Context: an optimization exercise on an open-source flow, tuned for small area and a short achievable clock period. The choices shown serve that exercise and are no tape-out recipe. Function was checked by simulation only, so behaviour that the tests miss may differ from the original. Not every run is shown, and edits may drop behaviour that the tests do not exercise. Power is estimated from default activity; no workload was simulated.

$ cat flow/run.sh
#!/bin/bash
# synth_recipe.tcl (not shown) runs the flow's synth.tcl, then flattens the netlist and writes it again
# the make line also repeats each setting of config.mk as NAME=value (left out here)
make -C /OpenROAD-flow-scripts/flow DESIGN_CONFIG=/design/flow/config.mk WORK_HOME=/design/flow/orfs CLKGATE_MAP_FILE= SYNTH_SCRIPT=/design/flow/synth_recipe.tcl finish
$ cat flow/config.mk
export PLATFORM = sky130hd
export DESIGN_NAME = pipelined_RISC
export DESIGN_NICKNAME = pipelined_RISC
export VERILOG_FILES = /design/flow/design.v
export SDC_FILE = /design/flow/constraint.sdc
export NUM_CORES = 4
export LEC_CHECK = 0
export CAP_MARGIN = 20
export CORE_MARGIN = 2
export CORE_UTILIZATION = 40
export SLEW_MARGIN = 20
$ cat flow/constraint.sdc
create_clock -name core_clock -period 8.0 [get_ports {clk}]
set_input_delay 1.6000 -clock core_clock [delete_from_list [all_inputs] [get_ports {clk}]]
set_output_delay 1.6000 -clock core_clock [all_outputs]
set_load 0.01 [all_outputs]
$ cat flow/design.v
module pipelined_RISC(clk, rst, start, imem_addr, imem_rdata, dmem_addr, dmem_wdata, dmem_we, dmem_re, dmem_rdata);
  parameter word_size = 32;
  parameter reg_size = 5;
  parameter opcode_size = 6;
  input clk, rst, start;
  output [word_size-1:0] imem_addr;
  input [word_size-1:0] imem_rdata;
  output [word_size-1:0] dmem_addr, dmem_wdata;
  output dmem_we, dmem_re;
  input [word_size-1:0] dmem_rdata;
  wire [word_size-1:0] instruction_fetch_out;
  wire [word_size-1:0] PC_next_normal_fetch_out;
  wire [word_size-1:0] PC_next_branch;
  wire PCSrc;
  wire [63:0] IF_ID_data_in, IF_ID_data_out;
  assign IF_ID_data_in = {PC_next_normal_fetch_out, instruction_fetch_out};
  fetch_unit F (instruction_fetch_out, PC_next_normal_fetch_out, PC_next_branch, PCSrc, start, clk, rst, imem_addr, imem_rdata);
  Register_Unit IF_ID (IF_ID_data_out, IF_ID_data_in, 1'b1, clk, rst);
  defparam IF_ID.word_size = 64;
  wire [3:0] ex_control_signals_decode_out;
  wire [2:0] mem_control_signals_decode_out;
  wire [1:0] wb_control_signals_decode_out;
  wire [word_size-1: 0] PC_out_decode_out, ReadData1_decode_out, ReadData2_decode_out, sign_extend_out_decode_out;
  wire [reg_size-1:0] rt_decode_out, rd_decode_out;
  wire [word_size-1: 0] PC_next_normal_decode_in, instruction_decode_in, WriteData;
  wire RegWrite;
  wire [reg_size-1:0] WriteReg;
  wire [146:0] ID_EX_data_in, ID_EX_data_out;
  assign instruction_decode_in = IF_ID_data_out[31:0];
  assign PC_next_normal_decode_in = IF_ID_data_out[63:32];
  assign ID_EX_data_in = {ex_control_signals_decode_out, mem_control_signals_decode_out, wb_control_signals_decode_out, PC_out_decode_out, ReadData1_decode_out, ReadData2_decode_out, sign_extend_out_decode_out, rt_decode_out, rd_decode_out};
  decode_unit D (ex_control_signals_decode_out, mem_control_signals_decode_out, wb_control_signals_decode_out, PC_out_decode_out, ReadData1_decode_out, ReadData2_decode_out, sign_extend_out_decode_out, rt_decode_out, rd_decode_out, instruction_decode_in, PC_next_normal_decode_in, WriteReg, WriteData, RegWrite, clk, rst);
  Register_Unit ID_EX (ID_EX_data_out, ID_EX_data_in, 1'b1, clk, rst);
  defparam ID_EX.word_size = 147;
  wire zero_ex_out;
  wire [word_size-1:0] AddResult_ex_out, alu_result_ex_out;
  wire [word_size-1:0] WriteData_ex_out;
  wire [reg_size-1:0] destination_reg_ex_out;
  wire [2:0] mem_control_signals_out_ex_out;
  wire [1:0] wb_control_signals_out_ex_out;
  wire [3:0] ex_control_signals_ex_in;
  wire [reg_size-1:0] rt_ex_in, rd_ex_in;
  wire [word_size-1:0] PC_in_ex_in;
  wire [word_size-1:0] ReadData1_ex_in, ReadData2_ex_in, sign_extended_ex_in;
  wire [2:0] mem_control_signals_ex_in;
  wire [1:0] wb_control_signals_ex_in;
  wire [106:0] EX_MEM_data_out, EX_MEM_data_in;
  assign rd_ex_in = ID_EX_data_out[4:0];
  assign rt_ex_in = ID_EX_data_out[9:5];
  assign sign_extended_ex_in = ID_EX_data_out[41:10];
  assign ReadData2_ex_in = ID_EX_data_out[73:42];
  assign ReadData1_ex_in = ID_EX_data_out[105:74];
  assign PC_in_ex_in = ID_EX_data_out[137:106];
  assign wb_control_signals_ex_in = ID_EX_data_out[139:138];
  assign mem_control_signals_ex_in = ID_EX_data_out[142:140];
  assign ex_control_signals_ex_in = ID_EX_data_out[146:143];
  assign EX_MEM_data_in = {mem_control_signals_out_ex_out, wb_control_signals_out_ex_out, AddResult_ex_out, zero_ex_out, alu_result_ex_out, WriteData_ex_out, destination_reg_ex_out};
  EXStage E (WriteData_ex_out, alu_result_ex_out, zero_ex_out, AddResult_ex_out, destination_reg_ex_out, mem_control_signals_out_ex_out, wb_control_signals_out_ex_out, PC_in_ex_in, ReadData1_ex_in, ReadData2_ex_in, sign_extended_ex_in, rt_ex_in, rd_ex_in, ex_control_signals_ex_in, mem_control_signals_ex_in, wb_control_signals_ex_in);
  Register_Unit EX_MEM (EX_MEM_data_out, EX_MEM_data_in, 1'b1, clk, rst);
  defparam EX_MEM.word_size = 107;
  wire [word_size-1:0] ReadData_mem_out;
  wire [word_size-1:0] Address_mem_out;
  wire [reg_size-1:0] destination_reg_out_mem_out;
  wire [1:0] wb_control_signals_out_mem_out;
  wire [2:0] mem_control_signals_mem_in;
  wire [1:0] wb_control_signals_mem_in;
  wire [word_size-1:0] AddResult_mem_in;
  wire [word_size-1:0] WriteData_mem_in;
  wire [reg_size-1:0] destination_reg_mem_in;
  wire [word_size-1:0] Address_mem_in;
  wire zero_mem_in;
  wire [70:0] MEM_WB_data_out, MEM_WB_data_in;
  assign destination_reg_mem_in = EX_MEM_data_out[4:0];
  assign WriteData_mem_in = EX_MEM_data_out[36:5];
  assign Address_mem_in = EX_MEM_data_out[68:37];
  assign zero_mem_in = EX_MEM_data_out[69];
  assign AddResult_mem_in = EX_MEM_data_out[101:70];
  assign wb_control_signals_mem_in = EX_MEM_data_out[103:102];
  assign mem_control_signals_mem_in = EX_MEM_data_out[106:104];
  assign MEM_WB_data_in = {wb_control_signals_out_mem_out, ReadData_mem_out, Address_mem_out, destination_reg_out_mem_out};
  MEMStage M (ReadData_mem_out, Address_mem_out, destination_reg_out_mem_out, wb_control_signals_out_mem_out, PC_next_branch, PCSrc, AddResult_mem_in, Address_mem_in, zero_mem_in, WriteData_mem_in, destination_reg_mem_in,  mem_control_signals_mem_in, wb_control_signals_mem_in, clk, dmem_addr, dmem_wdata, dmem_we, dmem_re, dmem_rdata);
  Register_Unit MEM_WB (MEM_WB_data_out, MEM_WB_data_in, 1'b1, clk, rst);
  defparam MEM_WB.word_size = 71;
  wire [1:0] wb_control_signals_wb_in;
  wire [word_size-1:0] ReadData_wb_in;
  wire [reg_size-1:0] destination_reg_wb_in;
  wire [word_size-1:0] Address_wb_in;
  assign destination_reg_wb_in = MEM_WB_data_out[4:0];
  assign Address_wb_in = MEM_WB_data_out[36:5];
  assign ReadData_wb_in = MEM_WB_data_out[68:37];
  assign wb_control_signals_wb_in = MEM_WB_data_out[70:69];
  WBStage WB (WriteReg, WriteData, RegWrite, ReadData_wb_in, Address_wb_in, destination_reg_wb_in, wb_control_signals_wb_in);
endmodule
module fetch_unit (instruction, PC_next_normal, PC_next_branch, PCSrc, start, clk, rst, imem_addr, imem_rdata);
  parameter word_size = 32;
  output [word_size-1:0] instruction;
  output [word_size-1:0] PC_next_normal;
  input [word_size-1:0] PC_next_branch;
  input PCSrc, start;
  input clk, rst;
  output [word_size-1:0] imem_addr;
  input [word_size-1:0] imem_rdata;
  wire [word_size-1: 0] mux_out, inst_address, reg_out;
  wire cout;
  wire [word_size-1: 0] start_address = 0;
  mux_2 mux_fetch (mux_out, PC_next_normal, PC_next_branch, PCSrc);
  defparam mux_fetch.word_size = 32;
  mux_2 mux_start (reg_out, mux_out, start_address, start);
  defparam mux_start.word_size = 32;
  Register_Unit PC (inst_address, reg_out, 1'b1, clk, rst);
  carry_select_32bit CSA_fetch (PC_next_normal, cout, inst_address, 32'd4, 1'b0);
  assign imem_addr = inst_address;
  assign instruction = imem_rdata;
endmodule
module decode_unit (ex_control_signals, mem_control_signals, wb_control_signals, PC_out, ReadData1, ReadData2, sign_extend_out, rt, rd, instruction, PC_in, WriteReg, WriteData, RegWrite, clk, rst);
  parameter word_size = 32;
  parameter reg_size = 5;
  parameter opcode_size = 6;
  output [3:0] ex_control_signals;
  output [2:0] mem_control_signals;
  output [1:0] wb_control_signals;
  output [word_size-1: 0] PC_out, ReadData1, ReadData2, sign_extend_out;
  output [reg_size-1:0] rt, rd;
  input [word_size-1: 0] PC_in, instruction, WriteData;
  input RegWrite, clk, rst;
  input [reg_size-1:0] WriteReg;
  wire [opcode_size-1:0] opcode;
  wire [reg_size-1:0] rs, rt, rd;
  wire [15:0] address;
  assign rs = instruction[25:21];
  assign rt = instruction[20:16];
  assign rd = instruction[15:11];
  assign PC_out = PC_in;
  assign opcode = instruction[31:26];
  assign address = instruction[15:0];
  control_unit C (ex_control_signals, mem_control_signals, wb_control_signals, opcode);
  Register_Bank regs (ReadData1, ReadData2, rs, rt, WriteReg, WriteData, RegWrite, clk, rst);
  sign_extend S (.out(sign_extend_out), .in(address));
endmodule
module EXStage (WriteData, alu_result, zero, AddResult, destination_reg, mem_control_signals_out, wb_control_signals_out, PC_in, ReadData1, ReadData2, sign_extended, rt, rd, ex_control_signals, mem_control_signals, wb_control_signals);
  parameter word_size = 32;
  parameter reg_size = 5;
  parameter fun_size = 6;
  output zero;
  output [word_size-1:0] AddResult, alu_result;
  output [word_size-1:0] WriteData;
  output [reg_size-1:0] destination_reg;
  output [2:0] mem_control_signals_out;
  output [1:0] wb_control_signals_out;
  input [3:0] ex_control_signals;
  input [reg_size-1:0] rt, rd;
  input [word_size-1:0] PC_in;
  input [word_size-1:0] ReadData1, ReadData2, sign_extended;
  input [2:0] mem_control_signals;
  input [1:0] wb_control_signals;
  wire [word_size-1:0] mux_output;
  wire [fun_size-1:0] Functfield;
  wire [word_size-1:0] shift_left_out;
  wire [3:0] aluCTRL;
  wire RegDst, ALUSrc, ALUOp1, ALUOp0,Cout;
  wire [1:0] ALUOp;
  assign {RegDst, ALUSrc, ALUOp1, ALUOp0} = ex_control_signals;
  assign Functfield = sign_extended [5:0];
  assign ALUOp = {ALUOp1,ALUOp0};
  assign WriteData = ReadData2;
  assign mem_control_signals_out = mem_control_signals;
  assign wb_control_signals_out = wb_control_signals;
  mux_2 MUX1 (mux_output, ReadData2, sign_extended, ALUSrc);
  defparam MUX1.word_size = 32;
  mux_2 MUX2 (destination_reg, rt, rd, RegDst);
  defparam MUX2.word_size = 5;
  ALU_control alc (aluCTRL, ALUOp, Functfield);
  Shiftleft sl2 (.dout(shift_left_out), .din(sign_extended));
  carry_select_32bit Add (AddResult, Cout, PC_in, shift_left_out, 1'b0);
  alu  ALU (alu_result, zero, ReadData1, mux_output, aluCTRL);
endmodule
module MEMStage (ReadData, AluResult_out, destination_reg_out, wb_control_signals_out, PC_next_branch, PCSrc, AddResult, Address, zero, WriteData, destination_reg,  mem_control_signals, wb_control_signals, clk, dmem_addr, dmem_wdata, dmem_we, dmem_re, dmem_rdata);
    parameter word_size = 32;
    parameter reg_size = 5;
    output [word_size-1:0] ReadData;
    output [word_size-1:0] AluResult_out;
  	output [word_size-1:0] PC_next_branch;
    output [reg_size-1:0] destination_reg_out;
    output [1:0] wb_control_signals_out;
    output PCSrc;
    input [2:0] mem_control_signals;
    input [1:0] wb_control_signals;
    input [word_size-1:0] AddResult;
    input [word_size-1:0] WriteData;
    input [reg_size-1:0] destination_reg;
    input [word_size-1:0] Address;
    input zero;
    input clk;
    output [word_size-1:0] dmem_addr, dmem_wdata;
    output dmem_we, dmem_re;
    input [word_size-1:0] dmem_rdata;
    wire MemRead, MemWrite, Branch;
    assign PC_next_branch = AddResult;
    assign {MemRead, MemWrite, Branch} = mem_control_signals;
    assign wb_control_signals_out = wb_control_signals;
    assign AluResult_out = Address;
    assign destination_reg_out = destination_reg;
    and (PCSrc, Branch, zero);
    assign dmem_addr = Address;
    assign dmem_wdata = WriteData;
    assign dmem_we = MemWrite;
    assign dmem_re = MemRead;
    assign ReadData = dmem_rdata;
endmodule
module WBStage (WriteReg, WriteData, RegWrite, ReadData, AluResult, destination_reg, wb_control_signals);
    parameter word_size = 32;
    parameter reg_size = 5;
    output [word_size-1:0] WriteData;
    output [reg_size-1:0] WriteReg;
    output RegWrite;
    input [1:0] wb_control_signals;
    input [word_size-1:0] ReadData;
    input [reg_size-1:0] destination_reg;
    input [word_size-1:0] AluResult;
    wire MemtoReg;
    assign {RegWrite, MemtoReg} = wb_control_signals;
    assign WriteReg = destination_reg;
    mux_2 MUX3(WriteData, AluResult, ReadData, MemtoReg);
    defparam MUX3.word_size = 32;
endmodule
module Shiftleft(dout, din);
  parameter word_size = 32;
  output [word_size-1:0] dout;
  input [word_size-1:0] din;  
  assign dout = din << 2;  
endmodule 
module ALU_control (aluCTRL, ALUOp, Functfield);
  parameter fun_size = 6;
  output [3:0] aluCTRL;
  input [1:0] ALUOp;
  input [fun_size-1:0] Functfield;
  wire t1, t2;
  or (t1, Functfield[0], Functfield[3]);
  and (aluCTRL[0], ALUOp[1], t1);
  and (t2, Functfield[1], ALUOp[1]);
  or (aluCTRL[2], ALUOp[0], t2);
  or (aluCTRL[1], ~ALUOp[1], ~Functfield[2]);
  assign aluCTRL[3]= 1'b0;
endmodule
module alu (alu_result, zero, data1, data2, aluCTRL);
  parameter word_size = 32;
  output zero;
  output reg [word_size-1:0] alu_result;
  input [word_size-1:0] data1, data2;
  input [3:0] aluCTRL;
  reg [word_size-1:0] b;     
  reg [word_size-1:0] out;   
  wire [word_size-1:0] out_addsub;   
  reg cin;
  wire cout;
  carry_select_32bit CSA (out_addsub, cout, data1, b, cin);
  assign zero = ~|alu_result;   
  parameter ADD = 4'b0010;
  parameter SUB = 4'b0110;
  parameter AND = 4'b0000;
  parameter  OR = 4'b0001;
  parameter SLT = 4'b0111;
  parameter NOR = 4'b1100;
  always @(aluCTRL or data1 or data2) begin
    b = data2;
    cin = 1'b0;
    out = 0;
	case (aluCTRL)
      ADD: begin
        b = data2;
        cin = 1'b0;
      end
      SUB: begin
        b = ~data2;
        cin = 1'b1;
      end
      AND: out = data1 & data2;
      OR: out = data1 | data2;
      NOR: out = ~(data1 | data2);
      SLT: begin
        if(data1 < data2) out = 1'b1;
        else out = 1'b0;
      end
	endcase
  end
  always @(*) begin
    if (aluCTRL == ADD | aluCTRL == SUB) alu_result = out_addsub;
    else alu_result = out;
  end
endmodule
module control_unit (ex_control_signals, mem_control_signals, wb_control_signals, opcode);
  parameter opcode_size = 6;
  input [opcode_size-1:0] opcode;
  output [3:0] ex_control_signals;
  output [2:0] mem_control_signals;
  output [1:0] wb_control_signals;
  wire RegDst, ALUSrc, MemtoReg, RegWrite, MemRead, MemWrite, Branch, ALUOp1, ALUOp0;
  wire Rformat, lw, sw, beq;
  wire op2_neg, op3_neg, op4_neg;
  assign op2_neg = ~opcode[2];
  assign op3_neg = ~opcode[3];
  assign op4_neg = ~opcode[4];
  nor a1 (Rformat, opcode[0], opcode[1], opcode[2], opcode[3], opcode[4], opcode[5]);
  and a2 (lw, opcode[0], opcode[1], op2_neg, op3_neg, op4_neg, opcode[5]);
  and a3 (sw, opcode[0], opcode[1], op2_neg, opcode[3], op4_neg, opcode[5]);
  nor a4 (beq, opcode[0], opcode[1], op2_neg, opcode[3], opcode[4], opcode[5]);
  assign RegDst = Rformat;
  assign ALUSrc = (lw | sw);
  assign MemtoReg = lw;
  assign RegWrite = (Rformat | lw);
  assign MemRead = lw;
  assign MemWrite = sw;
  assign Branch = beq;
  assign ALUOp1 = Rformat;
  assign ALUOp0 = beq;
  assign ex_control_signals = {RegDst, ALUSrc, ALUOp1, ALUOp0};
  assign mem_control_signals = {MemRead, MemWrite, Branch};
  assign wb_control_signals = {RegWrite, MemtoReg};
endmodule
module Register_Bank (ReadData1, ReadData2, ReadReg1, ReadReg2, WriteReg, WriteData, RegWrite, clk, rst);
  parameter word_size = 32;
  parameter reg_size = 5;
  parameter RegTotal = 32;
  input [reg_size-1: 0] ReadReg1, ReadReg2, WriteReg;
  input [word_size-1: 0] WriteData;
  input RegWrite, clk, rst;
  output reg [word_size-1: 0] ReadData1, ReadData2;
  reg [RegTotal-1:0] LoadRegVector;
  wire [word_size-1: 0] RegDataOut [RegTotal-1: 0];
  genvar i;
  generate
    for (i = 0; i < RegTotal; i = i + 1) begin
      Register_Unit regs (.data_out(RegDataOut[i]), .data_in(WriteData), .load(LoadRegVector[i]), .clk(clk), .rst(rst));
    end
  endgenerate
  always @(*) begin 
    ReadData1 = RegDataOut[ReadReg1];
    ReadData2 = RegDataOut[ReadReg2];
    if (RegWrite) LoadRegVector = (1 << WriteReg);    
    else LoadRegVector = 0;
  end
endmodule
module sign_extend (out, in);
  parameter word_size = 32;
  input [(word_size/2)-1: 0] in;
  output wire [word_size-1: 0] out;
  assign out[(word_size/2)-1: 0] = in;
  assign out[word_size-1: word_size/2] = {(word_size/2){in[(word_size/2)-1]}};
endmodule
module Register_Unit (data_out, data_in, load, clk, rst);
  parameter word_size = 32;
  output [word_size-1: 0] data_out;
  input [word_size-1: 0] data_in;
  input load;
  input clk, rst;
  reg [word_size-1: 0] data_out;
  always @ (posedge clk or negedge rst) begin
    if (rst == 0) data_out <= 0; 
  	else if (load) data_out <= data_in;
  end
endmodule
module carry_select_32bit (out, cout, a, b, cin);
  parameter word_size = 32;
  output [word_size-1:0] out;
  output cout;
  input [word_size-1:0] a, b;
  input cin;
  wire c4, c8, c12, c16, c20, c24, c28;
  ripple_carry_4bit unit0 (out[3:0], c4, a[3:0], b[3:0], cin);
  adder_4bit unit1 (out[7:4], c8, a[7:4], b[7:4], c4);
  adder_4bit unit2 (out[11:8], c12, a[11:8], b[11:8], c8);
  adder_4bit unit3 (out[15:12], c16, a[15:12], b[15:12], c12);
  adder_4bit unit4 (out[19:16], c20, a[19:16], b[19:16], c16);
  adder_4bit unit5 (out[23:20], c24, a[23:20], b[23:20], c20);
  adder_4bit unit6 (out[27:24], c28, a[27:24], b[27:24], c24);
  adder_4bit unit7 (out[31:28], cout, a[31:28], b[31:28], c28);
endmodule
module adder_4bit (out, cout, a, b, cin);
  output [3:0] out;
  output cout;
  input [3:0] a, b;
  input cin;
  wire [3:0] out0, out1;
  wire cout_0, cout_1;
  ripple_carry_4bit RCA0 (out0, cout_0, a, b, 1'b0);
  ripple_carry_4bit RCA1 (out1, cout_1, a, b, 1'b1);
  mux_2 mbit0 (out[0], out0[0], out1[0], cin);
  mux_2 mbit1 (out[1], out0[1], out1[1], cin);
  mux_2 mbit2 (out[2], out0[2], out1[2], cin);
  mux_2 mbit3 (out[3], out0[3], out1[3], cin);
  mux_2 carry (cout, cout_0, cout_1, cin);
endmodule
module ripple_carry_4bit (out, cout, a, b, cin);
  output [3:0] out;
  output cout;
  input [3:0] a, b;
  input cin;
  wire c1, c2, c3;
  full_adder F0 (out[0], c1, a[0], b[0], cin);
  full_adder F1 (out[1], c2, a[1], b[1], c1);
  full_adder F2 (out[2], c3, a[2], b[2], c2);
  full_adder F3 (out[3], cout, a[3], b[3], c3);
endmodule
module full_adder (out, cout, a, b, cin);  
  output reg out, cout;
  input a, b, cin;
  always @ (*) begin
    out = a ^ b ^ cin;
    cout = (a & b) | (b & cin) | (a & cin);
  end
endmodule
module mux_2 (mux_out, data_a, data_b, sel);
  parameter word_size = 1;
  output reg [word_size-1: 0] mux_out;
  input [word_size-1: 0] data_a, data_b;
  input sel;
  always @ (*) begin
  	mux_out = (sel == 0) ? data_a: data_b; 
  end
endmodule
==> run_1/pdn.png <==
(1 px per um) Pins as bars on the die edge.
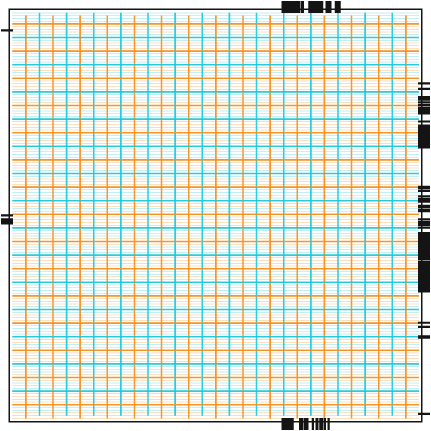
Key: cyan = VDD; orange = VSS
29 straps on met4. 165 signal pins sit on the boundary. The core has 149 rows.
DIE HEIGHT: 411.0 um
worst voltage drop across the vdd grid: 0.0002518 V
width of the chip: 411.0 um

==> run_1/cell_classes.png <==
(1 px per um) Fill, decap, tap and diode cells in gray.
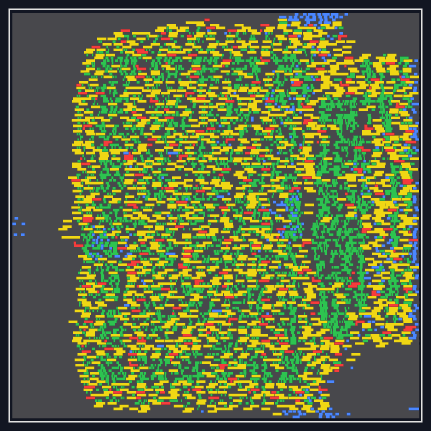
Key: yellow = flip-flops [cells 1420]; green = all other logic [cells 4545]; blue = other buffers and delay cells [cells 329]; red = clock drivers and dummy loads [cells 277]

==> run_1/clock_map.png <==
(1.5 px per um)
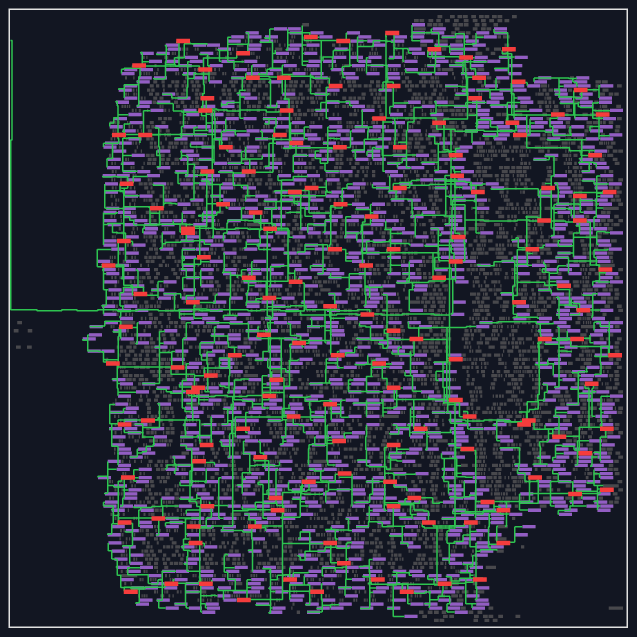
Key: purple = flip-flops [count 1420]; green = clock wires [length 18400 um]; red = cells driving clock nets [count 152]
There are 153 routed clock nets.
Clk power: 7.41 mW
clk_skew: 36.89 ps
insertion delay to the later sink of the worst-skew pair: 820 ps

==> run_1/metal_stack.png <==
(1 px per um) Only two layers are drawn.
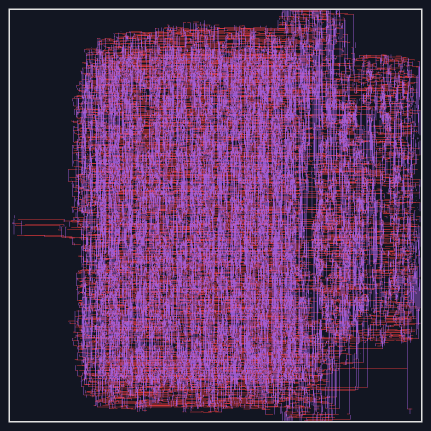
Key: red = met1 [wire length 111 mm]; purple = met2 [wire length 123 mm]

run 1: power by group through the flow:
stage	clock network, mW	logic (mW)	registers (mW)
final	7.41	1.49	7.79
after global placement	0	1.40	7.90
after CTS	7.43	1.43	7.78
after floorplan	0	0.777	7.77
after detailed placement	0	1.42	7.91
after global routing	7.72	1.58	7.81
run 1: worst paths after layout:
path	to	slack, ps	cells past startpoint
setup / recovery	EX_MEM.data_out[69]$_DFF_PN0_	1050	20
hold / removal	MEM_WB.data_out[4]$_DFF_PN0_	340	0
setup reg to reg	EX_MEM.data_out[69]$_DFF_PN0_	1050	20
hold reg to reg	MEM_WB.data_out[4]$_DFF_PN0_	340	0
max in group asynchronous	D.regs.genblk1[6].regs.data_out[5]$_DFFE_PN0P_	5250	3
min in group asynchronous	IF_ID.data_out[33]$_DFF_PN0_	820	1
run 1: metal layers:
layer	GRT usage [%]	vias up	part of all wire, %
li1	-	23780	-
met5	0.7349	-	0.11
met1	44.57	28890	36
met2	49.56	5065	40
met4	20.46	26	7.5
met3	17.01	1577	16
run 1: critical path: cells and delay by family (launching register included):
family,cells,cell delay [ps]
multiplexers,1,210
AND/OR/NAND/NOR,8,2150
XOR/XNOR,1,240
adder cells (fa/ha/maj),3,1170
AO/OA/AOI/OAI,5,2160
buffers and inverters,2,340
flip-flops,1,560
run 1: registers in the layout, summed over array words and instances (netlist names):
name / cells
F.PC.data_out: 32
ID_EX.data_out: 123
D.regs.genblk1.regs.data_out: 1024
MEM_WB.data_out: 71
EX_MEM.data_out: 106
IF_ID.data_out: 64
run 1: cell families (layout without fill, tap and decap cells):
kind of cell,Yosys count,after routing,synth area share [%]
compound gates,2405,2405,24.45
simple gates,1671,1671,10.99
flops,1420,1420,53.62
buf+inv,767,726,4.936
fa+ha+maj,190,190,3.633
mux,85,85,1.388
xor+xnor,74,74,0.9780
other cells,0,15,0
run 1: metrics by stage:
stage / cell area [um2] / util, % / total power [mW] / hold WS, ps
CTS: 75280 / 45.68 / 16.64 / 343.0
floorplan: 66270 / - / 8.542 / 331.2
finish: 75410 / 45.76 / 16.69 / 343.0
global route: 75370 / 45.74 / 17.12 / 350.2
detailed placement: 70090 / 42.53 / 9.329 / 334.7
global placement: 70060 / 42.51 / 9.301 / 332.8
run 1: cell usage in the layout (no fill, tap or decap), types with 13 or more instances in the layout:
cell type        count
clkbuf_1            25
mux2i_2             27
xnor2_1             61
or2_2               19
nor4_1              16
a22oi_1            321
nand2_1            443
dfrtp_1           1418
inv_1              117
nor2_4              77
and3_1              13
a21oi_1            766
mux2i_1             26
o21ai_0            429
clkbuf_16          159
buf_4              153
a22o_1             354
nand3_1             90
xor2_1              13
clkinv_2            27
o211ai_1            14
clkbuf_8            35
mux2_2              21
diode_2             15
nor2_1             732
a221oi_1           322
clkdlybuf4s50_1    163
nor3_1              30
o32a_1              64
o31ai_1             15
ha_1               186
nand4_1            139
run 1: cell type report:
type	instances	area share, %
flip-flops and latches	1420	47.13
multi-input cells	4425	37.65
clock buffers	219	6.040
repair buffers	329	4.059
well taps	2189	3.632
clock inverters	58	0.8429
inverters	120	0.5973
diodes	15	0.04978
==> summary.md, run 1 <==
| Metric | Value |
|---|---|
| Ratio of cells with drive above 1 in the final layout | `approximately a tenth` |
| Clock Root Buffer | `clkbuf_16` |
| Vias in the first global route | `roughly 57000` |
| Pre-antenna DRT Iters | `12` |
| Sequential area share after synthesis | `between 50% and 60%` |
| Count of final setup violators | `0` |
| Number of buffers inserted by hold repair at cts | `0` |
| Max capacitance violation total | `0` |
| Worst setup slack before clock tree synthesis | `1126 ps` |
| Core area | `between 150000 and 200000 um2` |
| Number of antenna-violating nets in the routed design | `0` |
| Power density over the cells | `between 200 and 250 nW/um2` |
| Final max-slew violation count | `0` |
| Library cell occupying the most area in the post-synthesis netlist | `dfrtp_1` |
| EDFF count, synth | `0` |
| Relative slew margins | `roughly an eighth` |
| Most repeated cell in the gate-level netlist after synthesis | `dfrtp_1` |
| All-Layer GR Usage | `about 36%` |
| Largest net degree at the start of global routing | `approximately 170` |
| Number of gates resized after cts | `0` |
| Final Hold Viols | `0` |
| Longest Clk Path Bufs | `3` |
| Count of vias placed by the detailed router | `around 60000` |
| Critical path capture point type | `flip-flop` |
| TritonCTS clock tree | `done` |
| Area taken by flip-flops and latches | `between 30000 and 40000 um2` |
| Highest Clock Rate | `between 100 and 150 MHz` |
| Gate Count Post-Synth | `6612` |
| Count of buffers added by post-CTS timing repair for setup | `0` |
| Number of DRC markers in iteration 0 | `about 10000` |
| Layout fillers | `15400` |
| GRT Residual Overflow | `0` |
| Clock input transition at the sequential cells of the worst setup and hold paths | `approximately 60 ps` |
| Reg-to-Reg Start | `ID_EX.data_out[144]$_DFF_PN0_` |
| Transition at the pin with the smallest max-transition slack | `about 1300 ps` |
| Delay contributed by the slowest stage of the critical path | `620 ps` |
| Number of distinct library cells after synthesis | `103` |
| Required @ worst endpoint | `a little under 9000 ps` |
| Number of buffers created by CTS | `152` |
| Effective utilization at floorplan | `40.21%` |
| Top post-synthesis cells by count | `dfrtp_1, nor2_1, a21oi_1, clkbuf_1, nand2_1` |
| Power spent charging and discharging nets | `~4.5 mW` |
| Clock power frac | `44.4%` |
| Count of unresolved DRC violations after routing | `0` |
| Worst Setup Path Type | `reg -> reg` |
| Num rows | `approximately 150` |
| Combinational share of power | `under 10%` |
| Final critical-path required period | `approximately 7000 ps` |
| DR WL/cell | `34.87 um` |
| Final wirelength | `306.0 mm` |
| Top Ports | `between 150 and 200` |
| Max stage delay cell, worst path | `a2111oi_1` |
| Worst hold start | `EX_MEM.data_out[4]$_DFF_PN0_` |
| Biggest area contributors in the synthesized netlist | `dfrtp_1, a21oi_1, a22o_1` |
| Netlist Area Pre-Place | `between 60000 and 70000 um2` |
| FFs w/ async S/R, synth | `100.0%` |
| Worst Hold Class | `reg -> reg` |
| Count of non-filler cells in the finished layout | `slightly below 9000` |
| Die ar. | `roughly 170000 um2` |
| Critical path startpoint | `ID_EX.data_out[144]$_DFF_PN0_` |
| H-tree levels | `4` |
| Number of warning messages in the yosys log | `11` |
| Area share of the largest cell type after synthesis | `between 50% and 60%` |
| Arr. time, crit path | `between 7000 and 8000 ps` |
| Result of the run | `no timing/DRC/antenna violations` |
==> run_1/final_all.png <==
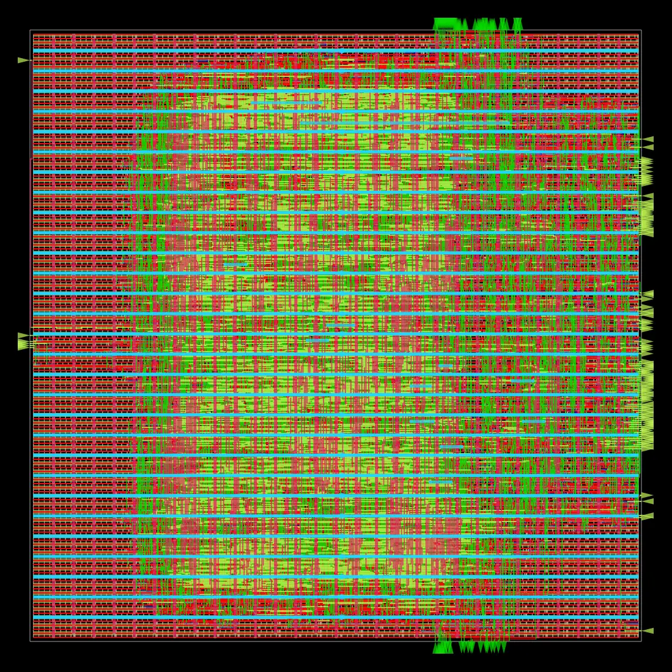

## Run 2: files that changed since run 1, shown whole
==> flow/design.v <==
module pipelined_RISC(clk, rst, start, imem_addr, imem_rdata, dmem_addr, dmem_wdata, dmem_we, dmem_re, dmem_rdata);
  input clk, rst, start;
  output [31:0] imem_addr;
  input  [31:0] imem_rdata;
  output [31:0] dmem_addr, dmem_wdata;
  output dmem_we, dmem_re;
  input  [31:0] dmem_rdata;
  reg  [31:2] pc;
  wire [31:2] pc_inc = pc + 30'd1;
  reg  [31:0] m_wdata;
  reg         m_take;
  always @(posedge clk or negedge rst)
    if (!rst)          pc <= 30'd0;
    else if (start)    pc <= 30'd0;
    else if (m_take)   pc <= m_wdata[31:2];
    else               pc <= pc_inc;
  assign imem_addr = {pc, 2'b00};
  wire [5:0] f_op  = imem_rdata[31:26];
  wire       f_isR = (f_op == 6'b000000);
  reg [31:0] d_sel1, d_sel2;    
  reg [15:0] d_imm;
  reg [31:2] d_pc;
  reg [4:0]  d_dest;
  reg        d_isR, d_isLW, d_isSW, d_isBEQ;
  reg [3:0]  d_fn;
  reg [31:0] R [0:31];
  reg [31:0] valid;
  reg [31:0] w_data;
  reg [31:0] w_en;              
  wire [31:0] valid_next = valid | w_en;
  integer k;
  always @(posedge clk)
      for (k = 0; k < 32; k = k + 1) begin
        d_sel1[k] <= (imem_rdata[25:21] == k) & valid_next[k];
        d_sel2[k] <= (imem_rdata[20:16] == k) & valid_next[k];
      end
  always @(posedge clk) begin
    d_imm <= imem_rdata[15:0];
    d_pc  <= pc_inc;
  end
  always @(posedge clk or negedge rst)
    if (!rst) begin
      d_dest <= 5'd0; d_isR <= 1'b1; d_isLW <= 1'b0; d_isSW <= 1'b0;
      d_isBEQ <= 1'b0; d_fn <= 4'b0110;
    end else begin
      d_dest  <= f_isR ? imem_rdata[15:11] : imem_rdata[20:16];
      d_isR   <= f_isR;
      d_isLW  <= (f_op == 6'b100011);
      d_isSW  <= (f_op == 6'b101011);
      d_isBEQ <= (f_op == 6'b000100);
      d_fn    <= imem_rdata[3:0];
    end
  wire f2  = d_fn[2];
  wire f1  = d_fn[1];
  wire f03 = d_fn[0] | d_fn[3];
  wire sub = (d_isR & ~f2 & f1) | d_isBEQ;    
  wire [31:0] se_imm = {{16{d_imm[15]}}, d_imm};
  wire use_rt = d_isR | d_isBEQ;
  wire [31:0] sel1 = d_sel1;
  wire [31:0] sel2 = d_sel2;
  reg  [31:0] rd1, rd2;
  integer j;
  always @(*) begin
    rd1 = 32'd0;
    rd2 = 32'd0;
    for (j = 0; j < 32; j = j + 1) begin
      rd1 = rd1 | ({32{sel1[j]}} & R[j]);
      rd2 = rd2 | ({32{sel2[j]}} & R[j]);
    end
  end
  reg [31:0] e_a, e_b, e_bx;
  reg [4:0]  e_dest;
  reg        e_regw, e_lw, e_sw, e_beq;
  reg        e_sub, e_arith, e_and, e_or, e_slt;
  always @(posedge clk) begin
    e_a      <= rd1;
    e_b      <= d_isBEQ ? {d_pc + se_imm[29:0], 2'b00} : rd2;
    e_bx     <= ({32{use_rt & ~sub}} & rd2) | ({32{use_rt & sub}} & ~rd2)
              | ({32{~use_rt}} & se_imm);
    e_dest   <= d_dest;
    e_sub    <= sub;
    e_arith  <= ~d_isR | (~f2 & ~f03);
    e_and    <= d_isR & f2 & ~f1 & ~f03;
    e_or     <= d_isR & f2 & ~f1 & f03;
    e_slt    <= d_isR & ~f2 & f1 & f03;
  end
  always @(posedge clk or negedge rst)
    if (!rst) begin
      e_regw <= 1'b0; e_lw <= 1'b0; e_sw <= 1'b0; e_beq <= 1'b0;
    end else begin
      e_regw <= d_isR | d_isLW;
      e_lw   <= d_isLW;
      e_sw   <= d_isSW;
      e_beq  <= d_isBEQ;
    end
  wire [33:0] sumx = {1'b0, e_a, 1'b1} + {1'b0, e_bx, e_sub};
  wire [32:0] sum  = sumx[33:1];
  wire [31:0] res  = ({32{e_arith}} & sum[31:0])
                   | ({32{e_and}} & (e_a & e_bx))
                   | ({32{e_or}}  & (e_a | e_bx))
                   | {31'd0, e_slt & ~sum[32]};
  wire eq = &(e_a ^ e_bx);
  reg [31:0] m_addr;
  reg [4:0]  m_dest;
  reg        m_we, m_re, m_regw;
  always @(posedge clk) begin
    m_addr   <= res;
    m_wdata  <= e_b;
    m_dest   <= e_dest;
  end
  always @(posedge clk or negedge rst)
    if (!rst) begin
      m_take <= 1'b0; m_we <= 1'b0; m_re <= 1'b0; m_regw <= 1'b0;
    end else begin
      m_take <= e_beq & eq;
      m_we   <= e_sw;
      m_re   <= e_lw;
      m_regw <= e_regw;
    end
  assign dmem_addr  = m_addr;
  assign dmem_wdata = m_wdata;
  assign dmem_we    = m_we;
  assign dmem_re    = m_re;
  always @(posedge clk)
    w_data <= m_re ? dmem_rdata : m_addr;
  integer i;
  always @(posedge clk or negedge rst)
    if (!rst) w_en <= 32'd0;
    else
      for (i = 0; i < 32; i = i + 1)
        w_en[i] <= m_regw & (m_dest == i);
  always @(posedge clk)
    for (i = 0; i < 32; i = i + 1)
      if (w_en[i]) R[i] <= w_data;
  always @(posedge clk or negedge rst)
    if (!rst) valid <= 32'd0;
    else      valid <= valid_next;
endmodule
==> flow/config.mk <==
export PLATFORM = sky130hd
export DESIGN_NAME = pipelined_RISC
export DESIGN_NICKNAME = pipelined_RISC
export VERILOG_FILES = /design/flow/design.v
export SDC_FILE = /design/flow/constraint.sdc
export NUM_CORES = 4
export LEC_CHECK = 0
export CAP_MARGIN = 20
export CORE_MARGIN = 2
export CORE_UTILIZATION = 50
export CTS_CLUSTER_DIAMETER = 100
export CTS_CLUSTER_SIZE = 22
export SETUP_SLACK_MARGIN = 5
export SLEW_MARGIN = 20
==> run_2/final_all.png <==
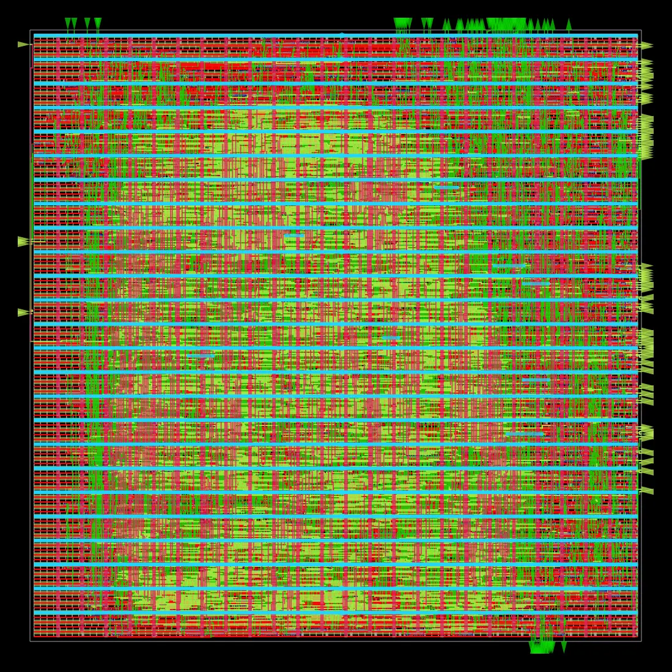
Top Ports: 165
count of non-filler cells in the finished layout: 5966
num rows: 125

==> run 2 against run 1 <==
Combinational power shrank 67%. Flip-flop and latch count is 36 higher. Die area fell by 29%. Utilization is 9.9 points higher. Count of clock-buffer cells in the layout is 83 lower. Sequential share of layout area grew 15 points. Hold slack got worse by 13 ps. Power down 20%. Non-clock buffer count shrank 30. Sequential power rose by 8.2%. Register-to-register slack gained 3900 ps. Critical path type unchanged. First-iteration DRC count fell by 9.9%. Still clean.
==> summary.md, run 2 <==
| Metric | Value |
|---|---|
| Avg Synthesized Cell Area | `between 10 and 15 um2` |
| Width of the chip | `345.8 um (-16%)` |
| Highest-count cells in the layout ignoring fill and taps | `edfxtp_1, a22oi_1, dfxtp_1, nor2_1, nand3_1` |
| TritonCTS clock tree | `done` |
| Final Hold Viols | `0 (unchanged)` |
| Max stage delay cell, worst path | `or4_1` |
| Area share of the largest cell type after synthesis | `52.64% (-0.98 points)` |
| Number of DRC markers in iteration 0 | `9021 (-9.9%)` |
| Post-detailed-placement half-perimeter wirelength | `between 100 and 150 mm` |
| Net count reported at finish | `between 4000 and 5000` |
| Relative slew margins | `17.55% (+4.3 points)` |
| Crit share post-route | `a little under two fifths` |
| Arr. time, crit path | `3620 ps (-4030 ps)` |
| Kind of cell adding the most delay to the critical path | `simple AND/OR/NAND/NOR gates` |
| Die ar. | `119600 um2 (-29%)` |
| Final critical-path required period | `3069 ps (-3883 ps)` |
| Setup Total Neg Slack | `0 ps` |
| GRT Residual Overflow | `0 (unchanged)` |
| Worst Setup Path Type | `reg -> reg` |
| Count of final setup violators | `0 (unchanged)` |
| Most common cell after layout, fill and taps aside | `edfxtp_1` |
| Number of warning messages in the yosys log | `2 (-9)` |
| Longest Clk Path Bufs | `3 (unchanged)` |
| Count of unresolved DRC violations after routing | `0 (unchanged)` |
| Compound-gate portion of the synthesized area | `17.01% (-7.4 points)` |
| Sequential area share after synthesis | `68.44% (+15 points)` |
| Final wirelength | `257.6 mm (-16%)` |
| Last weighted congestion value of the routability-driven placer | `~0.9` |
| Required @ worst endpoint | `8550 ps (-150 ps)` |
| Delay contributed by the slowest stage of the critical path | `890 ps (+270 ps)` |
| Number of buffers inserted by hold repair at cts | `0 (unchanged)` |
| Gate Count Post-Synth | `4242 (-36%)` |
| Count of vias placed by the detailed router | `45500 (-23%)` |
| Library cell occupying the most area in the post-synthesis netlist | `edfxtp_1` |
| Transition at the pin with the smallest max-transition slack | `1237 ps (-63.78 ps)` |
| Largest net degree at the start of global routing | `76 (-56%)` |
| Ratio of cells with drive above 1 in the final layout | `9.783% (-0.033 points)` |
| Max reg flops | `1024 (unchanged)` |
| Syn-to-layout area delta | `10.62%` |
| Internal power contribution | `10.30 mW` |
| Number of buffers created by CTS | `76 (-50%)` |
| Total number of clock tree sinks | `1456` |
| Clock input transition at the sequential cells of the worst setup and hold paths | `90 ps (+30 ps)` |
| Number of distinct library cells after synthesis | `78 (-24%)` |
| Clock Root Buffer | `clkbuf_16` |
| Critical path capture point type | `flip-flop` |
| Pre-antenna DRT Iters | `7 (-5)` |
| Most used DFF post-synth | `edfxtp_1` |
| Worst-path fanout max | `27` |
| Number of antenna-violating nets in the routed design | `0 (unchanged)` |
| Worst voltage drop across the vdd grid | `0.0001505 V (-40%)` |
| Sequence of cells on the critical path | `buf_4 > a22o_1 > a221oi_1 > nand3_1 > or4_1 > nand2_1 > o31ai_1` |
| Biggest area contributors in the synthesized netlist | `edfxtp_1, dfxtp_1, a22oi_1` |
| Power density over the cells | `206.0 nW/um2 (-6.9%)` |
| First-pass GRT wire length | `345.6 mm` |
| Worst Path Buf+Inv | `1 (-1)` |
| Clk_skew | `28.11 ps (-8.777 ps)` |
| Layout fillers | `9394 (-39%)` |
| Highest Clock Rate | `325.9 MHz (+130%)` |
| Largest family of logic cells by synthesized area | `compound AO/OA/AOI/OAI gates` |
| Net switching share of the total power | `a little under a quarter` |
| RSZ-0062 raised after global routing | `yes` |
| Vias in the first global route | `42560 (-25%)` |
| Netlist Area Pre-Place | `58410 um2 (-12%)` |
| FFs w/ async S/R, synth | `7.898% (-92 points)` |
| Worst Hold Class | `reg -> reg` |
| H-tree levels | `3 (-1)` |
| Insertion delay to the later sink of the worst-skew pair | `700 ps (-120 ps)` |
| EDFF count, synth | `1024 (+1024)` |
| Most flop-heavy register | `R` |
| Clock power frac | `33.0% (-11 points)` |
| Total chip power | `13.31 mW (-20%)` |
| Post-synthesis share of cell area spent on and, or, nand and nor gates | `7.585% (-3.4 points)` |
| All-Layer GR Usage | `41.94% (+6.4 points)` |
| Power spent charging and discharging nets | `3.013 mW (-32%)` |
| Cell leakage power | `approximately 23 nW` |
| Initial antenna violation count | `15` |
| Max capacitance violation total | `0 (unchanged)` |
| Synthesized-area fraction occupied by xor and xnor cells | `1.050% (+0.072 points)` |
| Via-to-Cell Ratio | `roughly 7.6` |
| DR WL/cell | `43.18 um (+24%)` |
| Mux cell area share after synthesis | `1.290% (-0.098 points)` |
| Combinational share of power | `3.7% (-5.2 points)` |
| Final max-slew violation count | `0 (unchanged)` |
| Most repeated cell in the gate-level netlist after synthesis | `edfxtp_1` |
| Portion of total power attributed to sequential cells | `between 60% and 70%` |
| Adder-cell area share of the yosys netlist | `2.082% (-1.6 points)` |
| Worst hold margin | `330.2 ps (-12.77 ps)` |
| Count of state elements after synthesis | `1456` |
| Top post-synthesis cells by count | `edfxtp_1, a22oi_1, dfxtp_1, clkbuf_1, nor2_1` |
| Result of the run | `no timing/DRC/antenna violations` |
| I/O Buffers | `between 150 and 200` |
| Kind of launch point of the worst setup path | `flip-flop` |
| Effective utilization at floorplan | `50.33% (+10 points)` |
==> run_2/pdn.png <==
(1 px per um) Pins as bars on the die edge.
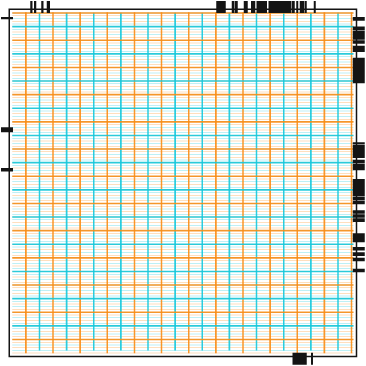
core area: 116000 um2
DIE HEIGHT: 345.8 um

run 2: changes by cell type after synthesis, sizes merged, moves of 191 or more:
cell / delta
dfxtp: +317
a221oi: -191
nand2: -332
dfrtp: -1308
a22o: -224
o21ai: -395
a22oi: +443
edfxtp: +1024
clkbuf: -284
a21oi: -689
nor2: -649
run 2: final timing paths:
kind                                    start                  to  slack, ps  cells past startpoint
max in group asynchronous                 rst     d_isR$_DFF_PN1_       5950                      3
min reg2reg                    e_b[8]$_DFF_P_  m_wdata[8]$_DFF_P_        330                      0
min                            e_b[8]$_DFF_P_  m_wdata[8]$_DFF_P_        330                      0
max reg2reg                d_sel2[25]$_DFF_P_     e_b[22]$_DFF_P_       4930                      7
min in group asynchronous                 rst    pc[21]$_DFF_PN0_        910                      1
max                        d_sel2[25]$_DFF_P_     e_b[22]$_DFF_P_       4930                      7
run 2: metrics by stage:
stage | instances | instance area [um2] | worst slack [ps] | util [%]
floorplan | 4243 | 58410 | 5130 | -
global placement | 5772 | 61860 | 4555 | 53.30
detailed placement | 5772 | 61850 | 4574 | 53.30
CTS | 5940 | 64330 | 4729 | 55.43
global route | 5950 | 64570 | 4970 | 55.64
finish | 5966 | 64610 | 4931 | 55.68
run 2: cell type report:
class | instances | area, um2 | area share, %
repair buffers | 299 | 2586 | 4.003
diodes | 16 | 40.04 | 0.06197
clock buffers | 136 | 2180 | 3.373
flip-flops and latches | 1456 | 40140 | 62.13
clock inverters | 6 | 67.56 | 0.1046
well taps | 1524 | 1907 | 2.951
inverters | 134 | 503.0 | 0.7784
multi-input cells | 2395 | 17190 | 26.60
run 2: cells by family (layout without fill, tap and decap cells):
kind of cell,Yosys count,after routing
flops,1456,1456
buf+inv,392,575
mux,71,71
xor+xnor,70,70
other cells,1,18
fa+ha+maj,96,96
simple gates,853,853
compound gates,1303,1303
run 2: power groups by stage:
stage,sequential [mW],clock (mW),combinational (mW)
detailed placement,8.59,0,0.469
global placement,8.59,0,0.468
CTS,8.42,4.35,0.467
finish,8.43,4.39,0.499
global route,8.44,4.60,0.526
floorplan,8.52,0,0.216
run 2: worst register-to-register path, delay by kind of cell (launching register included):
family | cells | cell delay (ps)
AO/OA/AOI/OAI | 3 | 770
flip-flops | 1 | 450
buffers and inverters | 1 | 430
AND/OR/NAND/NOR | 3 | 1270
run 2: what timing repair did:
action / in CTS / in global routing
pin swaps: 7 / 18
setup endpoints to repair: 105 / 23
setup buffers: 26 / 8
resized for setup: 131 / 45
run 2: per-layer routing:
metal / GRT usage [%] / routed length (um) / vias up
met1: 51.92 / 86010 / 22060
met4: 25.90 / 20820 / 16
met3: 18.83 / 44740 / 1344
met2: 59.99 / 105900 / 4795
met5: 0 / 106 / -
li1: - / - / 17290
## Run 3: what changed since run 2
==> flow/flow/run.sh (new file) <==
#!/bin/bash
set -euo pipefail
bash standard.sh SETUP_SLACK_MARGIN=5.3 finish > flow_make.log 2>&1
==> flow/standard.sh (new file) <==
#!/bin/bash
# synth_recipe.tcl (not shown) runs the flow's synth.tcl, then flattens the netlist and writes it again
# the make line also repeats each setting of config.mk as NAME=value (left out here)
make -C /OpenROAD-flow-scripts/flow DESIGN_CONFIG=/design/flow/config.mk WORK_HOME=/design/flow/orfs CLKGATE_MAP_FILE= SYNTH_SCRIPT=/design/flow/synth_recipe.tcl "${@:-finish}"
--- a/flow/config.mk
+++ b/flow/config.mk
@@ -10,5 +10,5 @@
 export CORE_UTILIZATION = 50
 export CTS_CLUSTER_DIAMETER = 100
 export CTS_CLUSTER_SIZE = 22
-export SETUP_SLACK_MARGIN = 5
 export SLEW_MARGIN = 20
+export TNS_END_PERCENT = 10
removed: flow/run.sh
==> run 3 against run 2 <==
Synthesized cell count did not move. Combinational power rose by 6.6%. Hold slack worse by 2.3 ps. Via count down 0.31%. Clock power about the same. Final cell count grew 0.57%. Sequential share of layout area is 0.48 points lower. Die area did not move. Count of clock-buffer cells in the layout down 3. Global-route usage is 0.23 points lower. Clock skew rose by 18 ps. Critical path depth decreased by 1. Largest cell class unchanged. Largest power group unchanged.
==> summary.md, run 3 <==
| Metric | Value |
|---|---|
| Net count reported at finish | `4558 (+0.73%)` |
| Highest-count cells in the layout ignoring fill and taps | `edfxtp_1, a22oi_1, dfxtp_1, buf_4, nor2_1` |
| Worst hold start | `e_dest[2]$_DFF_P_` |
| Clock Root Buffer | `clkbuf_16` |
| Reg-to-Reg Start | `d_sel2[12]$_DFF_P_` |
| Count of state elements after synthesis | `1456 (unchanged)` |
| Avg Synthesized Cell Area | `13.77 um2 (unchanged)` |
| H-tree levels | `3 (unchanged)` |
| Cell leakage power | `22.53 nW (about the same)` |
| Placed Area | `61860 um2 (about the same)` |
| First-pass GRT wire length | `343.9 mm (-0.50%)` |
| Area taken by flip-flops and latches | `40200 um2 (+0.15%)` |
| Kind of launch point of the worst setup path | `flip-flop` |
| Arr. time, crit path | `3610 ps (about the same)` |
| DIE HEIGHT | `345.8 um (unchanged)` |
| Width of the chip | `345.8 um (unchanged)` |
| Worst Setup Path Type | `reg -> reg` |
| Longest Clk Path Bufs | `3 (unchanged)` |
| Num rows | `125 (unchanged)` |
| Top Ports | `165 (unchanged)` |
| Transition at the pin with the smallest max-transition slack | `1157 ps (-79.95 ps)` |
| Final max-slew violation count | `0 (unchanged)` |
| Max stage delay cell, worst path | `or4_1` |
| TritonCTS clock tree | `done` |
| Last weighted congestion value of the routability-driven placer | `0.9231 (+1.1%)` |
| Delay contributed by the slowest stage of the critical path | `790 ps (-100 ps)` |
| Crit share post-route | `38.12% (-0.24 points)` |
| Reg-to-reg endpoint | `e_bx[23]$_DFF_P_` |
| Gate Count Post-Synth | `4242 (unchanged)` |
| Most repeated cell in the gate-level netlist after synthesis | `edfxtp_1` |
| Hold Path Depth | `0 (unchanged)` |
| Final critical-path required period | `3050 ps (-19.12 ps)` |
| Post-detailed-placement half-perimeter wirelength | `129.7 mm (+0.48%)` |
| Final Hold Viols | `0 (unchanged)` |
| Pre-antenna DRT Iters | `10 (+3)` |
| Core area | `116000 um2 (unchanged)` |
| Highest Clock Rate | `327.9 MHz (+0.63%)` |
| Vias in the first global route | `42440 (-0.26%)` |
| Sequential area share after synthesis | `68.44% (unchanged)` |
| Max reg flops | `1024 (unchanged)` |
| I/O Buffers | `162 (unchanged)` |
| Worst Hold Endpoint | `m_dest[2]$_DFF_P_` |
| Number of DRC markers in iteration 0 | `9338 (+3.5%)` |
| Number of distinct library cells after synthesis | `78 (unchanged)` |
| Count of final setup violators | `0 (unchanged)` |
| Relative slew margins | `22.88% (+5.3 points)` |
| Via-to-Cell Ratio | `7.560 (-0.87%)` |
| All-Layer GR Usage | `41.71% (-0.23 points)` |
| EDFF count, synth | `1024 (unchanged)` |
| Number of buffers created by CTS | `76 (unchanged)` |
| Clk_skew | `45.75 ps (+17.63 ps)` |
| Power density over the cells | `204.4 nW/um2 (-0.81%)` |
| Count of unresolved DRC violations after routing | `0 (unchanged)` |
| Layout fillers | `9435 (+0.44%)` |
| Most used DFF post-synth | `edfxtp_1` |
| Area share of the largest cell type after synthesis | `52.64% (unchanged)` |
| Count of vias placed by the detailed router | `45360 (-0.31%)` |
| Required @ worst endpoint | `8560 ps (about the same)` |
| Most flop-heavy register | `R` |
| Effective utilization at floorplan | `50.33% (unchanged)` |
| Area of the multi-input gates | `17480 um2 (+1.7%)` |
| Worst Hold Class | `reg -> reg` |
| Setup Total Neg Slack | `0 ps (unchanged)` |
| Ratio of cells with drive above 1 in the final layout | `13.33% (+3.5 points)` |
| Netlist Area Pre-Place | `58410 um2 (unchanged)` |
| Worst hold margin | `327.9 ps (-2.308 ps)` |
| Clock input transition at the sequential cells of the worst setup and hold paths | `100 ps (about the same)` |
| Library cell occupying the most area in the post-synthesis netlist | `edfxtp_1` |
| Top post-synthesis cells by count | `edfxtp_1, a22oi_1, dfxtp_1, clkbuf_1, nor2_1` |
| Biggest area contributors in the synthesized netlist | `edfxtp_1, dfxtp_1, a22oi_1` |
| Syn-to-layout area delta | `11.65%` |
| Number of warning messages in the yosys log | `2 (unchanged)` |
| FFs w/ async S/R, synth | `7.898% (unchanged)` |
| Initial antenna violation count | `29 (+14)` |
| Critical path capture point type | `flip-flop` |
| Register-to-register path setup slack | `4950 ps (+20 ps)` |
| Final wirelength | `257.1 mm (-0.18%)` |
| Max capacitance violation total | `0 (unchanged)` |
| Total number of clock tree sinks | `1456 (unchanged)` |
| Worst voltage drop across the vdd grid | `0.0001574 V (+4.6%)` |
| Cells on worst reg2reg path | `6 (-1)` |
| GRT Residual Overflow | `0 (unchanged)` |
| Largest net degree at the start of global routing | `76 (unchanged)` |
| Number of antenna-violating nets in the routed design | `0 (unchanged)` |
| DR WL/cell | `42.85 um (-0.75%)` |
| RSZ-0062 raised after global routing | `yes` |
| Worst-path fanout max | `27 (unchanged)` |
| Sequence of cells on the critical path | `buf_4 > a22oi_1 > nand4_1 > or4_1 > mux2i_1 > nand2_1` |
| Die ar. | `119600 um2 (unchanged)` |
| Result of the run | `no timing/DRC/antenna violations` |
| Most common cell after layout, fill and taps aside | `edfxtp_1` |
-- run 3: cell counts after synthesis --
No cell type changed its count.
-- run 3: cell families (layout without fill, tap and decap cells) --
group	Yosys count	after routing	share of synthesized area, %
muxes	71	71	1.290
xor gates and xnor gates	70	70	1.050
other	1	22	0.006420
DFF	1456	1456	68.44
buffers and inverters	392	605	2.534
and+or+nand+nor	853	853	7.585
AOI/OAI and AO/OA	1303	1303	17.01
adders and majority gates	96	96	2.082
-- run 3: how the worst max path moves through the flow --
| stage | startpoint | end | slack [ps] | cells past startpoint |
|---|---|---|---|---|
| 6_report | d_sel2[12]$_DFF_P_ | e_bx[23]$_DFF_P_ | 4950 | 6 |
| 5_1_grt | pc[24]$_DFF_PN0_ | imem_addr[24] | 5050 | 1 |
| 4_1_cts | m_re$_DFF_PN0_ | dmem_re | 5070 | 1 |
| 3_5_place_dp | imem_rdata[27] | d_dest[0]$_DFF_PN0_ | 4590 | 6 |
| 3_3_place_gp | imem_rdata[27] | d_dest[4]$_DFF_PN0_ | 4590 | 6 |
| 2_1_floorplan | imem_rdata[27] | d_dest[2]$_DFF_PN0_ | 5200 | 6 |
-- run 3: critical path, delay by kind of cell, from the launching register on --
family	cells	cell delay, ps
flops	1	610
simple gates	3	1020
buf+inv	1	720
mux	1	280
compound gates	1	210
-- run 3: area by class of cell --
cell class / count / area share [%]
Sequential cell: 1456 / 61.64
Multi-Input combinational cell: 2395 / 26.80
Timing Repair Buffer: 332 / 4.361
Clock buffer: 133 / 3.309
Tap cell: 1524 / 2.924
Inverter: 134 / 0.7713
Clock inverter: 6 / 0.1094
Antenna cell: 20 / 0.07674
-- run 3: metal layers --
| layer | global-route usage [%] | part of all wire [%] |
|---|---|---|
| met3 | 19.66 | 18 |
| met5 | 0.08003 | 0.061 |
| met1 | 51.16 | 33 |
| met4 | 25.27 | 8.1 |
| met2 | 59.72 | 41 |
-- run 3: where the power goes --
| part | switching (mW) | total (mW) | internal (mW) |
|---|---|---|---|
| combinational | 0.326 | 0.532 | 0.206 |
| clock | 2.50 | 4.37 | 1.87 |
| sequential | 0.193 | 8.43 | 8.23 |
-- run 3: metrics by stage --
step	power, mW	std cells	worst slack [ps]
detailed placement	9.058	5770	4591
CTS	13.23	5946	5068
finish	13.33	6000	4950
floorplan	8.738	4243	5199
global route	13.61	5987	5053
global placement	9.052	5770	4590
-- run 3: timing repair --
action,4_1_cts,5_1_grt
endpoints found under the setup margin,152,185
setup buffers,37,34
pin swaps,10,49
hold buffers,0,0
gates resized for setup,315,123
==> run_3/clock_map.png <==
(1.5 px per um)
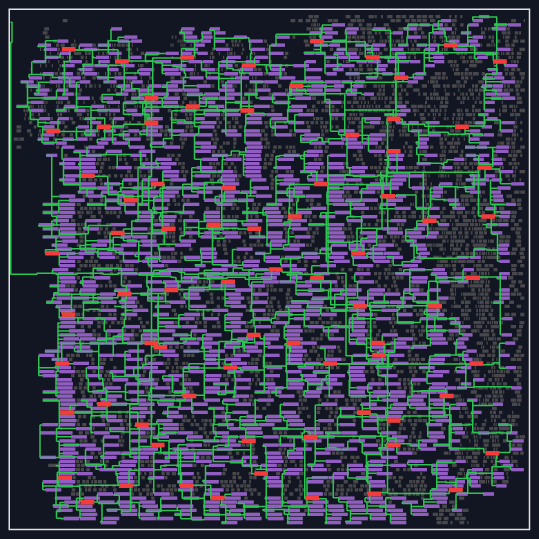
Clk power: 4.37 mW
Clock power frac: 32.8%
insertion delay to the later sink of the worst-skew pair: 730 ps

==> run_3/cell_classes.png <==
(1.5 px per um) Fill, decap, tap and diode cells in gray.
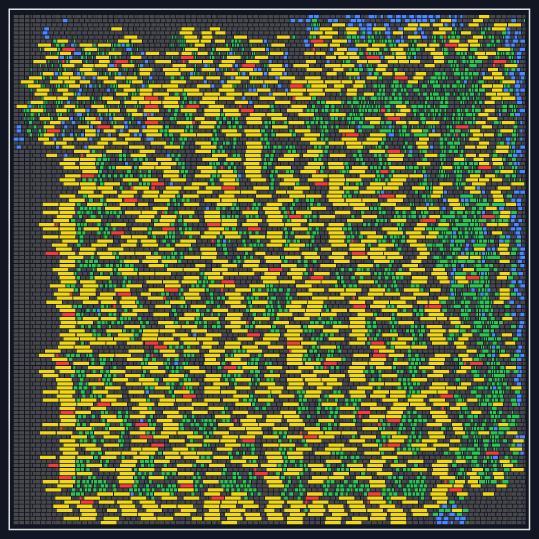
sequential share of cell area: 61.64%
final core occ: 56.20%
design area: 65220 um2

==> run_3/final_all.png <==
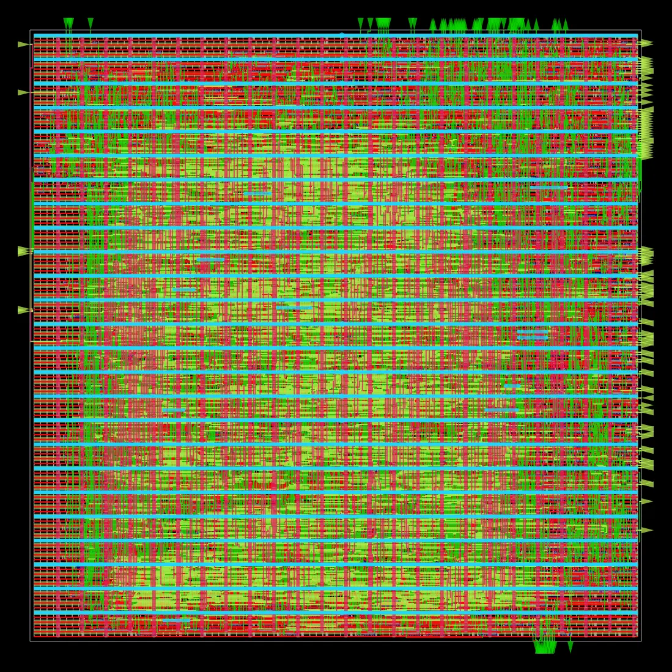

## Run 4: what changed since run 3
==> flow/flow/run.sh (replaced) <==
#!/bin/bash
set -euo pipefail
bash standard.sh SETUP_SLACK_MARGIN=5.35 \
  "BUFFER_PORTS_ARGS=-buffer_cell sky130_fd_sc_hd__buf_2" \
  finish > flow_make.log 2>&1
==> run_4/final_all.png <==
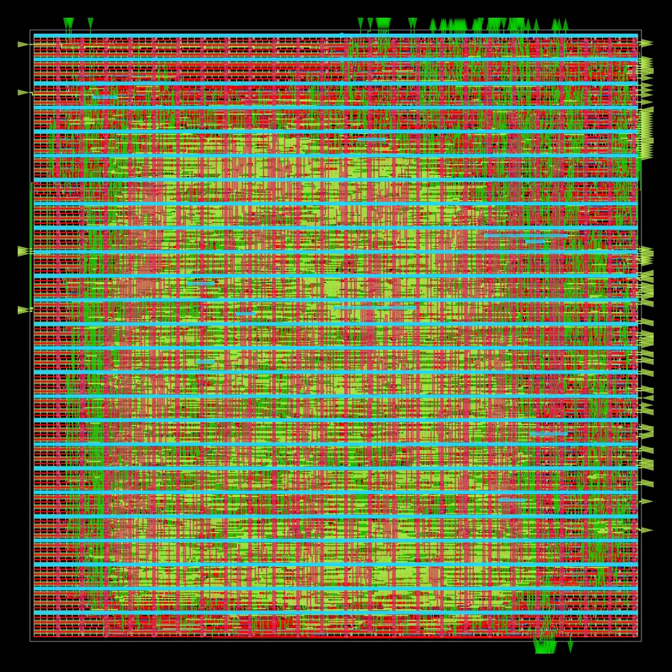
count of non-filler cells in the finished layout: 5953
final wirelength: 257.0 mm
width of the chip: 345.8 um

==> run_4/metal_stack.png <==
(1 px per um) Only two layers are drawn.
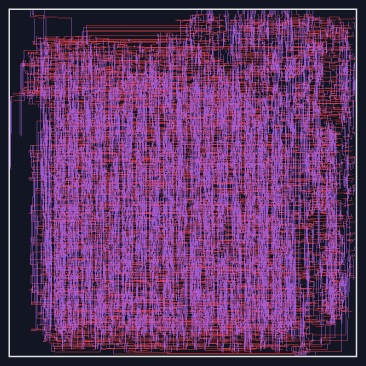
All-Layer GR Usage: 41.80%
count of vias placed by the detailed router: 45240
DR WL/cell: 43.17 um

==> run 4 against run 3 <==
Final area shrank 1.5%. Synthesized area is the same. Critical path type unchanged. Power shrank 0.37%. Wire length is essentially flat. Non-clock buffer count shrank 31.
==> summary.md, run 4 <==
| Metric | Value |
|---|---|
| Result of the run | `no timing/DRC/antenna violations` |
| Worst Setup Path Type | `reg -> reg` |
| Critical path capture point type | `flip-flop` |
| Met3 wire len | `45.27 mm (-1.4%)` |
| Routed metal-1 wirelength | `85.76 mm (+1.2%)` |
| Vias in the first global route | `42570 (+0.29%)` |
| GRT Residual Overflow | `0 (unchanged)` |
| Final max-slew violation count | `0 (unchanged)` |
| Worst-path fanout max | `32 (+19%)` |
| H-tree levels | `3 (unchanged)` |
| Longest Clk Path Bufs | `3 (unchanged)` |
| Setup Total Neg Slack | `0 ps (unchanged)` |
| Largest net degree at the start of global routing | `69 (-9.2%)` |
| Number of buffers inserted by hold repair at cts | `0 (unchanged)` |
| Count of unresolved DRC violations after routing | `0 (unchanged)` |
| Area taken by flip-flops and latches | `40150 um2 (-0.12%)` |
| Number of antenna-violating nets in the routed design | `0 (unchanged)` |
| Library cell occupying the most area in the post-synthesis netlist | `edfxtp_1` |
| Relative slew margins | `18.79% (-4.1 points)` |
| Max reg flops | `1024 (unchanged)` |
| Crit share post-route | `37.69% (-0.43 points)` |
| Most repeated cell in the gate-level netlist after synthesis | `edfxtp_1` |
| Post-detailed-placement half-perimeter wirelength | `129.6 mm (about the same)` |
| Power density over the cells | `206.7 nW/um2 (+1.1%)` |
| Clock input transition at the sequential cells of the worst setup and hold paths | `90 ps (about the same)` |
| Final critical-path required period | `3016 ps (-34.02 ps)` |
| Cell leakage power | `22.41 nW (-0.57%)` |
| Final Hold Viols | `0 (unchanged)` |
| Count of final setup violators | `0 (unchanged)` |
| Number of buffers created by CTS | `76 (unchanged)` |
| Clk_skew | `36.45 ps (-9.298 ps)` |
| Core area | `116000 um2 (unchanged)` |
| Die ar. | `119600 um2 (unchanged)` |
| FFs w/ async S/R, synth | `7.898% (unchanged)` |
| Last weighted congestion value of the routability-driven placer | `0.9190 (-0.44%)` |
| Most flop-heavy register | `R` |
| First-pass GRT wire length | `345.3 mm (+0.41%)` |
| Netlist Area Pre-Place | `58410 um2 (unchanged)` |
| Number of distinct library cells after synthesis | `78 (unchanged)` |
| Insertion delay to the later sink of the worst-skew pair | `710 ps (-20 ps)` |
| Count of state elements after synthesis | `1456 (unchanged)` |
| Avg Synthesized Cell Area | `13.77 um2 (unchanged)` |
| Worst hold margin | `331.2 ps (+3.295 ps)` |
| Sequential area share after synthesis | `68.44% (unchanged)` |
| Total chip power | `13.28 mW (-0.37%)` |
| Top layer in use | `met5` |
| Clock Root Buffer | `clkbuf_16` |
| Via-to-Cell Ratio | `7.600 (+0.53%)` |
| Pre-antenna DRT Iters | `7 (-3)` |
| EDFF count, synth | `1024 (unchanged)` |
| Top Ports | `165 (unchanged)` |
| Num rows | `125 (unchanged)` |
| Syn-to-layout area delta | `9.999%` |
| Layout fillers | `9474 (+0.41%)` |
| Worst voltage drop across the vdd grid | `0.0001445 V (-8.2%)` |
| Kind of launch point of the worst setup path | `flip-flop` |
| Arr. time, crit path | `3540 ps (-70 ps)` |
| Biggest area contributors in the synthesized netlist | `edfxtp_1, dfxtp_1, a22oi_1` |
| Total number of clock tree sinks | `1456 (unchanged)` |
| Effective utilization at floorplan | `50.33% (unchanged)` |
| Number of warning messages in the yosys log | `2 (unchanged)` |
| Net count reported at finish | `4527 (-0.68%)` |
| Number of DRC markers in iteration 0 | `9046 (-3.1%)` |
run 4: cell counts after synthesis:
No cell type changed its count.
run 4: report_power, final:
group / internal [mW] / total, mW / switching, mW
registers: 8.24 / 8.43 / 0.196
logic: 0.171 / 0.491 / 0.320
clock network: 1.90 / 4.36 / 2.45
run 4: critical path, cell delays in order (launching register included):
cell and delay, ps:
dfxtp_2 320, buf_4 430, a22o_1 350, a221oi_1 200, nand3_1 140, or4_1 860
nor2_2 420, a311oi_1 110
run 4: final cells by class:
cell class | instances | area share (%)
diodes | 11 | 0.04284
well taps | 1524 | 2.968
flip-flops and latches | 1456 | 62.50
clock inverters | 2 | 0.03116
multi-input cells | 2395 | 27.20
repair buffers | 301 | 3.044
inverters | 134 | 0.7828
clock buffers | 130 | 3.441
run 4: cell families (layout without fill, tap and decap cells):
kind of cell / count (synthesis) / in the layout / share of synthesized area [%]
DFF: 1456 / 1456 / 68.44
and+or+nand+nor: 853 / 853 / 7.585
muxes: 71 / 71 / 1.290
buffers and inverters: 392 / 567 / 2.534
other: 1 / 13 / 0.006420
adders and majority gates: 96 / 96 / 2.082
xor gates and xnor gates: 70 / 70 / 1.050
AOI/OAI and AO/OA: 1303 / 1303 / 17.01
run 4: repair_timing:
item                       4_1_cts  5_1_grt
buffers inserted                22       16
setup endpoints to repair      153      200
resized for setup               95       59
pin swaps                       21       21
run 4: layer usage:
metal  up-vias  global-route usage [%]
met4        20                   26.93
met2      4678                   58.87
met3      1394                   19.33
met5         -                  0.2401
li1      17270                       -
met1     21880                   51.69
run 4: per-stage QoR:
step	area (um2)	cells	utilization (%)
6_report	64250	5953	55.36
5_1_grt	64220	5942	55.34
4_1_cts	63840	5926	55.01
3_5_place_dp	61060	5772	52.61
3_3_place_gp	61060	5772	52.61
2_1_floorplan	58420	4243	-
run 4: final timing paths:
path	startpoint	end	slack (ps)	depth (start not counted)
worst max-delay path	d_sel2[24]$_DFF_P_	e_b[16]$_DFF_P_	4980	7
worst max register to register	d_sel2[24]$_DFF_P_	e_b[16]$_DFF_P_	4980	7
worst min-delay path	e_b[22]$_DFF_P_	m_wdata[22]$_DFF_P_	330	0
max in group asynchronous	rst	m_re$_DFF_PN0_	5600	2
min in group asynchronous	rst	d_fn[0]$_DFF_PN0_	930	1
worst min register to register	e_b[22]$_DFF_P_	m_wdata[22]$_DFF_P_	330	0
## Run 5: what changed since run 4
==> flow/flow/run.sh (replaced) <==
#!/bin/bash
set -euo pipefail
bash standard.sh SETUP_SLACK_MARGIN=5.5 \
  "BUFFER_PORTS_ARGS=-buffer_cell sky130_fd_sc_hd__buf_2" \
  finish > flow_make.log 2>&1
==> run 5 against run 4 <==
Largest power group unchanged. Final cell count increased by 0.22%. Combinational power up 2%. Highest routed layer unchanged. Still clean. Sequential share of layout area fell by 0.24 points. Synthesized area unchanged. Largest cell class unchanged. Critical path type unchanged. Via count grew 0.34%.
==> summary.md, run 5 <==
| Metric | Value |
|---|---|
| Result of the run | `no timing/DRC/antenna violations` |
| Last weighted congestion value of the routability-driven placer | `0.9190 (unchanged)` |
| Clock power frac | `32.8% (about the same)` |
| Total number of clock tree sinks | `1456 (unchanged)` |
| GRT Residual Overflow | `0 (unchanged)` |
| FFs w/ async S/R, synth | `7.898% (unchanged)` |
| Effective utilization at floorplan | `50.33% (unchanged)` |
| Ratio of cells with drive above 1 in the final layout | `~15%` |
| Power spent charging and discharging nets | `2.974 mW (+0.16%)` |
| Net count reported at finish | `4543 (+0.35%)` |
| Final max-slew violation count | `0 (unchanged)` |
| EDFF count, synth | `1024 (unchanged)` |
| Final critical-path required period | `2984 ps (-31.78 ps)` |
| Number of antenna-violating nets in the routed design | `0 (unchanged)` |
| Library cell occupying the most area in the post-synthesis netlist | `edfxtp_1` |
| Count of final setup violators | `0 (unchanged)` |
| Combinational share of power | `3.8% (about the same)` |
| Kind of cell adding the most delay to the critical path | `simple AND/OR/NAND/NOR gates` |
| Initial antenna violation count | `19` |
| Number of buffers created by CTS | `76 (unchanged)` |
| Width of the chip | `345.8 um (unchanged)` |
| Power density over the cells | `205.9 nW/um2 (-0.36%)` |
| First-pass GRT wire length | `345.7 mm (+0.12%)` |
| Most flop-heavy register | `R` |
| Top Ports | `165 (unchanged)` |
| Core area | `116000 um2 (unchanged)` |
| Number of warning messages in the yosys log | `2 (unchanged)` |
| Delay contributed by the slowest stage of the critical path | `680 ps (-180 ps)` |
| Kind of launch point of the worst setup path | `flip-flop` |
| Worst Path Buf+Inv | `1 (unchanged)` |
| Number of DRC markers in iteration 0 | `9270 (+2.5%)` |
| Worst voltage drop across the vdd grid | `0.0001459 V (+0.97%)` |
| Via-to-Cell Ratio | `7.609 (+0.12%)` |
| Area share of the largest cell type after synthesis | `between 50 and 60%` |
| Vias in the first global route | `42710 (+0.34%)` |
| Worst Setup Path Type | `reg -> reg` |
| Pre-antenna DRT Iters | `8 (+1)` |
| Relative slew margins | `18.26% (-0.53 points)` |
| Portion of total power attributed to sequential cells | `63.4% (about the same)` |
| DR WL/cell | `43.01 um (-0.37%)` |
| Clock Root Buffer | `clkbuf_16` |
| Max reg flops | `1024 (unchanged)` |
| Critical path capture point type | `flip-flop` |
| Max stage delay cell, worst path | `or4_1` |
| Biggest area contributors in the synthesized netlist | `edfxtp_1, dfxtp_1, a22oi_1` |
| Die ar. | `119600 um2 (unchanged)` |
| Register-to-register path setup slack | `5020 ps (+30 ps)` |
| All-Layer GR Usage | `41.84% (+0.043 points)` |
| Count of unresolved DRC violations after routing | `0 (unchanged)` |
| Post-detailed-placement half-perimeter wirelength | `129.6 mm (unchanged)` |
| Required @ worst endpoint | `between 8000 and 9000 ps` |
| Final wirelength | `256.6 mm (-0.15%)` |
| Syn-to-layout area delta | `10.47%` |
| Sequence of cells on the critical path | `buf_4 > a22o_1 > a221oi_1 > nand3_1 > or4_1 > nor2_1 > a21oi_1` |
| Worst-path fanout max | `24 (-25%)` |
| Number of distinct library cells after synthesis | `78 (unchanged)` |
| Netlist Area Pre-Place | `58410 um2 (unchanged)` |
| Crit share post-route | `37.30% (-0.40 points)` |
| Num rows | `125 (unchanged)` |
| Arr. time, crit path | `3530 ps (about the same)` |
| Cell leakage power | `22.49 nW (+0.40%)` |
| Count of state elements after synthesis | `1456 (unchanged)` |
| Placed Area | `61060 um2 (unchanged)` |
| Setup Total Neg Slack | `0 ps (unchanged)` |
| Internal power contribution | `10.31 mW (about the same)` |
| Net switching share of the total power | `22.38% (about the same)` |
| Count of vias placed by the detailed router | `45390 (+0.34%)` |
| Largest net degree at the start of global routing | `69 (unchanged)` |
| Number of buffers inserted by hold repair at cts | `0 (unchanged)` |
| Longest Clk Path Bufs | `3 (unchanged)` |
| Most repeated cell in the gate-level netlist after synthesis | `edfxtp_1` |
| H-tree levels | `3 (unchanged)` |
| Clock input transition at the sequential cells of the worst setup and hold paths | `90 ps (about the same)` |
| Final Hold Viols | `0 (unchanged)` |
| Avg Synthesized Cell Area | `13.77 um2 (unchanged)` |
[run 5: cell counts after synthesis]
Identical to the previous run, type by type.
[run 5: through the flow]
stage               hold slack [ps]  std cells  total power, mW  utilization, %
global placement              311.1       5772            9.017           52.61
finish                        331.3       5966            13.29           55.60
CTS                           332.4       5931            13.23           55.18
detailed placement            312.1       5772            9.022           52.61
global route                  336.4       5958            13.59           55.59
floorplan                     309.6       4243            8.738               -
[run 5: power groups by stage]
| stage | clock (mW) | sequential [mW] | combinational [mW] |
|---|---|---|---|
| final | 4.36 | 8.43 | 0.499 |
| after global routing | 4.62 | 8.45 | 0.525 |
| after CTS | 4.34 | 8.42 | 0.471 |
| after detailed placement | 0 | 8.59 | 0.428 |
| after global placement | 0 | 8.59 | 0.429 |
| after floorplan | 0 | 8.52 | 0.216 |
[run 5: cell families (layout without fill, tap and decap cells)]
group / count (synthesis) / count (layout) / share of synthesized area, %
compound gates: 1303 / 1303 / 17.01
xor+xnor: 70 / 70 / 1.050
fa+ha+maj: 96 / 96 / 2.082
buf+inv: 392 / 583 / 2.534
flops: 1456 / 1456 / 68.44
mux: 71 / 71 / 1.290
other cells: 1 / 10 / 0.006420
simple gates: 853 / 853 / 7.585
[run 5: layout make-up]
class | count | area (um2)
fillers | 9479 | 51520
flip-flops and latches | 1456 | 40170
multi-input cells | 2395 | 17530
clock buffers | 130 | 2211
repair buffers | 317 | 2165
well taps | 1524 | 1907
inverters | 134 | 503.0
clock inverters | 2 | 20.02
diodes | 8 | 20.02
[run 5: routing by layer]
layer / up-vias / GRT usage (%) / share of wire (%)
met3: 1403 / 19.07 / 18
li1: 17280 / - / -
met5: - / 0.6403 / 0.094
met2: 4794 / 59.00 / 40
met4: 22 / 26.87 / 8.6
met1: 21890 / 51.87 / 33
[run 5: timing repair]
item,in CTS,in global routing
gates resized for setup,133,67
gates cloned,0,0
pin swaps,36,20
buffers inserted,27,27
setup endpoints to repair,177,263
[run 5: worst paths after layout]
check | startpoint | to | cells past startpoint
max | d_sel2[0]$_DFF_P_ | e_b[10]$_DFF_P_ | 7
min | e_b[22]$_DFF_P_ | m_wdata[22]$_DFF_P_ | 0
max reg2reg | d_sel2[0]$_DFF_P_ | e_b[10]$_DFF_P_ | 7
min reg2reg | e_b[22]$_DFF_P_ | m_wdata[22]$_DFF_P_ | 0
max in group asynchronous | rst | m_re$_DFF_PN0_ | 2
min in group asynchronous | rst | d_fn[0]$_DFF_PN0_ | 1
==> run_5/cell_classes.png <==
(1.5 px per um) Fill, decap, tap and diode cells in gray.
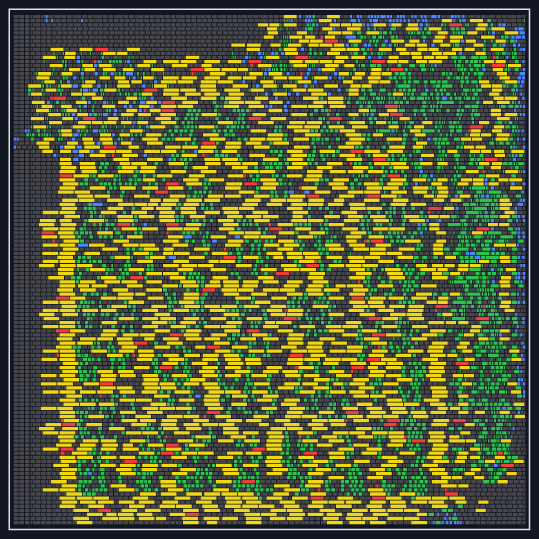
Key: blue = other buffers and delay cells [cells 317]; yellow = flip-flops [cells 1456]; red = clock drivers and dummy loads [cells 132]; green = all other logic [cells 2529]
sequential share of cell area: 62.25%
design area: 64530 um2

==> run_5/clock_map.png <==
(1.5 px per um)
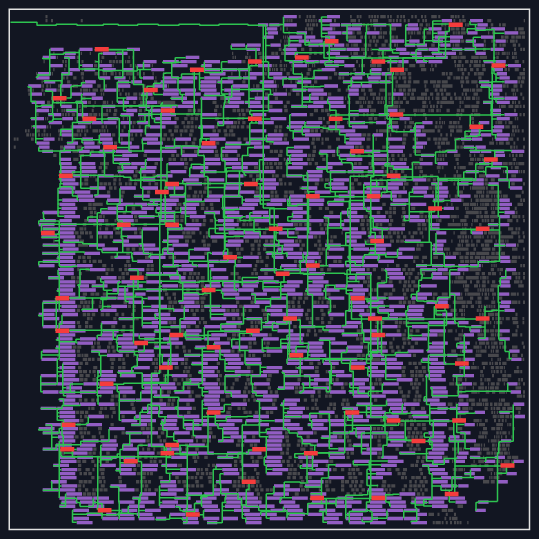
Key: purple = flip-flops [count 1456]; green = clock wires [length 15300 um]; red = cells driving clock nets [count 76]
Position of the flops: all over the die.
insertion delay to the later sink of the worst-skew pair: 710 ps
Clk power: 4.36 mW
clk_skew: 38.19 ps

==> run_5/metal_stack.png <==
(1 px per um) Only two layers are drawn.
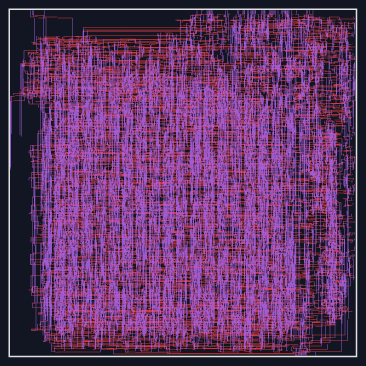

## Run 6: what changed since run 5
--- a/flow/design.v
+++ b/flow/design.v
@@ -26,7 +26,9 @@
   reg [31:0] R [0:31];
   reg [31:0] valid;
   reg [31:0] w_data;
-  reg [31:0] w_en;              
+  reg [4:0]  w_dest;
+  reg        w_regw;
+  wire [31:0] w_en = {31'd0, w_regw} << w_dest;    
   wire [31:0] valid_next = valid | w_en;
   integer k;
   always @(posedge clk)
@@ -121,14 +123,14 @@
   assign dmem_wdata = m_wdata;
   assign dmem_we    = m_we;
   assign dmem_re    = m_re;
-  always @(posedge clk)
+  always @(posedge clk) begin
     w_data <= m_re ? dmem_rdata : m_addr;
+    w_dest <= m_dest;
+  end
+  always @(posedge clk or negedge rst)
+    if (!rst) w_regw <= 1'b0;
+    else      w_regw <= m_regw;
   integer i;
-  always @(posedge clk or negedge rst)
-    if (!rst) w_en <= 32'd0;
-    else
-      for (i = 0; i < 32; i = i + 1)
-        w_en[i] <= m_regw & (m_dest == i);
   always @(posedge clk)
     for (i = 0; i < 32; i = i + 1)
       if (w_en[i]) R[i] <= w_data;
==> run_6/metal_stack.png <==
(1 px per um) Only two layers are drawn.
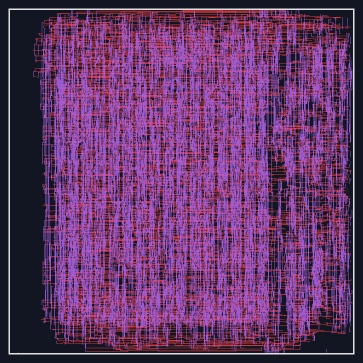
DR WL/cell: 43.46 um
final wirelength: 255.4 mm
count of vias placed by the detailed router: 45150
All-Layer GR Usage: 42.30%

==> run_6/pdn.png <==
(1 px per um) Pins as bars on the die edge.
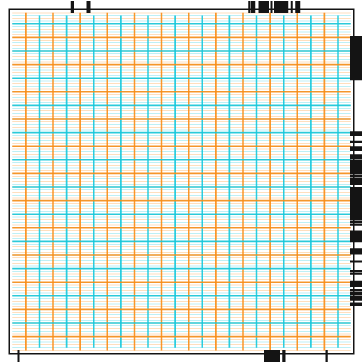
core area: 114200 um2
DIE HEIGHT: 342.9 um
width of the chip: 342.9 um
worst voltage drop across the vdd grid: 0.0001450 V

==> run 6 against run 5 <==
Still clean on timing, DRC and antenna. Setup slack better by 63 ps. Fmax is 2.2% higher. Hold slack worse by 17 ps. Synthesized area is 1.7% lower. Combinational power hardly changed. Final cell count is 1.5% lower. Synthesized cell count is 2.6% lower. First-iteration DRC count is 7.7% lower. Die area is 1.6% lower. Critical path depth stayed put. Critical path type unchanged. Critical endpoint is now e_b[30]$_DFF_P_.
==> summary.md, run 6 <==
| Metric | Value |
|---|---|
| Last weighted congestion value of the routability-driven placer | `0.9298 (+1.2%)` |
| Worst Hold Class | `reg -> reg` |
| Highest Clock Rate | `between 300 and 400 MHz` |
| Critical path capture point type | `flip-flop` |
| Biggest area contributors in the synthesized netlist | `edfxtp_1, dfxtp_1, a22oi_1` |
| Clock Root Buffer | `clkbuf_16` |
| Worst-path fanout max | `19 (-21%)` |
| I/O Buffers | `~160` |
| Top Ports | `165 (unchanged)` |
| Final max-slew violation count | `0 (unchanged)` |
| Netlist Area Pre-Place | `57440 um2 (-1.7%)` |
| Total number of clock tree sinks | `1430 (-1.8%)` |
| Most used DFF post-synth | `edfxtp_1` |
| Longest Clk Path Bufs | `3 (unchanged)` |
| Most common cell after layout, fill and taps aside | `edfxtp_1` |
| Count of state elements after synthesis | `1430 (-1.8%)` |
| Delay contributed by the slowest stage of the critical path | `610 ps (-70 ps)` |
| Crit share post-route | `36.51% (-0.79 points)` |
| Top post-synthesis cells by count | `edfxtp_1, a22oi_1, dfxtp_1, clkbuf_1, nor2_1` |
| Num rows | `124 (-0.80%)` |
| Max reg flops | `1024 (unchanged)` |
| Count of final setup violators | `0 (unchanged)` |
| Final Hold Viols | `0 (unchanged)` |
| Kind of cell adding the most delay to the critical path | `simple AND/OR/NAND/NOR gates` |
| Worst Path Buf+Inv | `1 (unchanged)` |
| Most repeated cell in the gate-level netlist after synthesis | `edfxtp_1` |
| Result of the run | `no timing/DRC/antenna violations` |
| Initial antenna violation count | `18 (-1)` |
| FFs w/ async S/R, synth | `5.874% (-2.0 points)` |
| Area share of the largest cell type after synthesis | `53.53% (+0.89 points)` |
| Sequential area share after synthesis | `a little under 70%` |
| Gate Count Post-Synth | `about 4100` |
| First-pass GRT wire length | `339.8 mm (-1.7%)` |
| Count of unresolved DRC violations after routing | `0 (unchanged)` |
| Syn-to-layout area delta | `11.17%` |
| Max stage delay cell, worst path | `dfxtp_2` |
| Final critical-path required period | `2921 ps (-63.17 ps)` |
| Avg Synthesized Cell Area | `13.90 um2 (+0.94%)` |
| Count of non-filler cells in the finished layout | `5875 (-1.5%)` |
| Max capacitance violation total | `0` |
| Arr. time, crit path | `3460 ps (-70 ps)` |
| Largest net degree at the start of global routing | `62 (-10%)` |
| Number of antenna-violating nets in the routed design | `0 (unchanged)` |
| Total chip power | `13.08 mW (-1.6%)` |
| Number of DRC markers in iteration 0 | `8554 (-7.7%)` |
| Kind of launch point of the worst setup path | `flip-flop` |
| Worst Setup Path Type | `reg -> reg` |
| Number of distinct library cells after synthesis | `74 (-5.1%)` |
| Library cell occupying the most area in the post-synthesis netlist | `edfxtp_1` |
| Transition at the pin with the smallest max-transition slack | `~1200 ps` |
| Most flop-heavy register | `R` |
| Clk_skew | `28.62 ps (-9.571 ps)` |
| Clock input transition at the sequential cells of the worst setup and hold paths | `100 ps (about the same)` |
| Net count reported at finish | `4459 (-1.8%)` |
| Relative slew margins | `17.93% (-0.34 points)` |
| RSZ-0062 raised after global routing | `yes` |
| Highest-count cells in the layout ignoring fill and taps | `edfxtp_1, a22oi_1, dfxtp_1, buf_4, nand3_1` |
| Required @ worst endpoint | `8540 ps (about the same)` |
| Ratio of cells with drive above 1 in the final layout | `16.16% (+0.80 points)` |
| Via-to-Cell Ratio | `7.685 (+1.0%)` |
| Pre-antenna DRT Iters | `9 (+1)` |
| Number of warning messages in the yosys log | `2 (unchanged)` |
| Placed Cells incl. Taps | `5659 (-2.0%)` |
| H-tree levels | `3 (unchanged)` |
| Layout fillers | `9243 (-2.5%)` |
| Setup Total Neg Slack | `0 ps (unchanged)` |
| Vias in the first global route | `41730 (-2.3%)` |
| Power density over the cells | `204.8 nW/um2 (-0.53%)` |
| Sequence of cells on the critical path | `buf_4 > a22o_1 > a221oi_1 > nand3_1 > or4_1 > nor2_1 > a21oi_1` |
| Die ar. | `117600 um2 (-1.6%)` |
| Post-detailed-placement half-perimeter wirelength | `124.6 mm (-3.9%)` |
| Number of buffers created by CTS | `75 (-1.3%)` |
| Cell leakage power | `22.11 nW (-1.7%)` |
| Insertion delay to the later sink of the worst-skew pair | `710 ps (about the same)` |
| Final core occ | `55.92% (+0.32 points)` |
| Effective utilization at floorplan | `50.30% (about the same)` |
| Number of buffers inserted by hold repair at cts | `0 (unchanged)` |
| GRT Residual Overflow | `0 (unchanged)` |
| TritonCTS clock tree | `done` |
| EDFF count, synth | `1024 (unchanged)` |
## run 6: final cells by class
class                   instances  area, um2  share of cell area, %
clock inverters                 4      43.79                0.06858
inverters                     128      480.5                 0.7524
multi-input cells            2329      17610                  27.58
repair buffers                332       2220                  3.476
diodes                         13      32.53                0.05094
clock buffers                 127       2115                  3.311
flip-flops and latches       1430      39470                  61.80
well taps                    1512       1892                  2.962
## run 6: worst paths after layout
| kind | slack [ps] | cells after the start | to | startpoint |
|---|---|---|---|---|
| hold / removal | 310 | 0 | m_wdata[5]$_DFF_P_ | e_b[5]$_DFF_P_ |
| setup reg to reg | 5080 | 7 | e_b[30]$_DFF_P_ | d_sel2[31]$_DFF_P_ |
| max in group asynchronous | 5890 | 2 | valid[26]$_DFF_PN0_ | rst |
| hold reg to reg | 310 | 0 | m_wdata[5]$_DFF_P_ | e_b[5]$_DFF_P_ |
| setup / recovery | 5080 | 7 | e_b[30]$_DFF_P_ | d_sel2[31]$_DFF_P_ |
| min in group asynchronous | 830 | 1 | pc[23]$_DFF_PN0_ | rst |
## run 6: kinds of logic (layout without fill, tap and decap cells)
| logic type | count (synthesis) | in the layout | share of synthesized area [%] |
|---|---|---|---|
| XOR/XNOR | 79 | 79 | 1.205 |
| AO/OA/AOI/OAI | 1272 | 1272 | 16.99 |
| adder cells (fa/ha/maj) | 96 | 96 | 2.117 |
| AND/OR/NAND/NOR | 815 | 815 | 7.558 |
| buffers and inverters | 375 | 591 | 2.498 |
| flip-flops | 1430 | 1430 | 68.42 |
| other | 1 | 15 | 0.006528 |
| multiplexers | 65 | 65 | 1.209 |
## run 6: per-layer routing
layer | vias up | global-route usage [%] | routed length, um
li1 | 16960 | - | -
met1 | 21960 | 52.64 | 84700
met2 | 4812 | 60.29 | 104300
met3 | 1391 | 18.81 | 44710
met4 | 21 | 26.34 | 21430
met5 | - | 0.2003 | 231
## run 6: what timing repair did
item / CTS / global route
endpoints found under the setup margin: 174 / 365
pin swaps: 45 / 32
setup buffers: 38 / 33
resized for setup: 90 / 61
## run 6: where the power goes
part           switching (mW)  internal, mW
Clock                    2.45          1.83
Combinational           0.315         0.185
Sequential              0.196          8.10
Total                    2.96          10.1
## run 6: through the flow
stage | hold WS, ps | worst slack [ps] | cell area (um2)
6_report | 314.6 | 5079 | 63860
5_1_grt | 327.2 | 5014 | 63830
4_1_cts | 309.0 | 5077 | 63300
3_5_place_dp | 312.1 | 4836 | 60400
3_3_place_gp | 309.9 | 4838 | 60400
2_1_floorplan | 309.6 | 5199 | 57620
==> run_6/cell_classes.png <==
(1.5 px per um) Fill, decap, tap and diode cells in gray.
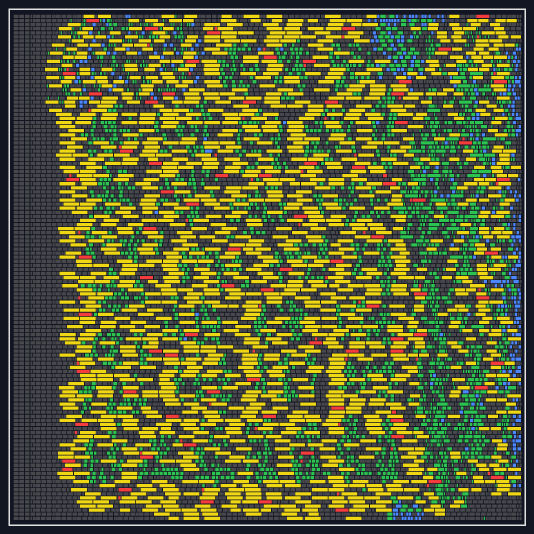

## Run 7: what changed since run 6
==> flow/flow/run.sh (replaced) <==
#!/bin/bash
set -euo pipefail
bash standard.sh SETUP_SLACK_MARGIN=5.35 \
  "BUFFER_PORTS_ARGS=-buffer_cell sky130_fd_sc_hd__buf_2" \
  finish > flow_make.log 2>&1
==> run_7/cell_classes.png <==
(1.5 px per um) Fill, decap, tap and diode cells in gray.
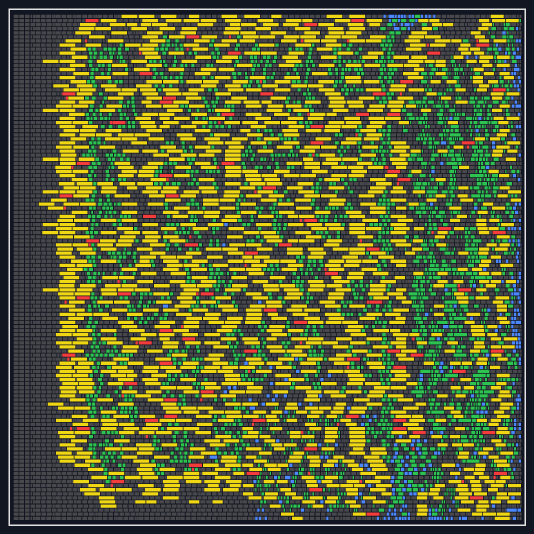
final core occ: 55.61%
num rows: 124
sequential share of cell area: 62.14%
design area: 63500 um2

==> run 7 against run 6 <==
Power is 0.15% lower. Register-to-register slack worse by 50 ps. Synthesized area stayed put. Combinational power is 4.6% lower. Final area is 0.56% lower. Still clean. Fmax is 1.8% lower.
==> summary.md, run 7 <==
| Metric | Value |
|---|---|
| Most used DFF post-synth | `edfxtp_1` |
| Met3 track utilization from global routing | `18.58% (-0.23 points)` |
| Library cell occupying the most area in the post-synthesis netlist | `edfxtp_1` |
| Net count reported at finish | `4430 (-0.65%)` |
| Total chip power | `13.06 mW (-0.15%)` |
| First-pass GRT wire length | `339.4 mm (-0.12%)` |
| Highest Clock Rate | `336.4 MHz (-1.8%)` |
| Most repeated cell in the gate-level netlist after synthesis | `edfxtp_1` |
| GRT Residual Overflow | `0 (unchanged)` |
| Avg Synthesized Cell Area | `13.90 um2 (unchanged)` |
| GRT Max-Usage Layer | `met2` |
| Pre-antenna DRT Iters | `12 (+3)` |
| DIE HEIGHT | `342.9 um (unchanged)` |
| Biggest area contributors in the synthesized netlist | `edfxtp_1, dfxtp_1, a22oi_1` |
| Combinational share of power | `3.7% (about the same)` |
| Critical path startpoint | `d_sel2[25]$_DFF_P_` |
| Highest-count cells in the layout ignoring fill and taps | `edfxtp_1, a22oi_1, dfxtp_1, nand3_1, buf_2` |
| DR WL/cell | `43.37 um (-0.22%)` |
| Ratio of cells with drive above 1 in the final layout | `15.02% (-1.1 points)` |
| Final critical-path required period | `2973 ps (+52.47 ps)` |
| Initial antenna violation count | `14 (-4)` |
| Total number of clock tree sinks | `1430 (unchanged)` |
| Count of state elements after synthesis | `1430 (unchanged)` |
| Worst Setup Path Type | `reg -> reg` |
| Number of distinct library cells after synthesis | `74 (unchanged)` |
| Transition at the pin with the smallest max-transition slack | `1210 ps (-21.50 ps)` |
| TritonCTS clock tree | `done` |
| Number of warning messages in the yosys log | `2 (unchanged)` |
| Syn-to-layout area delta | `10.55%` |
| Top post-synthesis cells by count | `edfxtp_1, a22oi_1, dfxtp_1, clkbuf_1, nor2_1` |
| Sequence of cells on the critical path | `buf_4 > a221oi_1 > nand3_1 > or4_1 > a221o_1` |
| Delay contributed by the slowest stage of the critical path | `820 ps (+210 ps)` |
| Worst Hold Class | `reg -> reg` |
| Worst-path fanout max | `20 (+1)` |
| Max reg flops | `1024 (unchanged)` |
| Last weighted congestion value of the routability-driven placer | `0.9243 (-0.59%)` |
| Relative slew margins | `19.25% (+1.3 points)` |
| Kind of cell adding the most delay to the critical path | `compound AO/OA/AOI/OAI gates` |
| Arr. time, crit path | `3520 ps (+60 ps)` |
| Top Ports | `165 (unchanged)` |
| Most flop-heavy register | `R` |
| Clock input transition at the sequential cells of the worst setup and hold paths | `90 ps (about the same)` |
| Most common cell after layout, fill and taps aside | `edfxtp_1` |
| Worst hold start | `e_b[3]$_DFF_P_` |
| Final max-slew violation count | `0 (unchanged)` |
| Worst Path Buf+Inv | `1 (unchanged)` |
| I/O Buffers | `162 (unchanged)` |
| RSZ-0062 raised after global routing | `yes` |
| Clock Root Buffer | `clkbuf_16` |
| Met1 capacity usage during global routing | `51.95% (-0.69 points)` |
| Core area | `114200 um2 (unchanged)` |
| Count of final setup violators | `0 (unchanged)` |
| Sequential area share after synthesis | `68.42% (unchanged)` |
| All-Layer GR Usage | `42.22% (-0.087 points)` |
| Effective utilization at floorplan | `50.30% (unchanged)` |
| Number of buffers created by CTS | `74 (-1.3%)` |
| Count of vias placed by the detailed router | `44650 (-1.1%)` |
| Kind of launch point of the worst setup path | `flip-flop` |
| Number of antenna-violating nets in the routed design | `0 (unchanged)` |
| Reg-to-Reg Start | `d_sel2[25]$_DFF_P_` |
| Clock power frac | `32.8% (about the same)` |
| Result of the run | `no timing/DRC/antenna violations` |
| Critical path capture point type | `flip-flop` |
| Power spent charging and discharging nets | `2.912 mW (-1.7%)` |
| Number of DRC markers in iteration 0 | `9118 (+6.6%)` |
| Vias in the first global route | `41950 (+0.51%)` |
| Power density over the cells | `205.7 nW/um2 (+0.41%)` |
| Worst voltage drop across the vdd grid | `0.0001628 V (+12%)` |
| Net switching share of the total power | `22.29% (-0.36 points)` |
| Area share of the largest cell type after synthesis | `53.53% (unchanged)` |
| Cell leakage power | `21.93 nW (-0.80%)` |
| Max capacitance violation total | `0 (unchanged)` |
| Count of unresolved DRC violations after routing | `0 (unchanged)` |
| Insertion delay to the later sink of the worst-skew pair | `710 ps (about the same)` |
| Longest Clk Path Bufs | `3 (unchanged)` |
| Post-detailed-placement half-perimeter wirelength | `129.6 mm (+4.0%)` |
| FFs w/ async S/R, synth | `5.874% (unchanged)` |
| H-tree levels | `3 (unchanged)` |
| Required @ worst endpoint | `8550 ps (about the same)` |
| Max stage delay cell, worst path | `or4_1` |
| Via-to-Cell Ratio | `7.628 (-0.75%)` |
| GR Layer Usage met2 | `60.74% (+0.46 points)` |
| Portion of total power attributed to sequential cells | `63.6% (about the same)` |
| Internal power contribution | `10.15 mW (+0.31%)` |
| Setup Total Neg Slack | `0 ps (unchanged)` |
| Netlist Area Pre-Place | `57440 um2 (unchanged)` |
| Clk_skew | `31.75 ps (+3.126 ps)` |
| Crit share post-route | `37.16% (+0.66 points)` |
| EDFF count, synth | `1024 (unchanged)` |
| Largest net degree at the start of global routing | `64 (+3.2%)` |
| Final Hold Viols | `0 (unchanged)` |
| Number of buffers inserted by hold repair at cts | `0 (unchanged)` |
| Width of the chip | `342.9 um (unchanged)` |
| Gate Count Post-Synth | `4133 (unchanged)` |
==> run_7/final_all.png <==
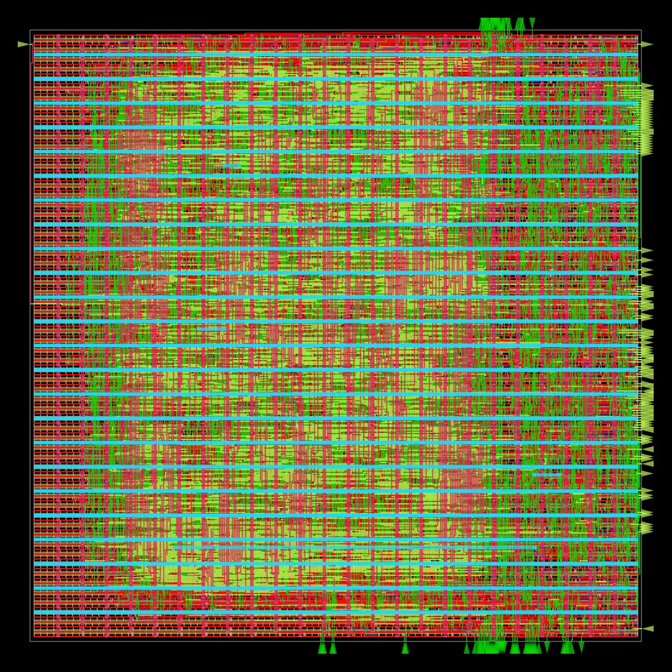
final wirelength: 253.9 mm
Die ar.: 117600 um2
count of non-filler cells in the finished layout: 5854

-- run 7: cell counts after synthesis --
No cell type changed its count.
-- run 7: worst paths after layout --
check / end / slack, ps / depth (start not counted)
setup / recovery: e_bx[10]$_DFF_P_ / 5030 / 5
hold / removal: m_wdata[3]$_DFF_P_ / 330 / 0
setup reg to reg: e_bx[10]$_DFF_P_ / 5030 / 5
hold reg to reg: m_wdata[3]$_DFF_P_ / 330 / 0
max in group asynchronous: valid[5]$_DFF_PN0_ / 6030 / 2
min in group asynchronous: m_re$_DFF_PN0_ / 900 / 1
-- run 7: power groups by stage --
stage                     registers, mW  logic [mW]  clock network, mW
after global placement             8.46       0.423                  0
after global routing               8.32       0.507               4.50
final                              8.31       0.477               4.28
after floorplan                    8.39       0.222                  0
after CTS                          8.29       0.446               4.26
after detailed placement           8.46       0.424                  0
-- run 7: cell type report --
| class | count | area, um2 |
|---|---|---|
| fillers | 9240 | 50690 |
| clock inverters | 1 | 8.758 |
| diodes | 14 | 35.03 |
| inverters | 128 | 480.5 |
| repair buffers | 304 | 1981 |
| flip-flops and latches | 1430 | 39460 |
| well taps | 1512 | 1892 |
| clock buffers | 136 | 2191 |
| multi-input cells | 2329 | 17450 |
-- run 7: timing repair --
item,4_1_cts,5_1_grt
hold endpoints to repair,0,0
setup endpoints to repair,175,223
setup buffers,23,24
pin swaps,37,33
resized for setup,61,77
-- run 7: cell families (layout without fill, tap and decap cells) --
kind of cell    after synthesis  after routing  synth area share [%]
other cells                   1             16              0.006528
buf+inv                     375            569                 2.498
simple gates                815            815                 7.558
flops                      1430           1430                 68.42
compound gates             1272           1272                 16.99
mux                          65             65                 1.209
xor+xnor                     79             79                 1.205
fa+ha+maj                    96             96                 2.117
-- run 7: metal layers --
layer	share of wire (%)	wire length, um
met2	41	104000
met5	0.093	237
met1	33	83750
met3	17	44260
met4	8.5	21590
-- run 7: per-stage QoR --
step / instances / area [um2] / setup slack, ps / utilization (%) / hold WS [ps]
global route: 5840 / 63460 / 5079 / 55.58 / 335.6
global placement: 5656 / 60330 / 4665 / 52.83 / 309.6
detailed placement: 5656 / 60330 / 4681 / 52.83 / 312.1
floorplan: 4134 / 57520 / 5199 / - / 309.6
CTS: 5816 / 63020 / 5061 / 55.19 / 333.5
finish: 5854 / 63500 / 5027 / 55.61 / 331.9
## Run 8: what changed since run 7
==> flow/flow/run.sh (replaced) <==
#!/bin/bash
set -euo pipefail
bash standard.sh SETUP_SLACK_MARGIN=5.35 MATCH_CELL_FOOTPRINT=0 \
  "BUFFER_PORTS_ARGS=-buffer_cell sky130_fd_sc_hd__buf_2" \
  finish > flow_make.log 2>&1
==> run_8/pdn.png <==
(1 px per um) Pins as bars on the die edge.
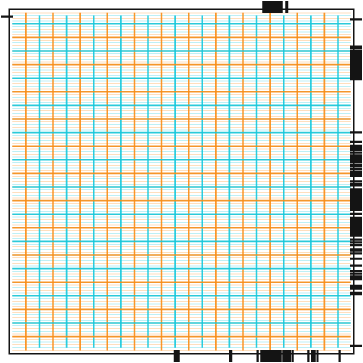
worst voltage drop across the vdd grid: 0.0001377 V

==> run_8/cell_classes.png <==
(1.5 px per um) Fill, decap, tap and diode cells in gray.
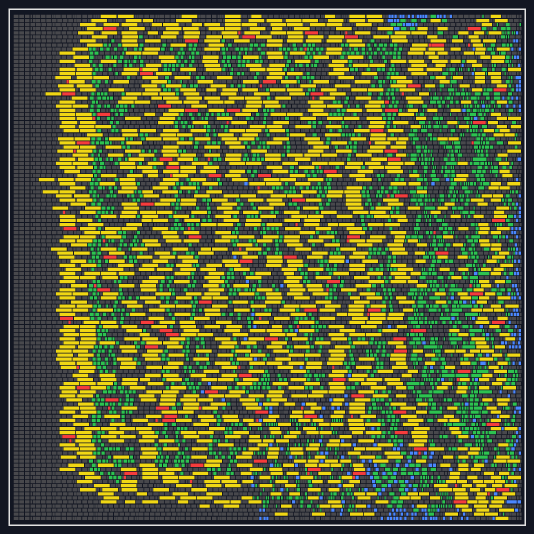
Key: red = clock drivers and dummy loads [cells 133]; green = all other logic [cells 2457]; yellow = flip-flops [cells 1430]; blue = other buffers and delay cells [cells 282]
final core occ: 55.32%
sequential share of cell area: 62.44%
design area: 63170 um2

==> run 8 against run 7 <==
Still clean on timing, DRC and antenna. Clock power barely moved. Critical path depth is 2 higher. Hold slack worse by 5.2 ps. Fmax is 0.55% lower. Clock skew rose by 9.7 ps. Final cell count shrank 0.51%. Flip-flop and latch count is the same. Synthesized cell count stayed put. Final area shrank 0.52%. Via count up 0.22%. Critical path type unchanged. Largest cell class unchanged.
==> summary.md, run 8 <==
| Metric | Value |
|---|---|
| Critical path capture point type | `flip-flop` |
| Transition at the pin with the smallest max-transition slack | `1200 ps (-9.255 ps)` |
| Worst hold start | `e_b[10]$_DFF_P_` |
| Top Ports | `165 (unchanged)` |
| Most used DFF post-synth | `edfxtp_1` |
| RSZ-0062 raised after global routing | `yes` |
| Clock Root Buffer | `clkbuf_16` |
| Top post-synthesis cells by count | `edfxtp_1, a22oi_1, dfxtp_1, clkbuf_1, nor2_1` |
| Mux cell area share after synthesis | `1.209% (unchanged)` |
| Total chip power | `13.08 mW (+0.15%)` |
| Arr. time, crit path | `3560 ps (+40 ps)` |
| Final worst setup slack | `5010 ps (-16.56 ps)` |
| Area share of the largest cell type after synthesis | `53.53% (unchanged)` |
| Sequence of cells on the critical path | `buf_4 > a22o_1 > a221oi_1 > nand3_1 > or4_1 > mux2i_1 > nand2_1` |
| Final wirelength | `255.1 mm (+0.47%)` |
| Width of the chip | `342.9 um (unchanged)` |
| Combinational share of power | `3.6% (about the same)` |
| Max reg flops | `1024 (unchanged)` |
| Largest net degree at the start of global routing | `64 (unchanged)` |
| Worst-path fanout max | `25 (+25%)` |
| GRT Residual Overflow | `0 (unchanged)` |
| Count of unresolved DRC violations after routing | `0 (unchanged)` |
| Die ar. | `117600 um2 (unchanged)` |
| Cell leakage power | `21.80 nW (-0.59%)` |
| DR WL/cell | `43.80 um (+0.99%)` |
| Number of buffers created by CTS | `74 (unchanged)` |
| Worst Path Buf+Inv | `1 (unchanged)` |
| Ratio of cells with drive above 1 in the final layout | `13.90% (-1.1 points)` |
| Clock input transition at the sequential cells of the worst setup and hold paths | `90 ps (about the same)` |
| Effective utilization at floorplan | `50.30% (unchanged)` |
| Insertion delay to the later sink of the worst-skew pair | `710 ps (about the same)` |
| Post-synthesis share of cell area spent on and, or, nand and nor gates | `7.558% (unchanged)` |
| Avg Synthesized Cell Area | `13.90 um2 (unchanged)` |
| Synthesized-area fraction occupied by xor and xnor cells | `1.205% (unchanged)` |
| Sequential area share after synthesis | `68.42% (unchanged)` |
| Placed Area | `60340 um2 (about the same)` |
| I/O Buffers | `162 (unchanged)` |
| Required @ worst endpoint | `8570 ps (+20 ps)` |
| Count of vias placed by the detailed router | `44750 (+0.22%)` |
| Post-detailed-placement half-perimeter wirelength | `128.5 mm (-0.86%)` |
| Most repeated cell in the gate-level netlist after synthesis | `edfxtp_1` |
| Largest family of logic cells by synthesized area | `compound AO/OA/AOI/OAI gates` |
| Max stage delay cell, worst path | `or4_1` |
| Power density over the cells | `207.1 nW/um2 (+0.68%)` |
| Worst Hold Class | `reg -> reg` |
| Kind of cell adding the most delay to the critical path | `simple AND/OR/NAND/NOR gates` |
| Syn-to-layout area delta | `9.970%` |
| Count of state elements after synthesis | `1430 (unchanged)` |
| Reg-to-Reg Start | `d_sel2[26]$_DFF_P_` |
| Portion of total power attributed to sequential cells | `63.5% (about the same)` |
| Number of warning messages in the yosys log | `2 (unchanged)` |
| Internal power contribution | `10.14 mW (-0.13%)` |
| Library cell occupying the most area in the post-synthesis netlist | `edfxtp_1` |
| Pre-antenna DRT Iters | `11 (-1)` |
| Clk_skew | `41.45 ps (+9.699 ps)` |
| Net switching share of the total power | `22.51% (+0.22 points)` |
| Gate Count Post-Synth | `4133 (unchanged)` |
| Final critical-path required period | `2990 ps (+16.56 ps)` |
| Number of buffers inserted by hold repair at cts | `0 (unchanged)` |
| Longest Clk Path Bufs | `3 (unchanged)` |
| H-tree levels | `3 (unchanged)` |
| Most common cell after layout, fill and taps aside | `edfxtp_1` |
| Number of antenna-violating nets in the routed design | `0 (unchanged)` |
| Relative slew margins | `19.98% (+0.73 points)` |
| Number of DRC markers in iteration 0 | `8987 (-1.4%)` |
| Final max-slew violation count | `0 (unchanged)` |
| Delay contributed by the slowest stage of the critical path | `790 ps (-30 ps)` |
| Adder-cell area share of the yosys netlist | `2.117% (unchanged)` |
| DIE HEIGHT | `342.9 um (unchanged)` |
| Layout fillers | `9242 (+0.022%)` |
| Biggest area contributors in the synthesized netlist | `edfxtp_1, dfxtp_1, a22oi_1` |
| Highest-count cells in the layout ignoring fill and taps | `edfxtp_1, a22oi_1, dfxtp_1, nand3_1, buf_2` |
| Core area | `114200 um2 (unchanged)` |
| Clock power frac | `32.9% (about the same)` |
| Crit share post-route | `37.37% (+0.21 points)` |
| Critical path startpoint | `d_sel2[26]$_DFF_P_` |
| Netlist Area Pre-Place | `57440 um2 (unchanged)` |
| Vias in the first global route | `41750 (-0.46%)` |
| Initial antenna violation count | `19 (+5)` |
| Total number of clock tree sinks | `1430 (unchanged)` |
| TritonCTS clock tree | `done` |
| Worst setup slack before clock tree synthesis | `4713 ps (+32.69 ps)` |
| Highest Clock Rate | `334.5 MHz (-0.55%)` |
| FFs w/ async S/R, synth | `5.874% (unchanged)` |
| Count of final setup violators | `0 (unchanged)` |
| Net count reported at finish | `4408 (-0.50%)` |
| Compound-gate portion of the synthesized area | `16.99% (unchanged)` |
| Worst Setup Path Type | `reg -> reg` |
| Kind of launch point of the worst setup path | `flip-flop` |
| Result of the run | `no timing/DRC/antenna violations` |
## run 8: cell type report
cell class | instances | area [um2] | share of cell area, %
clock buffer | 132 | 2176 | 3.445
inverter | 128 | 483.0 | 0.7646
multi-input combinational | 2329 | 17380 | 27.51
tap | 1512 | 1892 | 2.995
antenna | 10 | 25.02 | 0.03961
timing repair buffer | 282 | 1762 | 2.789
sequential | 1430 | 39440 | 62.44
clock inverter | 1 | 8.758 | 0.01387
## run 8: layer usage
layer / wire length, um / global-route usage (%) / up-vias
li1: - / - / 16840
met1: 83880 / 51.81 / 21830
met2: 106200 / 61.72 / 4703
met3: 44300 / 19.44 / 1367
met4: 20560 / 26.24 / 16
met5: 136 / 0 / -
## run 8: power by group through the flow
stage | registers, mW | clock network, mW | logic, mW
final | 8.31 | 4.30 | 0.472
after global routing | 8.32 | 4.54 | 0.500
after CTS | 8.29 | 4.28 | 0.449
after detailed placement | 8.46 | 0 | 0.426
after global placement | 8.46 | 0 | 0.425
after floorplan | 8.39 | 0 | 0.222
## run 8: kinds of logic after synthesis
logic type	after synthesis
flops	1430
compound gates	1272
simple gates	815
buf+inv	375
fa+ha+maj	96
xor+xnor	79
mux	65
other cells	1
## run 8: path summary, 6_finish.rpt
check	slack, ps	to	cells after the start
worst max-delay path	5010	e_bx[20]$_DFF_P_	7
min in group asynchronous	880	w_regw$_DFF_PN0_	1
worst min-delay path	330	m_wdata[10]$_DFF_P_	0
max in group asynchronous	6000	m_re$_DFF_PN0_	2
worst min register to register	330	m_wdata[10]$_DFF_P_	0
worst max register to register	5010	e_bx[20]$_DFF_P_	7
## run 8: stage by stage
| step | instances | util, % |
|---|---|---|
| 2_1_floorplan | 4134 | - |
| 3_3_place_gp | 5657 | 52.84 |
| 3_5_place_dp | 5657 | 52.84 |
| 4_1_cts | 5810 | 55.16 |
| 5_1_grt | 5814 | 55.30 |
| 6_report | 5824 | 55.32 |
## run 8: what timing repair did
item | in CTS | in global routing
endpoints found under the hold margin | 0 | 0
gates resized for setup | 60 | 31
setup buffers | 20 | 4
pin swaps | 35 | 28
endpoints found under the setup margin | 178 | 229
## Run 9: what changed since run 8
==> flow/flow/run.sh (replaced) <==
#!/bin/bash
set -euo pipefail
bash standard.sh SETUP_SLACK_MARGIN=5.7 \
  "BUFFER_PORTS_ARGS=-buffer_cell sky130_fd_sc_hd__buf_2" \
  finish > flow_make.log 2>&1
==> run_9/cell_classes.png <==
(1.5 px per um) Fill, decap, tap and diode cells in gray.
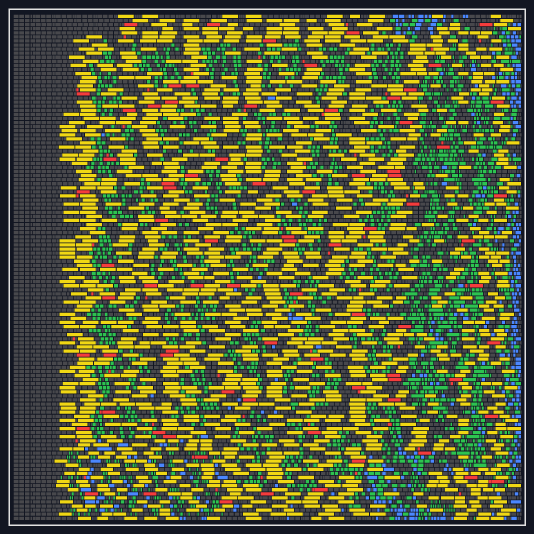
Key: green = all other logic [cells 2459]; red = clock drivers and dummy loads [cells 130]; yellow = flip-flops [cells 1430]; blue = other buffers and delay cells [cells 360]

==> run 9 against run 8 <==
Wire length rose by 0.16%. Setup slack improved by 75 ps. Still clean on timing, DRC and antenna. Critical path type is now reg -> out. Critical endpoint is now dmem_re. Power barely moved. Final area rose by 2.3%. Die area did not move. Hold slack got worse by 3.9 ps.
==> summary.md, run 9 <==
| Metric | Value |
|---|---|
| Kind of launch point of the worst setup path | `flip-flop` |
| Worst Hold Class | `reg -> reg` |
| Clk_skew | `35.93 ps (-5.519 ps)` |
| Top post-synthesis cells by count | `edfxtp_1, a22oi_1, dfxtp_1, clkbuf_1, nor2_1` |
| Netlist Area Pre-Place | `57440 um2 (unchanged)` |
| Hold Path Depth | `0 (unchanged)` |
| Design area | `64630 um2 (+2.3%)` |
| Library cell occupying the most area in the post-synthesis netlist | `edfxtp_1` |
| Most common cell after layout, fill and taps aside | `edfxtp_1` |
| Number of antenna-violating nets in the routed design | `0 (unchanged)` |
| Kind of cell adding the most delay to the critical path | `flip-flops` |
| Area share of the largest cell type after synthesis | `53.53% (unchanged)` |
| Worst Hold Endpoint | `m_wdata[13]$_DFF_P_` |
| Most used DFF post-synth | `edfxtp_1` |
| TritonCTS clock tree | `done` |
| Power density over the cells | `202.5 nW/um2 (-2.2%)` |
| Count of unresolved DRC violations after routing | `0 (unchanged)` |
| Final critical-path required period | `2915 ps (-74.81 ps)` |
| Register-to-register path setup slack | `5100 ps (+90 ps)` |
| Relative slew margins | `20.31% (+0.33 points)` |
| DR WL/cell | `43.26 um (-1.2%)` |
| Count of state elements after synthesis | `1430 (unchanged)` |
| Total number of clock tree sinks | `1430 (unchanged)` |
| Count of final setup violators | `0 (unchanged)` |
| RSZ-0062 raised after global routing | `yes` |
| Top Ports | `165 (unchanged)` |
| DIE HEIGHT | `342.9 um (unchanged)` |
| Number of buffers created by CTS | `74 (unchanged)` |
| I/O Buffers | `162 (unchanged)` |
| Longest Clk Path Bufs | `3 (unchanged)` |
| Result of the run | `no timing/DRC/antenna violations` |
| Core area | `114200 um2 (unchanged)` |
| Count of non-filler cells in the finished layout | `5906 (+1.4%)` |
| Width of the chip | `342.9 um (unchanged)` |
| Final worst setup slack | `5085 ps (+74.81 ps)` |
| Worst Path Buf+Inv | `1 (unchanged)` |
| Die ar. | `117600 um2 (unchanged)` |
| Highest Clock Rate | `343.1 MHz (+2.6%)` |
| Max stage delay cell, worst path | `dfrtp_4` |
| Final wirelength | `255.5 mm (+0.16%)` |
| Most repeated cell in the gate-level netlist after synthesis | `edfxtp_1` |
| Transition at the pin with the smallest max-transition slack | `1195 ps (-5.014 ps)` |
| Avg Synthesized Cell Area | `13.90 um2 (unchanged)` |
| FFs w/ async S/R, synth | `5.874% (unchanged)` |
| Syn-to-layout area delta | `12.51%` |
| Highest-count cells in the layout ignoring fill and taps | `edfxtp_1, a22oi_1, dfxtp_1, buf_4, nand3_1` |
| Required @ worst endpoint | `6400 ps (-2170 ps)` |
| Number of DRC markers in iteration 0 | `9289 (+3.4%)` |
| Critical path depth in cells | `1 (-6)` |
| GRT Residual Overflow | `0 (unchanged)` |
| Worst Setup Path Type | `reg -> out` |
| Insertion delay to the later sink of the worst-skew pair | `700 ps (about the same)` |
| Clock Root Buffer | `clkbuf_16` |
| Reg-to-Reg Start | `d_sel2[7]$_DFF_P_` |
| Final max-slew violation count | `0 (unchanged)` |
| Worst setup slack before clock tree synthesis | `4870 ps (+156.9 ps)` |
| Delay contributed by the slowest stage of the critical path | `510 ps (-280 ps)` |
| Sequence of cells on the critical path | `buf_6` |
| Initial antenna violation count | `15 (-4)` |
| Clock input transition at the sequential cells of the worst setup and hold paths | `90 ps (about the same)` |
| Number of warning messages in the yosys log | `2 (unchanged)` |
| Sequential area share after synthesis | `68.42% (unchanged)` |
| Reg-to-reg endpoint | `e_bx[3]$_DFF_P_` |
| Ratio of cells with drive above 1 in the final layout | `17.63% (+3.7 points)` |
| Max reg flops | `1024 (unchanged)` |
| Cell leakage power | `22.42 nW (+2.8%)` |
| Placed Area | `60440 um2 (+0.17%)` |
| Crit share post-route | `36.44% (-0.94 points)` |
==> run_9/pdn.png <==
(1 px per um) Pins as bars on the die edge.
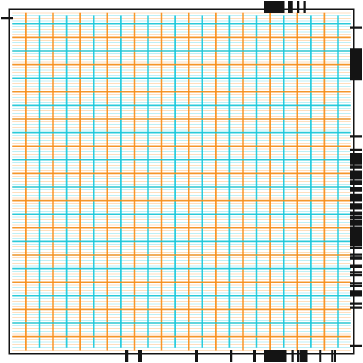
worst voltage drop across the vdd grid: 0.0001915 V

run 9: cell counts after synthesis:
No cell type changed its count.
run 9: report_power, final:
part	total [mW]	internal (mW)	switching [mW]
clock	4.27	1.86	2.41
sequential	8.31	8.10	0.205
combinational	0.514	0.201	0.313
run 9: cells by family after synthesis:
group,synth area share (%)
other,0.006528
xor gates and xnor gates,1.205
and+or+nand+nor,7.558
adders and majority gates,2.117
AOI/OAI and AO/OA,16.99
muxes,1.209
DFF,68.42
buffers and inverters,2.498
run 9: what timing repair did:
action                     in CTS  in global routing
setup buffers                  63                 45
hold buffers                    0                  0
gates resized for setup       148                107
gates cloned                    2                  0
setup endpoints to repair     858               1188
pin swaps                      48                 44
run 9: through the flow:
step / power [mW] / hold WS (ps)
2_1_floorplan: 8.622 / 309.6
3_3_place_gp: 8.889 / 310.0
3_5_place_dp: 8.894 / 312.1
4_1_cts: 13.01 / 326.9
5_1_grt: 13.35 / 329.5
6_report: 13.09 / 322.9
run 9: layout make-up:
cell class	instances	area, um2	share of cell area [%]
sequential	1430	39530	61.16
multi-input combinational	2331	17710	27.40
timing repair buffer	360	2809	4.346
clock buffer	129	2165	3.349
tap	1512	1892	2.927
inverter	128	480.5	0.7434
antenna	15	37.54	0.05808
clock inverter	1	8.758	0.01355
run 9: metal layers:
metal,vias to the layer above,share of wire (%),track usage (%),routed length [um]
met2,4764,42,61.66,106100
li1,17020,-,-,-
met5,-,0.031,0,80
met4,12,8.0,25.86,20510
met1,21780,33,52.48,83550
met3,1351,18,18.40,45200
run 9: how the worst max path moves through the flow:
stage	startpoint	endpoint	slack [ps]
4_1_cts	m_re$_DFF_PN0_	dmem_re	5050
2_1_floorplan	imem_rdata[27]	d_dest[0]$_DFF_PN0_	5200
5_1_grt	d_imm[0]$_DFF_P_	e_b[30]$_DFF_P_	5040
3_3_place_gp	d_imm[0]$_DFF_P_	e_b[30]$_DFF_P_	4890
3_5_place_dp	d_imm[0]$_DFF_P_	e_b[30]$_DFF_P_	4870
6_report	m_re$_DFF_PN0_	dmem_re	5090
==> run_9/clock_map.png <==
(1.5 px per um)
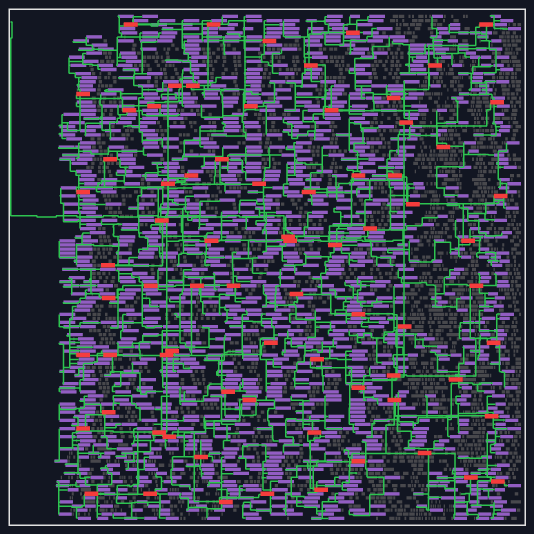

## Run 10: what changed since run 9
==> flow/run.sh (new file) <==
#!/bin/bash
# synth_recipe.tcl (not shown) runs the flow's synth.tcl, then flattens the netlist and writes it again
# the make line also repeats each setting of config.mk as NAME=value (left out here)
make -C /OpenROAD-flow-scripts/flow DESIGN_CONFIG=/design/flow/config.mk WORK_HOME=/design/flow/orfs CLKGATE_MAP_FILE= SYNTH_SCRIPT=/design/flow/synth_recipe.tcl finish
--- a/flow/config.mk
+++ b/flow/config.mk
@@ -10,5 +10,5 @@
 export CORE_UTILIZATION = 50
 export CTS_CLUSTER_DIAMETER = 100
 export CTS_CLUSTER_SIZE = 22
+export SETUP_SLACK_MARGIN = 5
 export SLEW_MARGIN = 20
-export TNS_END_PERCENT = 10
removed: flow/flow/run.sh
removed: flow/standard.sh
==> run_10/clock_map.png <==
(1.5 px per um)
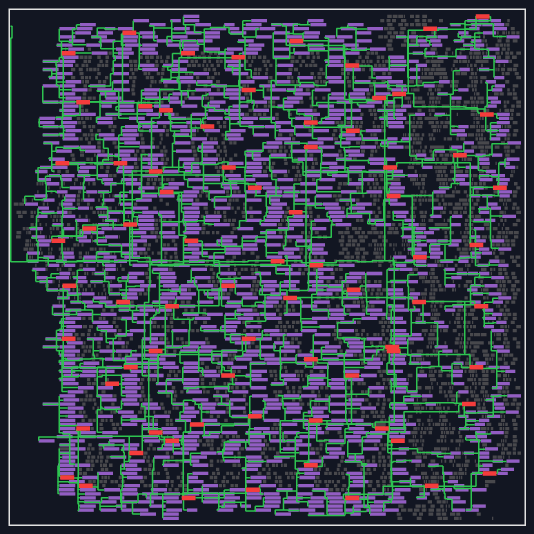
clk_skew: 34.08 ps
Clock power frac: 33.0%
insertion delay to the later sink of the worst-skew pair: 700 ps
Clk power: 4.33 mW

==> run 10 against run 9 <==
First-iteration DRC count fell by 0.75%. Critical path depth rose by 2. Setup slack got worse by 150 ps. Global-route usage fell by 0.32 points. Fmax fell by 5.0%. Clock power rose by 1%. Sequential power barely moved. Die area did not move. Count of clock-buffer cells in the layout rose by 6. Combinational power fell by 6.6%. Critical path type is now reg -> reg. Largest power group unchanged.
==> summary.md, run 10 <==
| Metric | Value |
|---|---|
| Count of state elements after synthesis | `1430 (unchanged)` |
| GRT Residual Overflow | `0 (unchanged)` |
| Number of buffers created by CTS | `75 (+1.4%)` |
| Final critical-path required period | `3068 ps (+152.8 ps)` |
| Area of the multi-input gates | `17250 um2 (-2.6%)` |
| Area taken by flip-flops and latches | `39460 um2 (-0.16%)` |
| Worst Path Buf+Inv | `1 (unchanged)` |
| Most common cell after layout, fill and taps aside | `edfxtp_1` |
| Most used DFF post-synth | `edfxtp_1` |
| Number of buffers inserted by hold repair at cts | `0 (unchanged)` |
| Most flop-heavy register | `R` |
| Clock Root Buffer | `clkbuf_16` |
| Number of warning messages in the yosys log | `2 (unchanged)` |
| Worst Setup Path Type | `reg -> reg` |
| Total number of clock tree sinks | `1430 (unchanged)` |
| Cell leakage power | `22.05 nW (-1.6%)` |
| Result of the run | `no timing/DRC/antenna violations` |
| Required @ worst endpoint | `8330 ps (+1930 ps)` |
| Setup Total Neg Slack | `0 ps` |
| FFs w/ async S/R, synth | `5.874% (unchanged)` |
| Relative slew margins | `15.88% (-4.4 points)` |
| Power density over the cells | `205.1 nW/um2 (+1.2%)` |
| Top post-synthesis cells by count | `edfxtp_1, a22oi_1, dfxtp_1, clkbuf_1, nor2_1` |
| Internal power contribution | `10.17 mW (about the same)` |
| Net count reported at finish | `4431` |
| Count of unresolved DRC violations after routing | `0 (unchanged)` |
| EDFF count, synth | `about 1000` |
| Number of DRC markers in iteration 0 | `9219 (-0.75%)` |
| Number of antenna-violating nets in the routed design | `0 (unchanged)` |
| Number of distinct library cells after synthesis | `74` |
| Max capacitance violation total | `0` |
| Worst voltage drop across the vdd grid | `0.0001769 V (-7.6%)` |
| RSZ-0062 raised after global routing | `yes` |
| Net switching share of the total power | `22.42% (+0.068 points)` |
| Power spent charging and discharging nets | `2.939 mW (+0.46%)` |
| Top Ports | `165 (unchanged)` |
| Library cell occupying the most area in the post-synthesis netlist | `edfxtp_1` |
| Num rows | `around 120` |
| Largest net degree at the start of global routing | `between 60 and 70` |
| All-Layer GR Usage | `42.17%` |
| Initial antenna violation count | `13 (-2)` |
| Pre-antenna DRT Iters | `10` |
| Layout fillers | `between 9000 and 10000` |
| Kind of cell adding the most delay to the critical path | `simple AND/OR/NAND/NOR gates` |
| Vias in the first global route | `approximately 42000` |
| Register-to-register path setup slack | `4930 ps (-170 ps)` |
| Max reg flops | `1024 (unchanged)` |
| Count of vias placed by the detailed router | `44850` |
| Highest Clock Rate | `326.0 MHz (-5.0%)` |
| Worst-path fanout max | `17` |
| DR WL/cell | `43.33 um (+0.16%)` |
| Post-detailed-placement half-perimeter wirelength | `127.9 mm` |
| Arr. time, crit path | `around 3400 ps` |
| Worst Hold Class | `reg -> reg` |
| Longest Clk Path Bufs | `3 (unchanged)` |
| Max stage delay cell, worst path | `nor2_4` |
| Die ar. | `117600 um2 (unchanged)` |
| Portion of total power attributed to sequential cells | `63.3% (-0.2 points)` |
| Biggest area contributors in the synthesized netlist | `edfxtp_1, dfxtp_1, a22oi_1` |
| Effective utilization at floorplan | `50.30%` |
| Netlist Area Pre-Place | `57440 um2 (unchanged)` |
| I/O Buffers | `162 (unchanged)` |
| H-tree levels | `3` |
| Final wirelength | `253.4 mm (-0.82%)` |
| Syn-to-layout area delta | `11.31%` |
| Crit share post-route | `38.35% (+1.9 points)` |
| Gate Count Post-Synth | `4133` |
| Delay contributed by the slowest stage of the critical path | `1150 ps (+640 ps)` |
| Sequence of cells on the critical path | `nand2b_1 > nor2_4 > buf_4` |
| Final Hold Viols | `0` |
| DIE HEIGHT | `342.9 um (unchanged)` |
| Sequential area share after synthesis | `68.42% (unchanged)` |
| Ratio of cells with drive above 1 in the final layout | `10.56% (-7.1 points)` |
| Avg Synthesized Cell Area | `13.90 um2 (unchanged)` |
| Transition at the pin with the smallest max-transition slack | `1259 ps (+63.45 ps)` |
| First-pass GRT wire length | `between 300 and 400 mm` |
| Area share of the largest cell type after synthesis | `53.53% (unchanged)` |
| Last weighted congestion value of the routability-driven placer | `0.9060` |
| Most repeated cell in the gate-level netlist after synthesis | `edfxtp_1` |
| TritonCTS clock tree | `done` |
| Via-to-Cell Ratio | `roughly 7.7` |
| Clock input transition at the sequential cells of the worst setup and hold paths | `90 ps (about the same)` |
| Design area | `63940 um2 (-1.1%)` |
| Width of the chip | `342.9 um (unchanged)` |
| Core area | `114200 um2 (unchanged)` |
| Placed Area | `61050 um2 (+1.0%)` |
| Final max-slew violation count | `0 (unchanged)` |
| Kind of launch point of the worst setup path | `flip-flop` |
| Combinational share of power | `3.7% (-0.2 points)` |
| Critical path capture point type | `flip-flop` |
| Count of final setup violators | `0 (unchanged)` |
| Highest-count cells in the layout ignoring fill and taps | `edfxtp_1, a22oi_1, dfxtp_1, nand3_1, buf_4` |
==> run_10/pdn.png <==
(1 px per um) Pins as bars on the die edge.
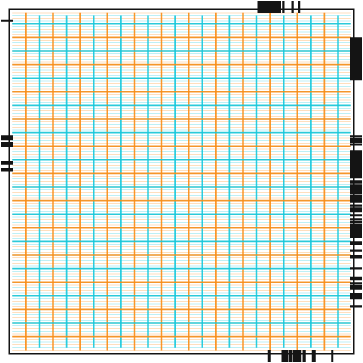
Key: cyan = VDD; orange = VSS
125 met1 rails follow the rows. 24 straps on met5. 24 straps on met4. The core has 124 rows.

==> run 10: cell counts after synthesis <==
Identical to the previous run, type by type.
==> run 10: worst paths after layout <==
path,from,end,cells past startpoint
max,w_dest[1]$_DFF_P_,R[21][23]$_DFFE_PP_,3
min reg2reg,e_dest[3]$_DFF_P_,m_dest[3]$_DFF_P_,0
min in group asynchronous,rst,pc[23]$_DFF_PN0_,1
max in group asynchronous,rst,valid[30]$_DFF_PN0_,2
min,e_dest[3]$_DFF_P_,m_dest[3]$_DFF_P_,0
max reg2reg,w_dest[1]$_DFF_P_,R[21][23]$_DFFE_PP_,3
==> run 10: kinds of logic after synthesis <==
family                     count (synthesis)  share of synthesized area, %
DFF                                     1430                         68.42
AOI/OAI and AO/OA                       1272                         16.99
and+or+nand+nor                          815                         7.558
buffers and inverters                    375                         2.498
adders and majority gates                 96                         2.117
xor gates and xnor gates                  79                         1.205
muxes                                     65                         1.209
other                                      1                      0.006528
==> run 10: routing by layer <==
metal	global-route usage, %	share of wire, %	wire length, um	vias to the layer above
met2	59.24	40	102200	4827
met3	20.87	19	48750	1197
met1	53.65	33	84780	21910
met5	0.2003	0.11	282	-
li1	-	-	-	16900
met4	21.85	6.8	17330	14
==> run 10: repair_timing <==
action | 4_1_cts | 5_1_grt
endpoints found under the setup margin | 111 | 30
buffers inserted | 36 | 14
resized for setup | 155 | 54
pin swaps | 10 | 20
cloned | 0 | 0
==> run 10: worst register-to-register path: stages, from the launching register on <==
cell	delay [ps]
dfxtp_1	360
nand2b_1	550
nor2_4	1150
buf_4	600
==> run 10: final cells by class <==
class                           count  area share (%)
Antenna cell                        8         0.03131
Clock buffer                      135           3.436
Clock inverter                      2         0.04501
Inverter                          128          0.7554
Multi-Input combinational cell   2329           26.98
Sequential cell                  1430           61.72
Tap cell                         1512           2.959
Timing Repair Buffer              304           4.067
==> run 10: per-stage QoR <==
stage	std cells	utilization [%]	total power, mW	hold slack (ps)	setup WS [ps]
2_1_floorplan	4134	-	8.607	309.6	5040
3_3_place_gp	5653	53.47	8.910	309.5	4447
3_5_place_dp	5653	53.47	8.915	312.1	4458
4_1_cts	5826	55.76	13.05	330.4	4907
5_1_grt	5840	55.97	13.38	337.7	4848
6_report	5848	55.99	13.11	330.8	4932
==> run 10: power groups by stage <==
| stage | Clock, mW | Sequential, mW | Combinational [mW] |
|---|---|---|---|
| 6_report | 4.33 | 8.30 | 0.480 |
| 2_1_floorplan | 0 | 8.39 | 0.218 |
| 3_5_place_dp | 0 | 8.46 | 0.457 |
| 4_1_cts | 4.30 | 8.29 | 0.459 |
| 3_3_place_gp | 0 | 8.45 | 0.457 |
| 5_1_grt | 4.55 | 8.32 | 0.510 |

==> port drivers added, routing unchanged <==
In the flow no input, the clock included, has a driving cell. The finished layouts below were timed again as built, in two steps.
Step 1 sets driving cells, clkbuf_16 on the clock port and buf_2 on the other inputs (assumed; they add their load-dependent delay and slew).
Step 2 also shifts input and output timing later by t, the mid clock arrival at the registers, as if the neighbouring blocks saw the same clock.
a / b / c = no drivers / after step 1 / after step 2; a / b = the first two.
run | t, ns | setup WS [ns] | worst setup path at the end
run 1 | 0.885 | 1.049 / 1.049 / 1.049 | register to register
run 2 | 0.769 | 4.931 / 4.931 / 4.561 | input to register
run 3 | 0.788 | 4.950 / 4.950 / 4.557 | input to register
run 4 | 0.768 | 4.984 / 4.984 / 4.855 | input to register
run 5 | 0.768 | 5.016 / 5.016 / 4.862 | input to register
run 6 | 0.772 | 5.079 / 5.022 / 4.840 | input to register
run 7 | 0.760 | 5.027 / 5.027 / 5.009 | input to register
run 8 | 0.768 | 5.010 / 5.000 / 5.010 | register to register
run 9 | 0.759 | 5.085 / 5.012 / 4.995 | input to register
run 10 | 0.764 | 4.932 / 4.932 / 4.501 | input to register
After both steps every run listed still meets setup and hold. For run 10, which loses most, drivers alone change the setup slack by 0.000 ns; drivers and shift together by -0.431 ns.
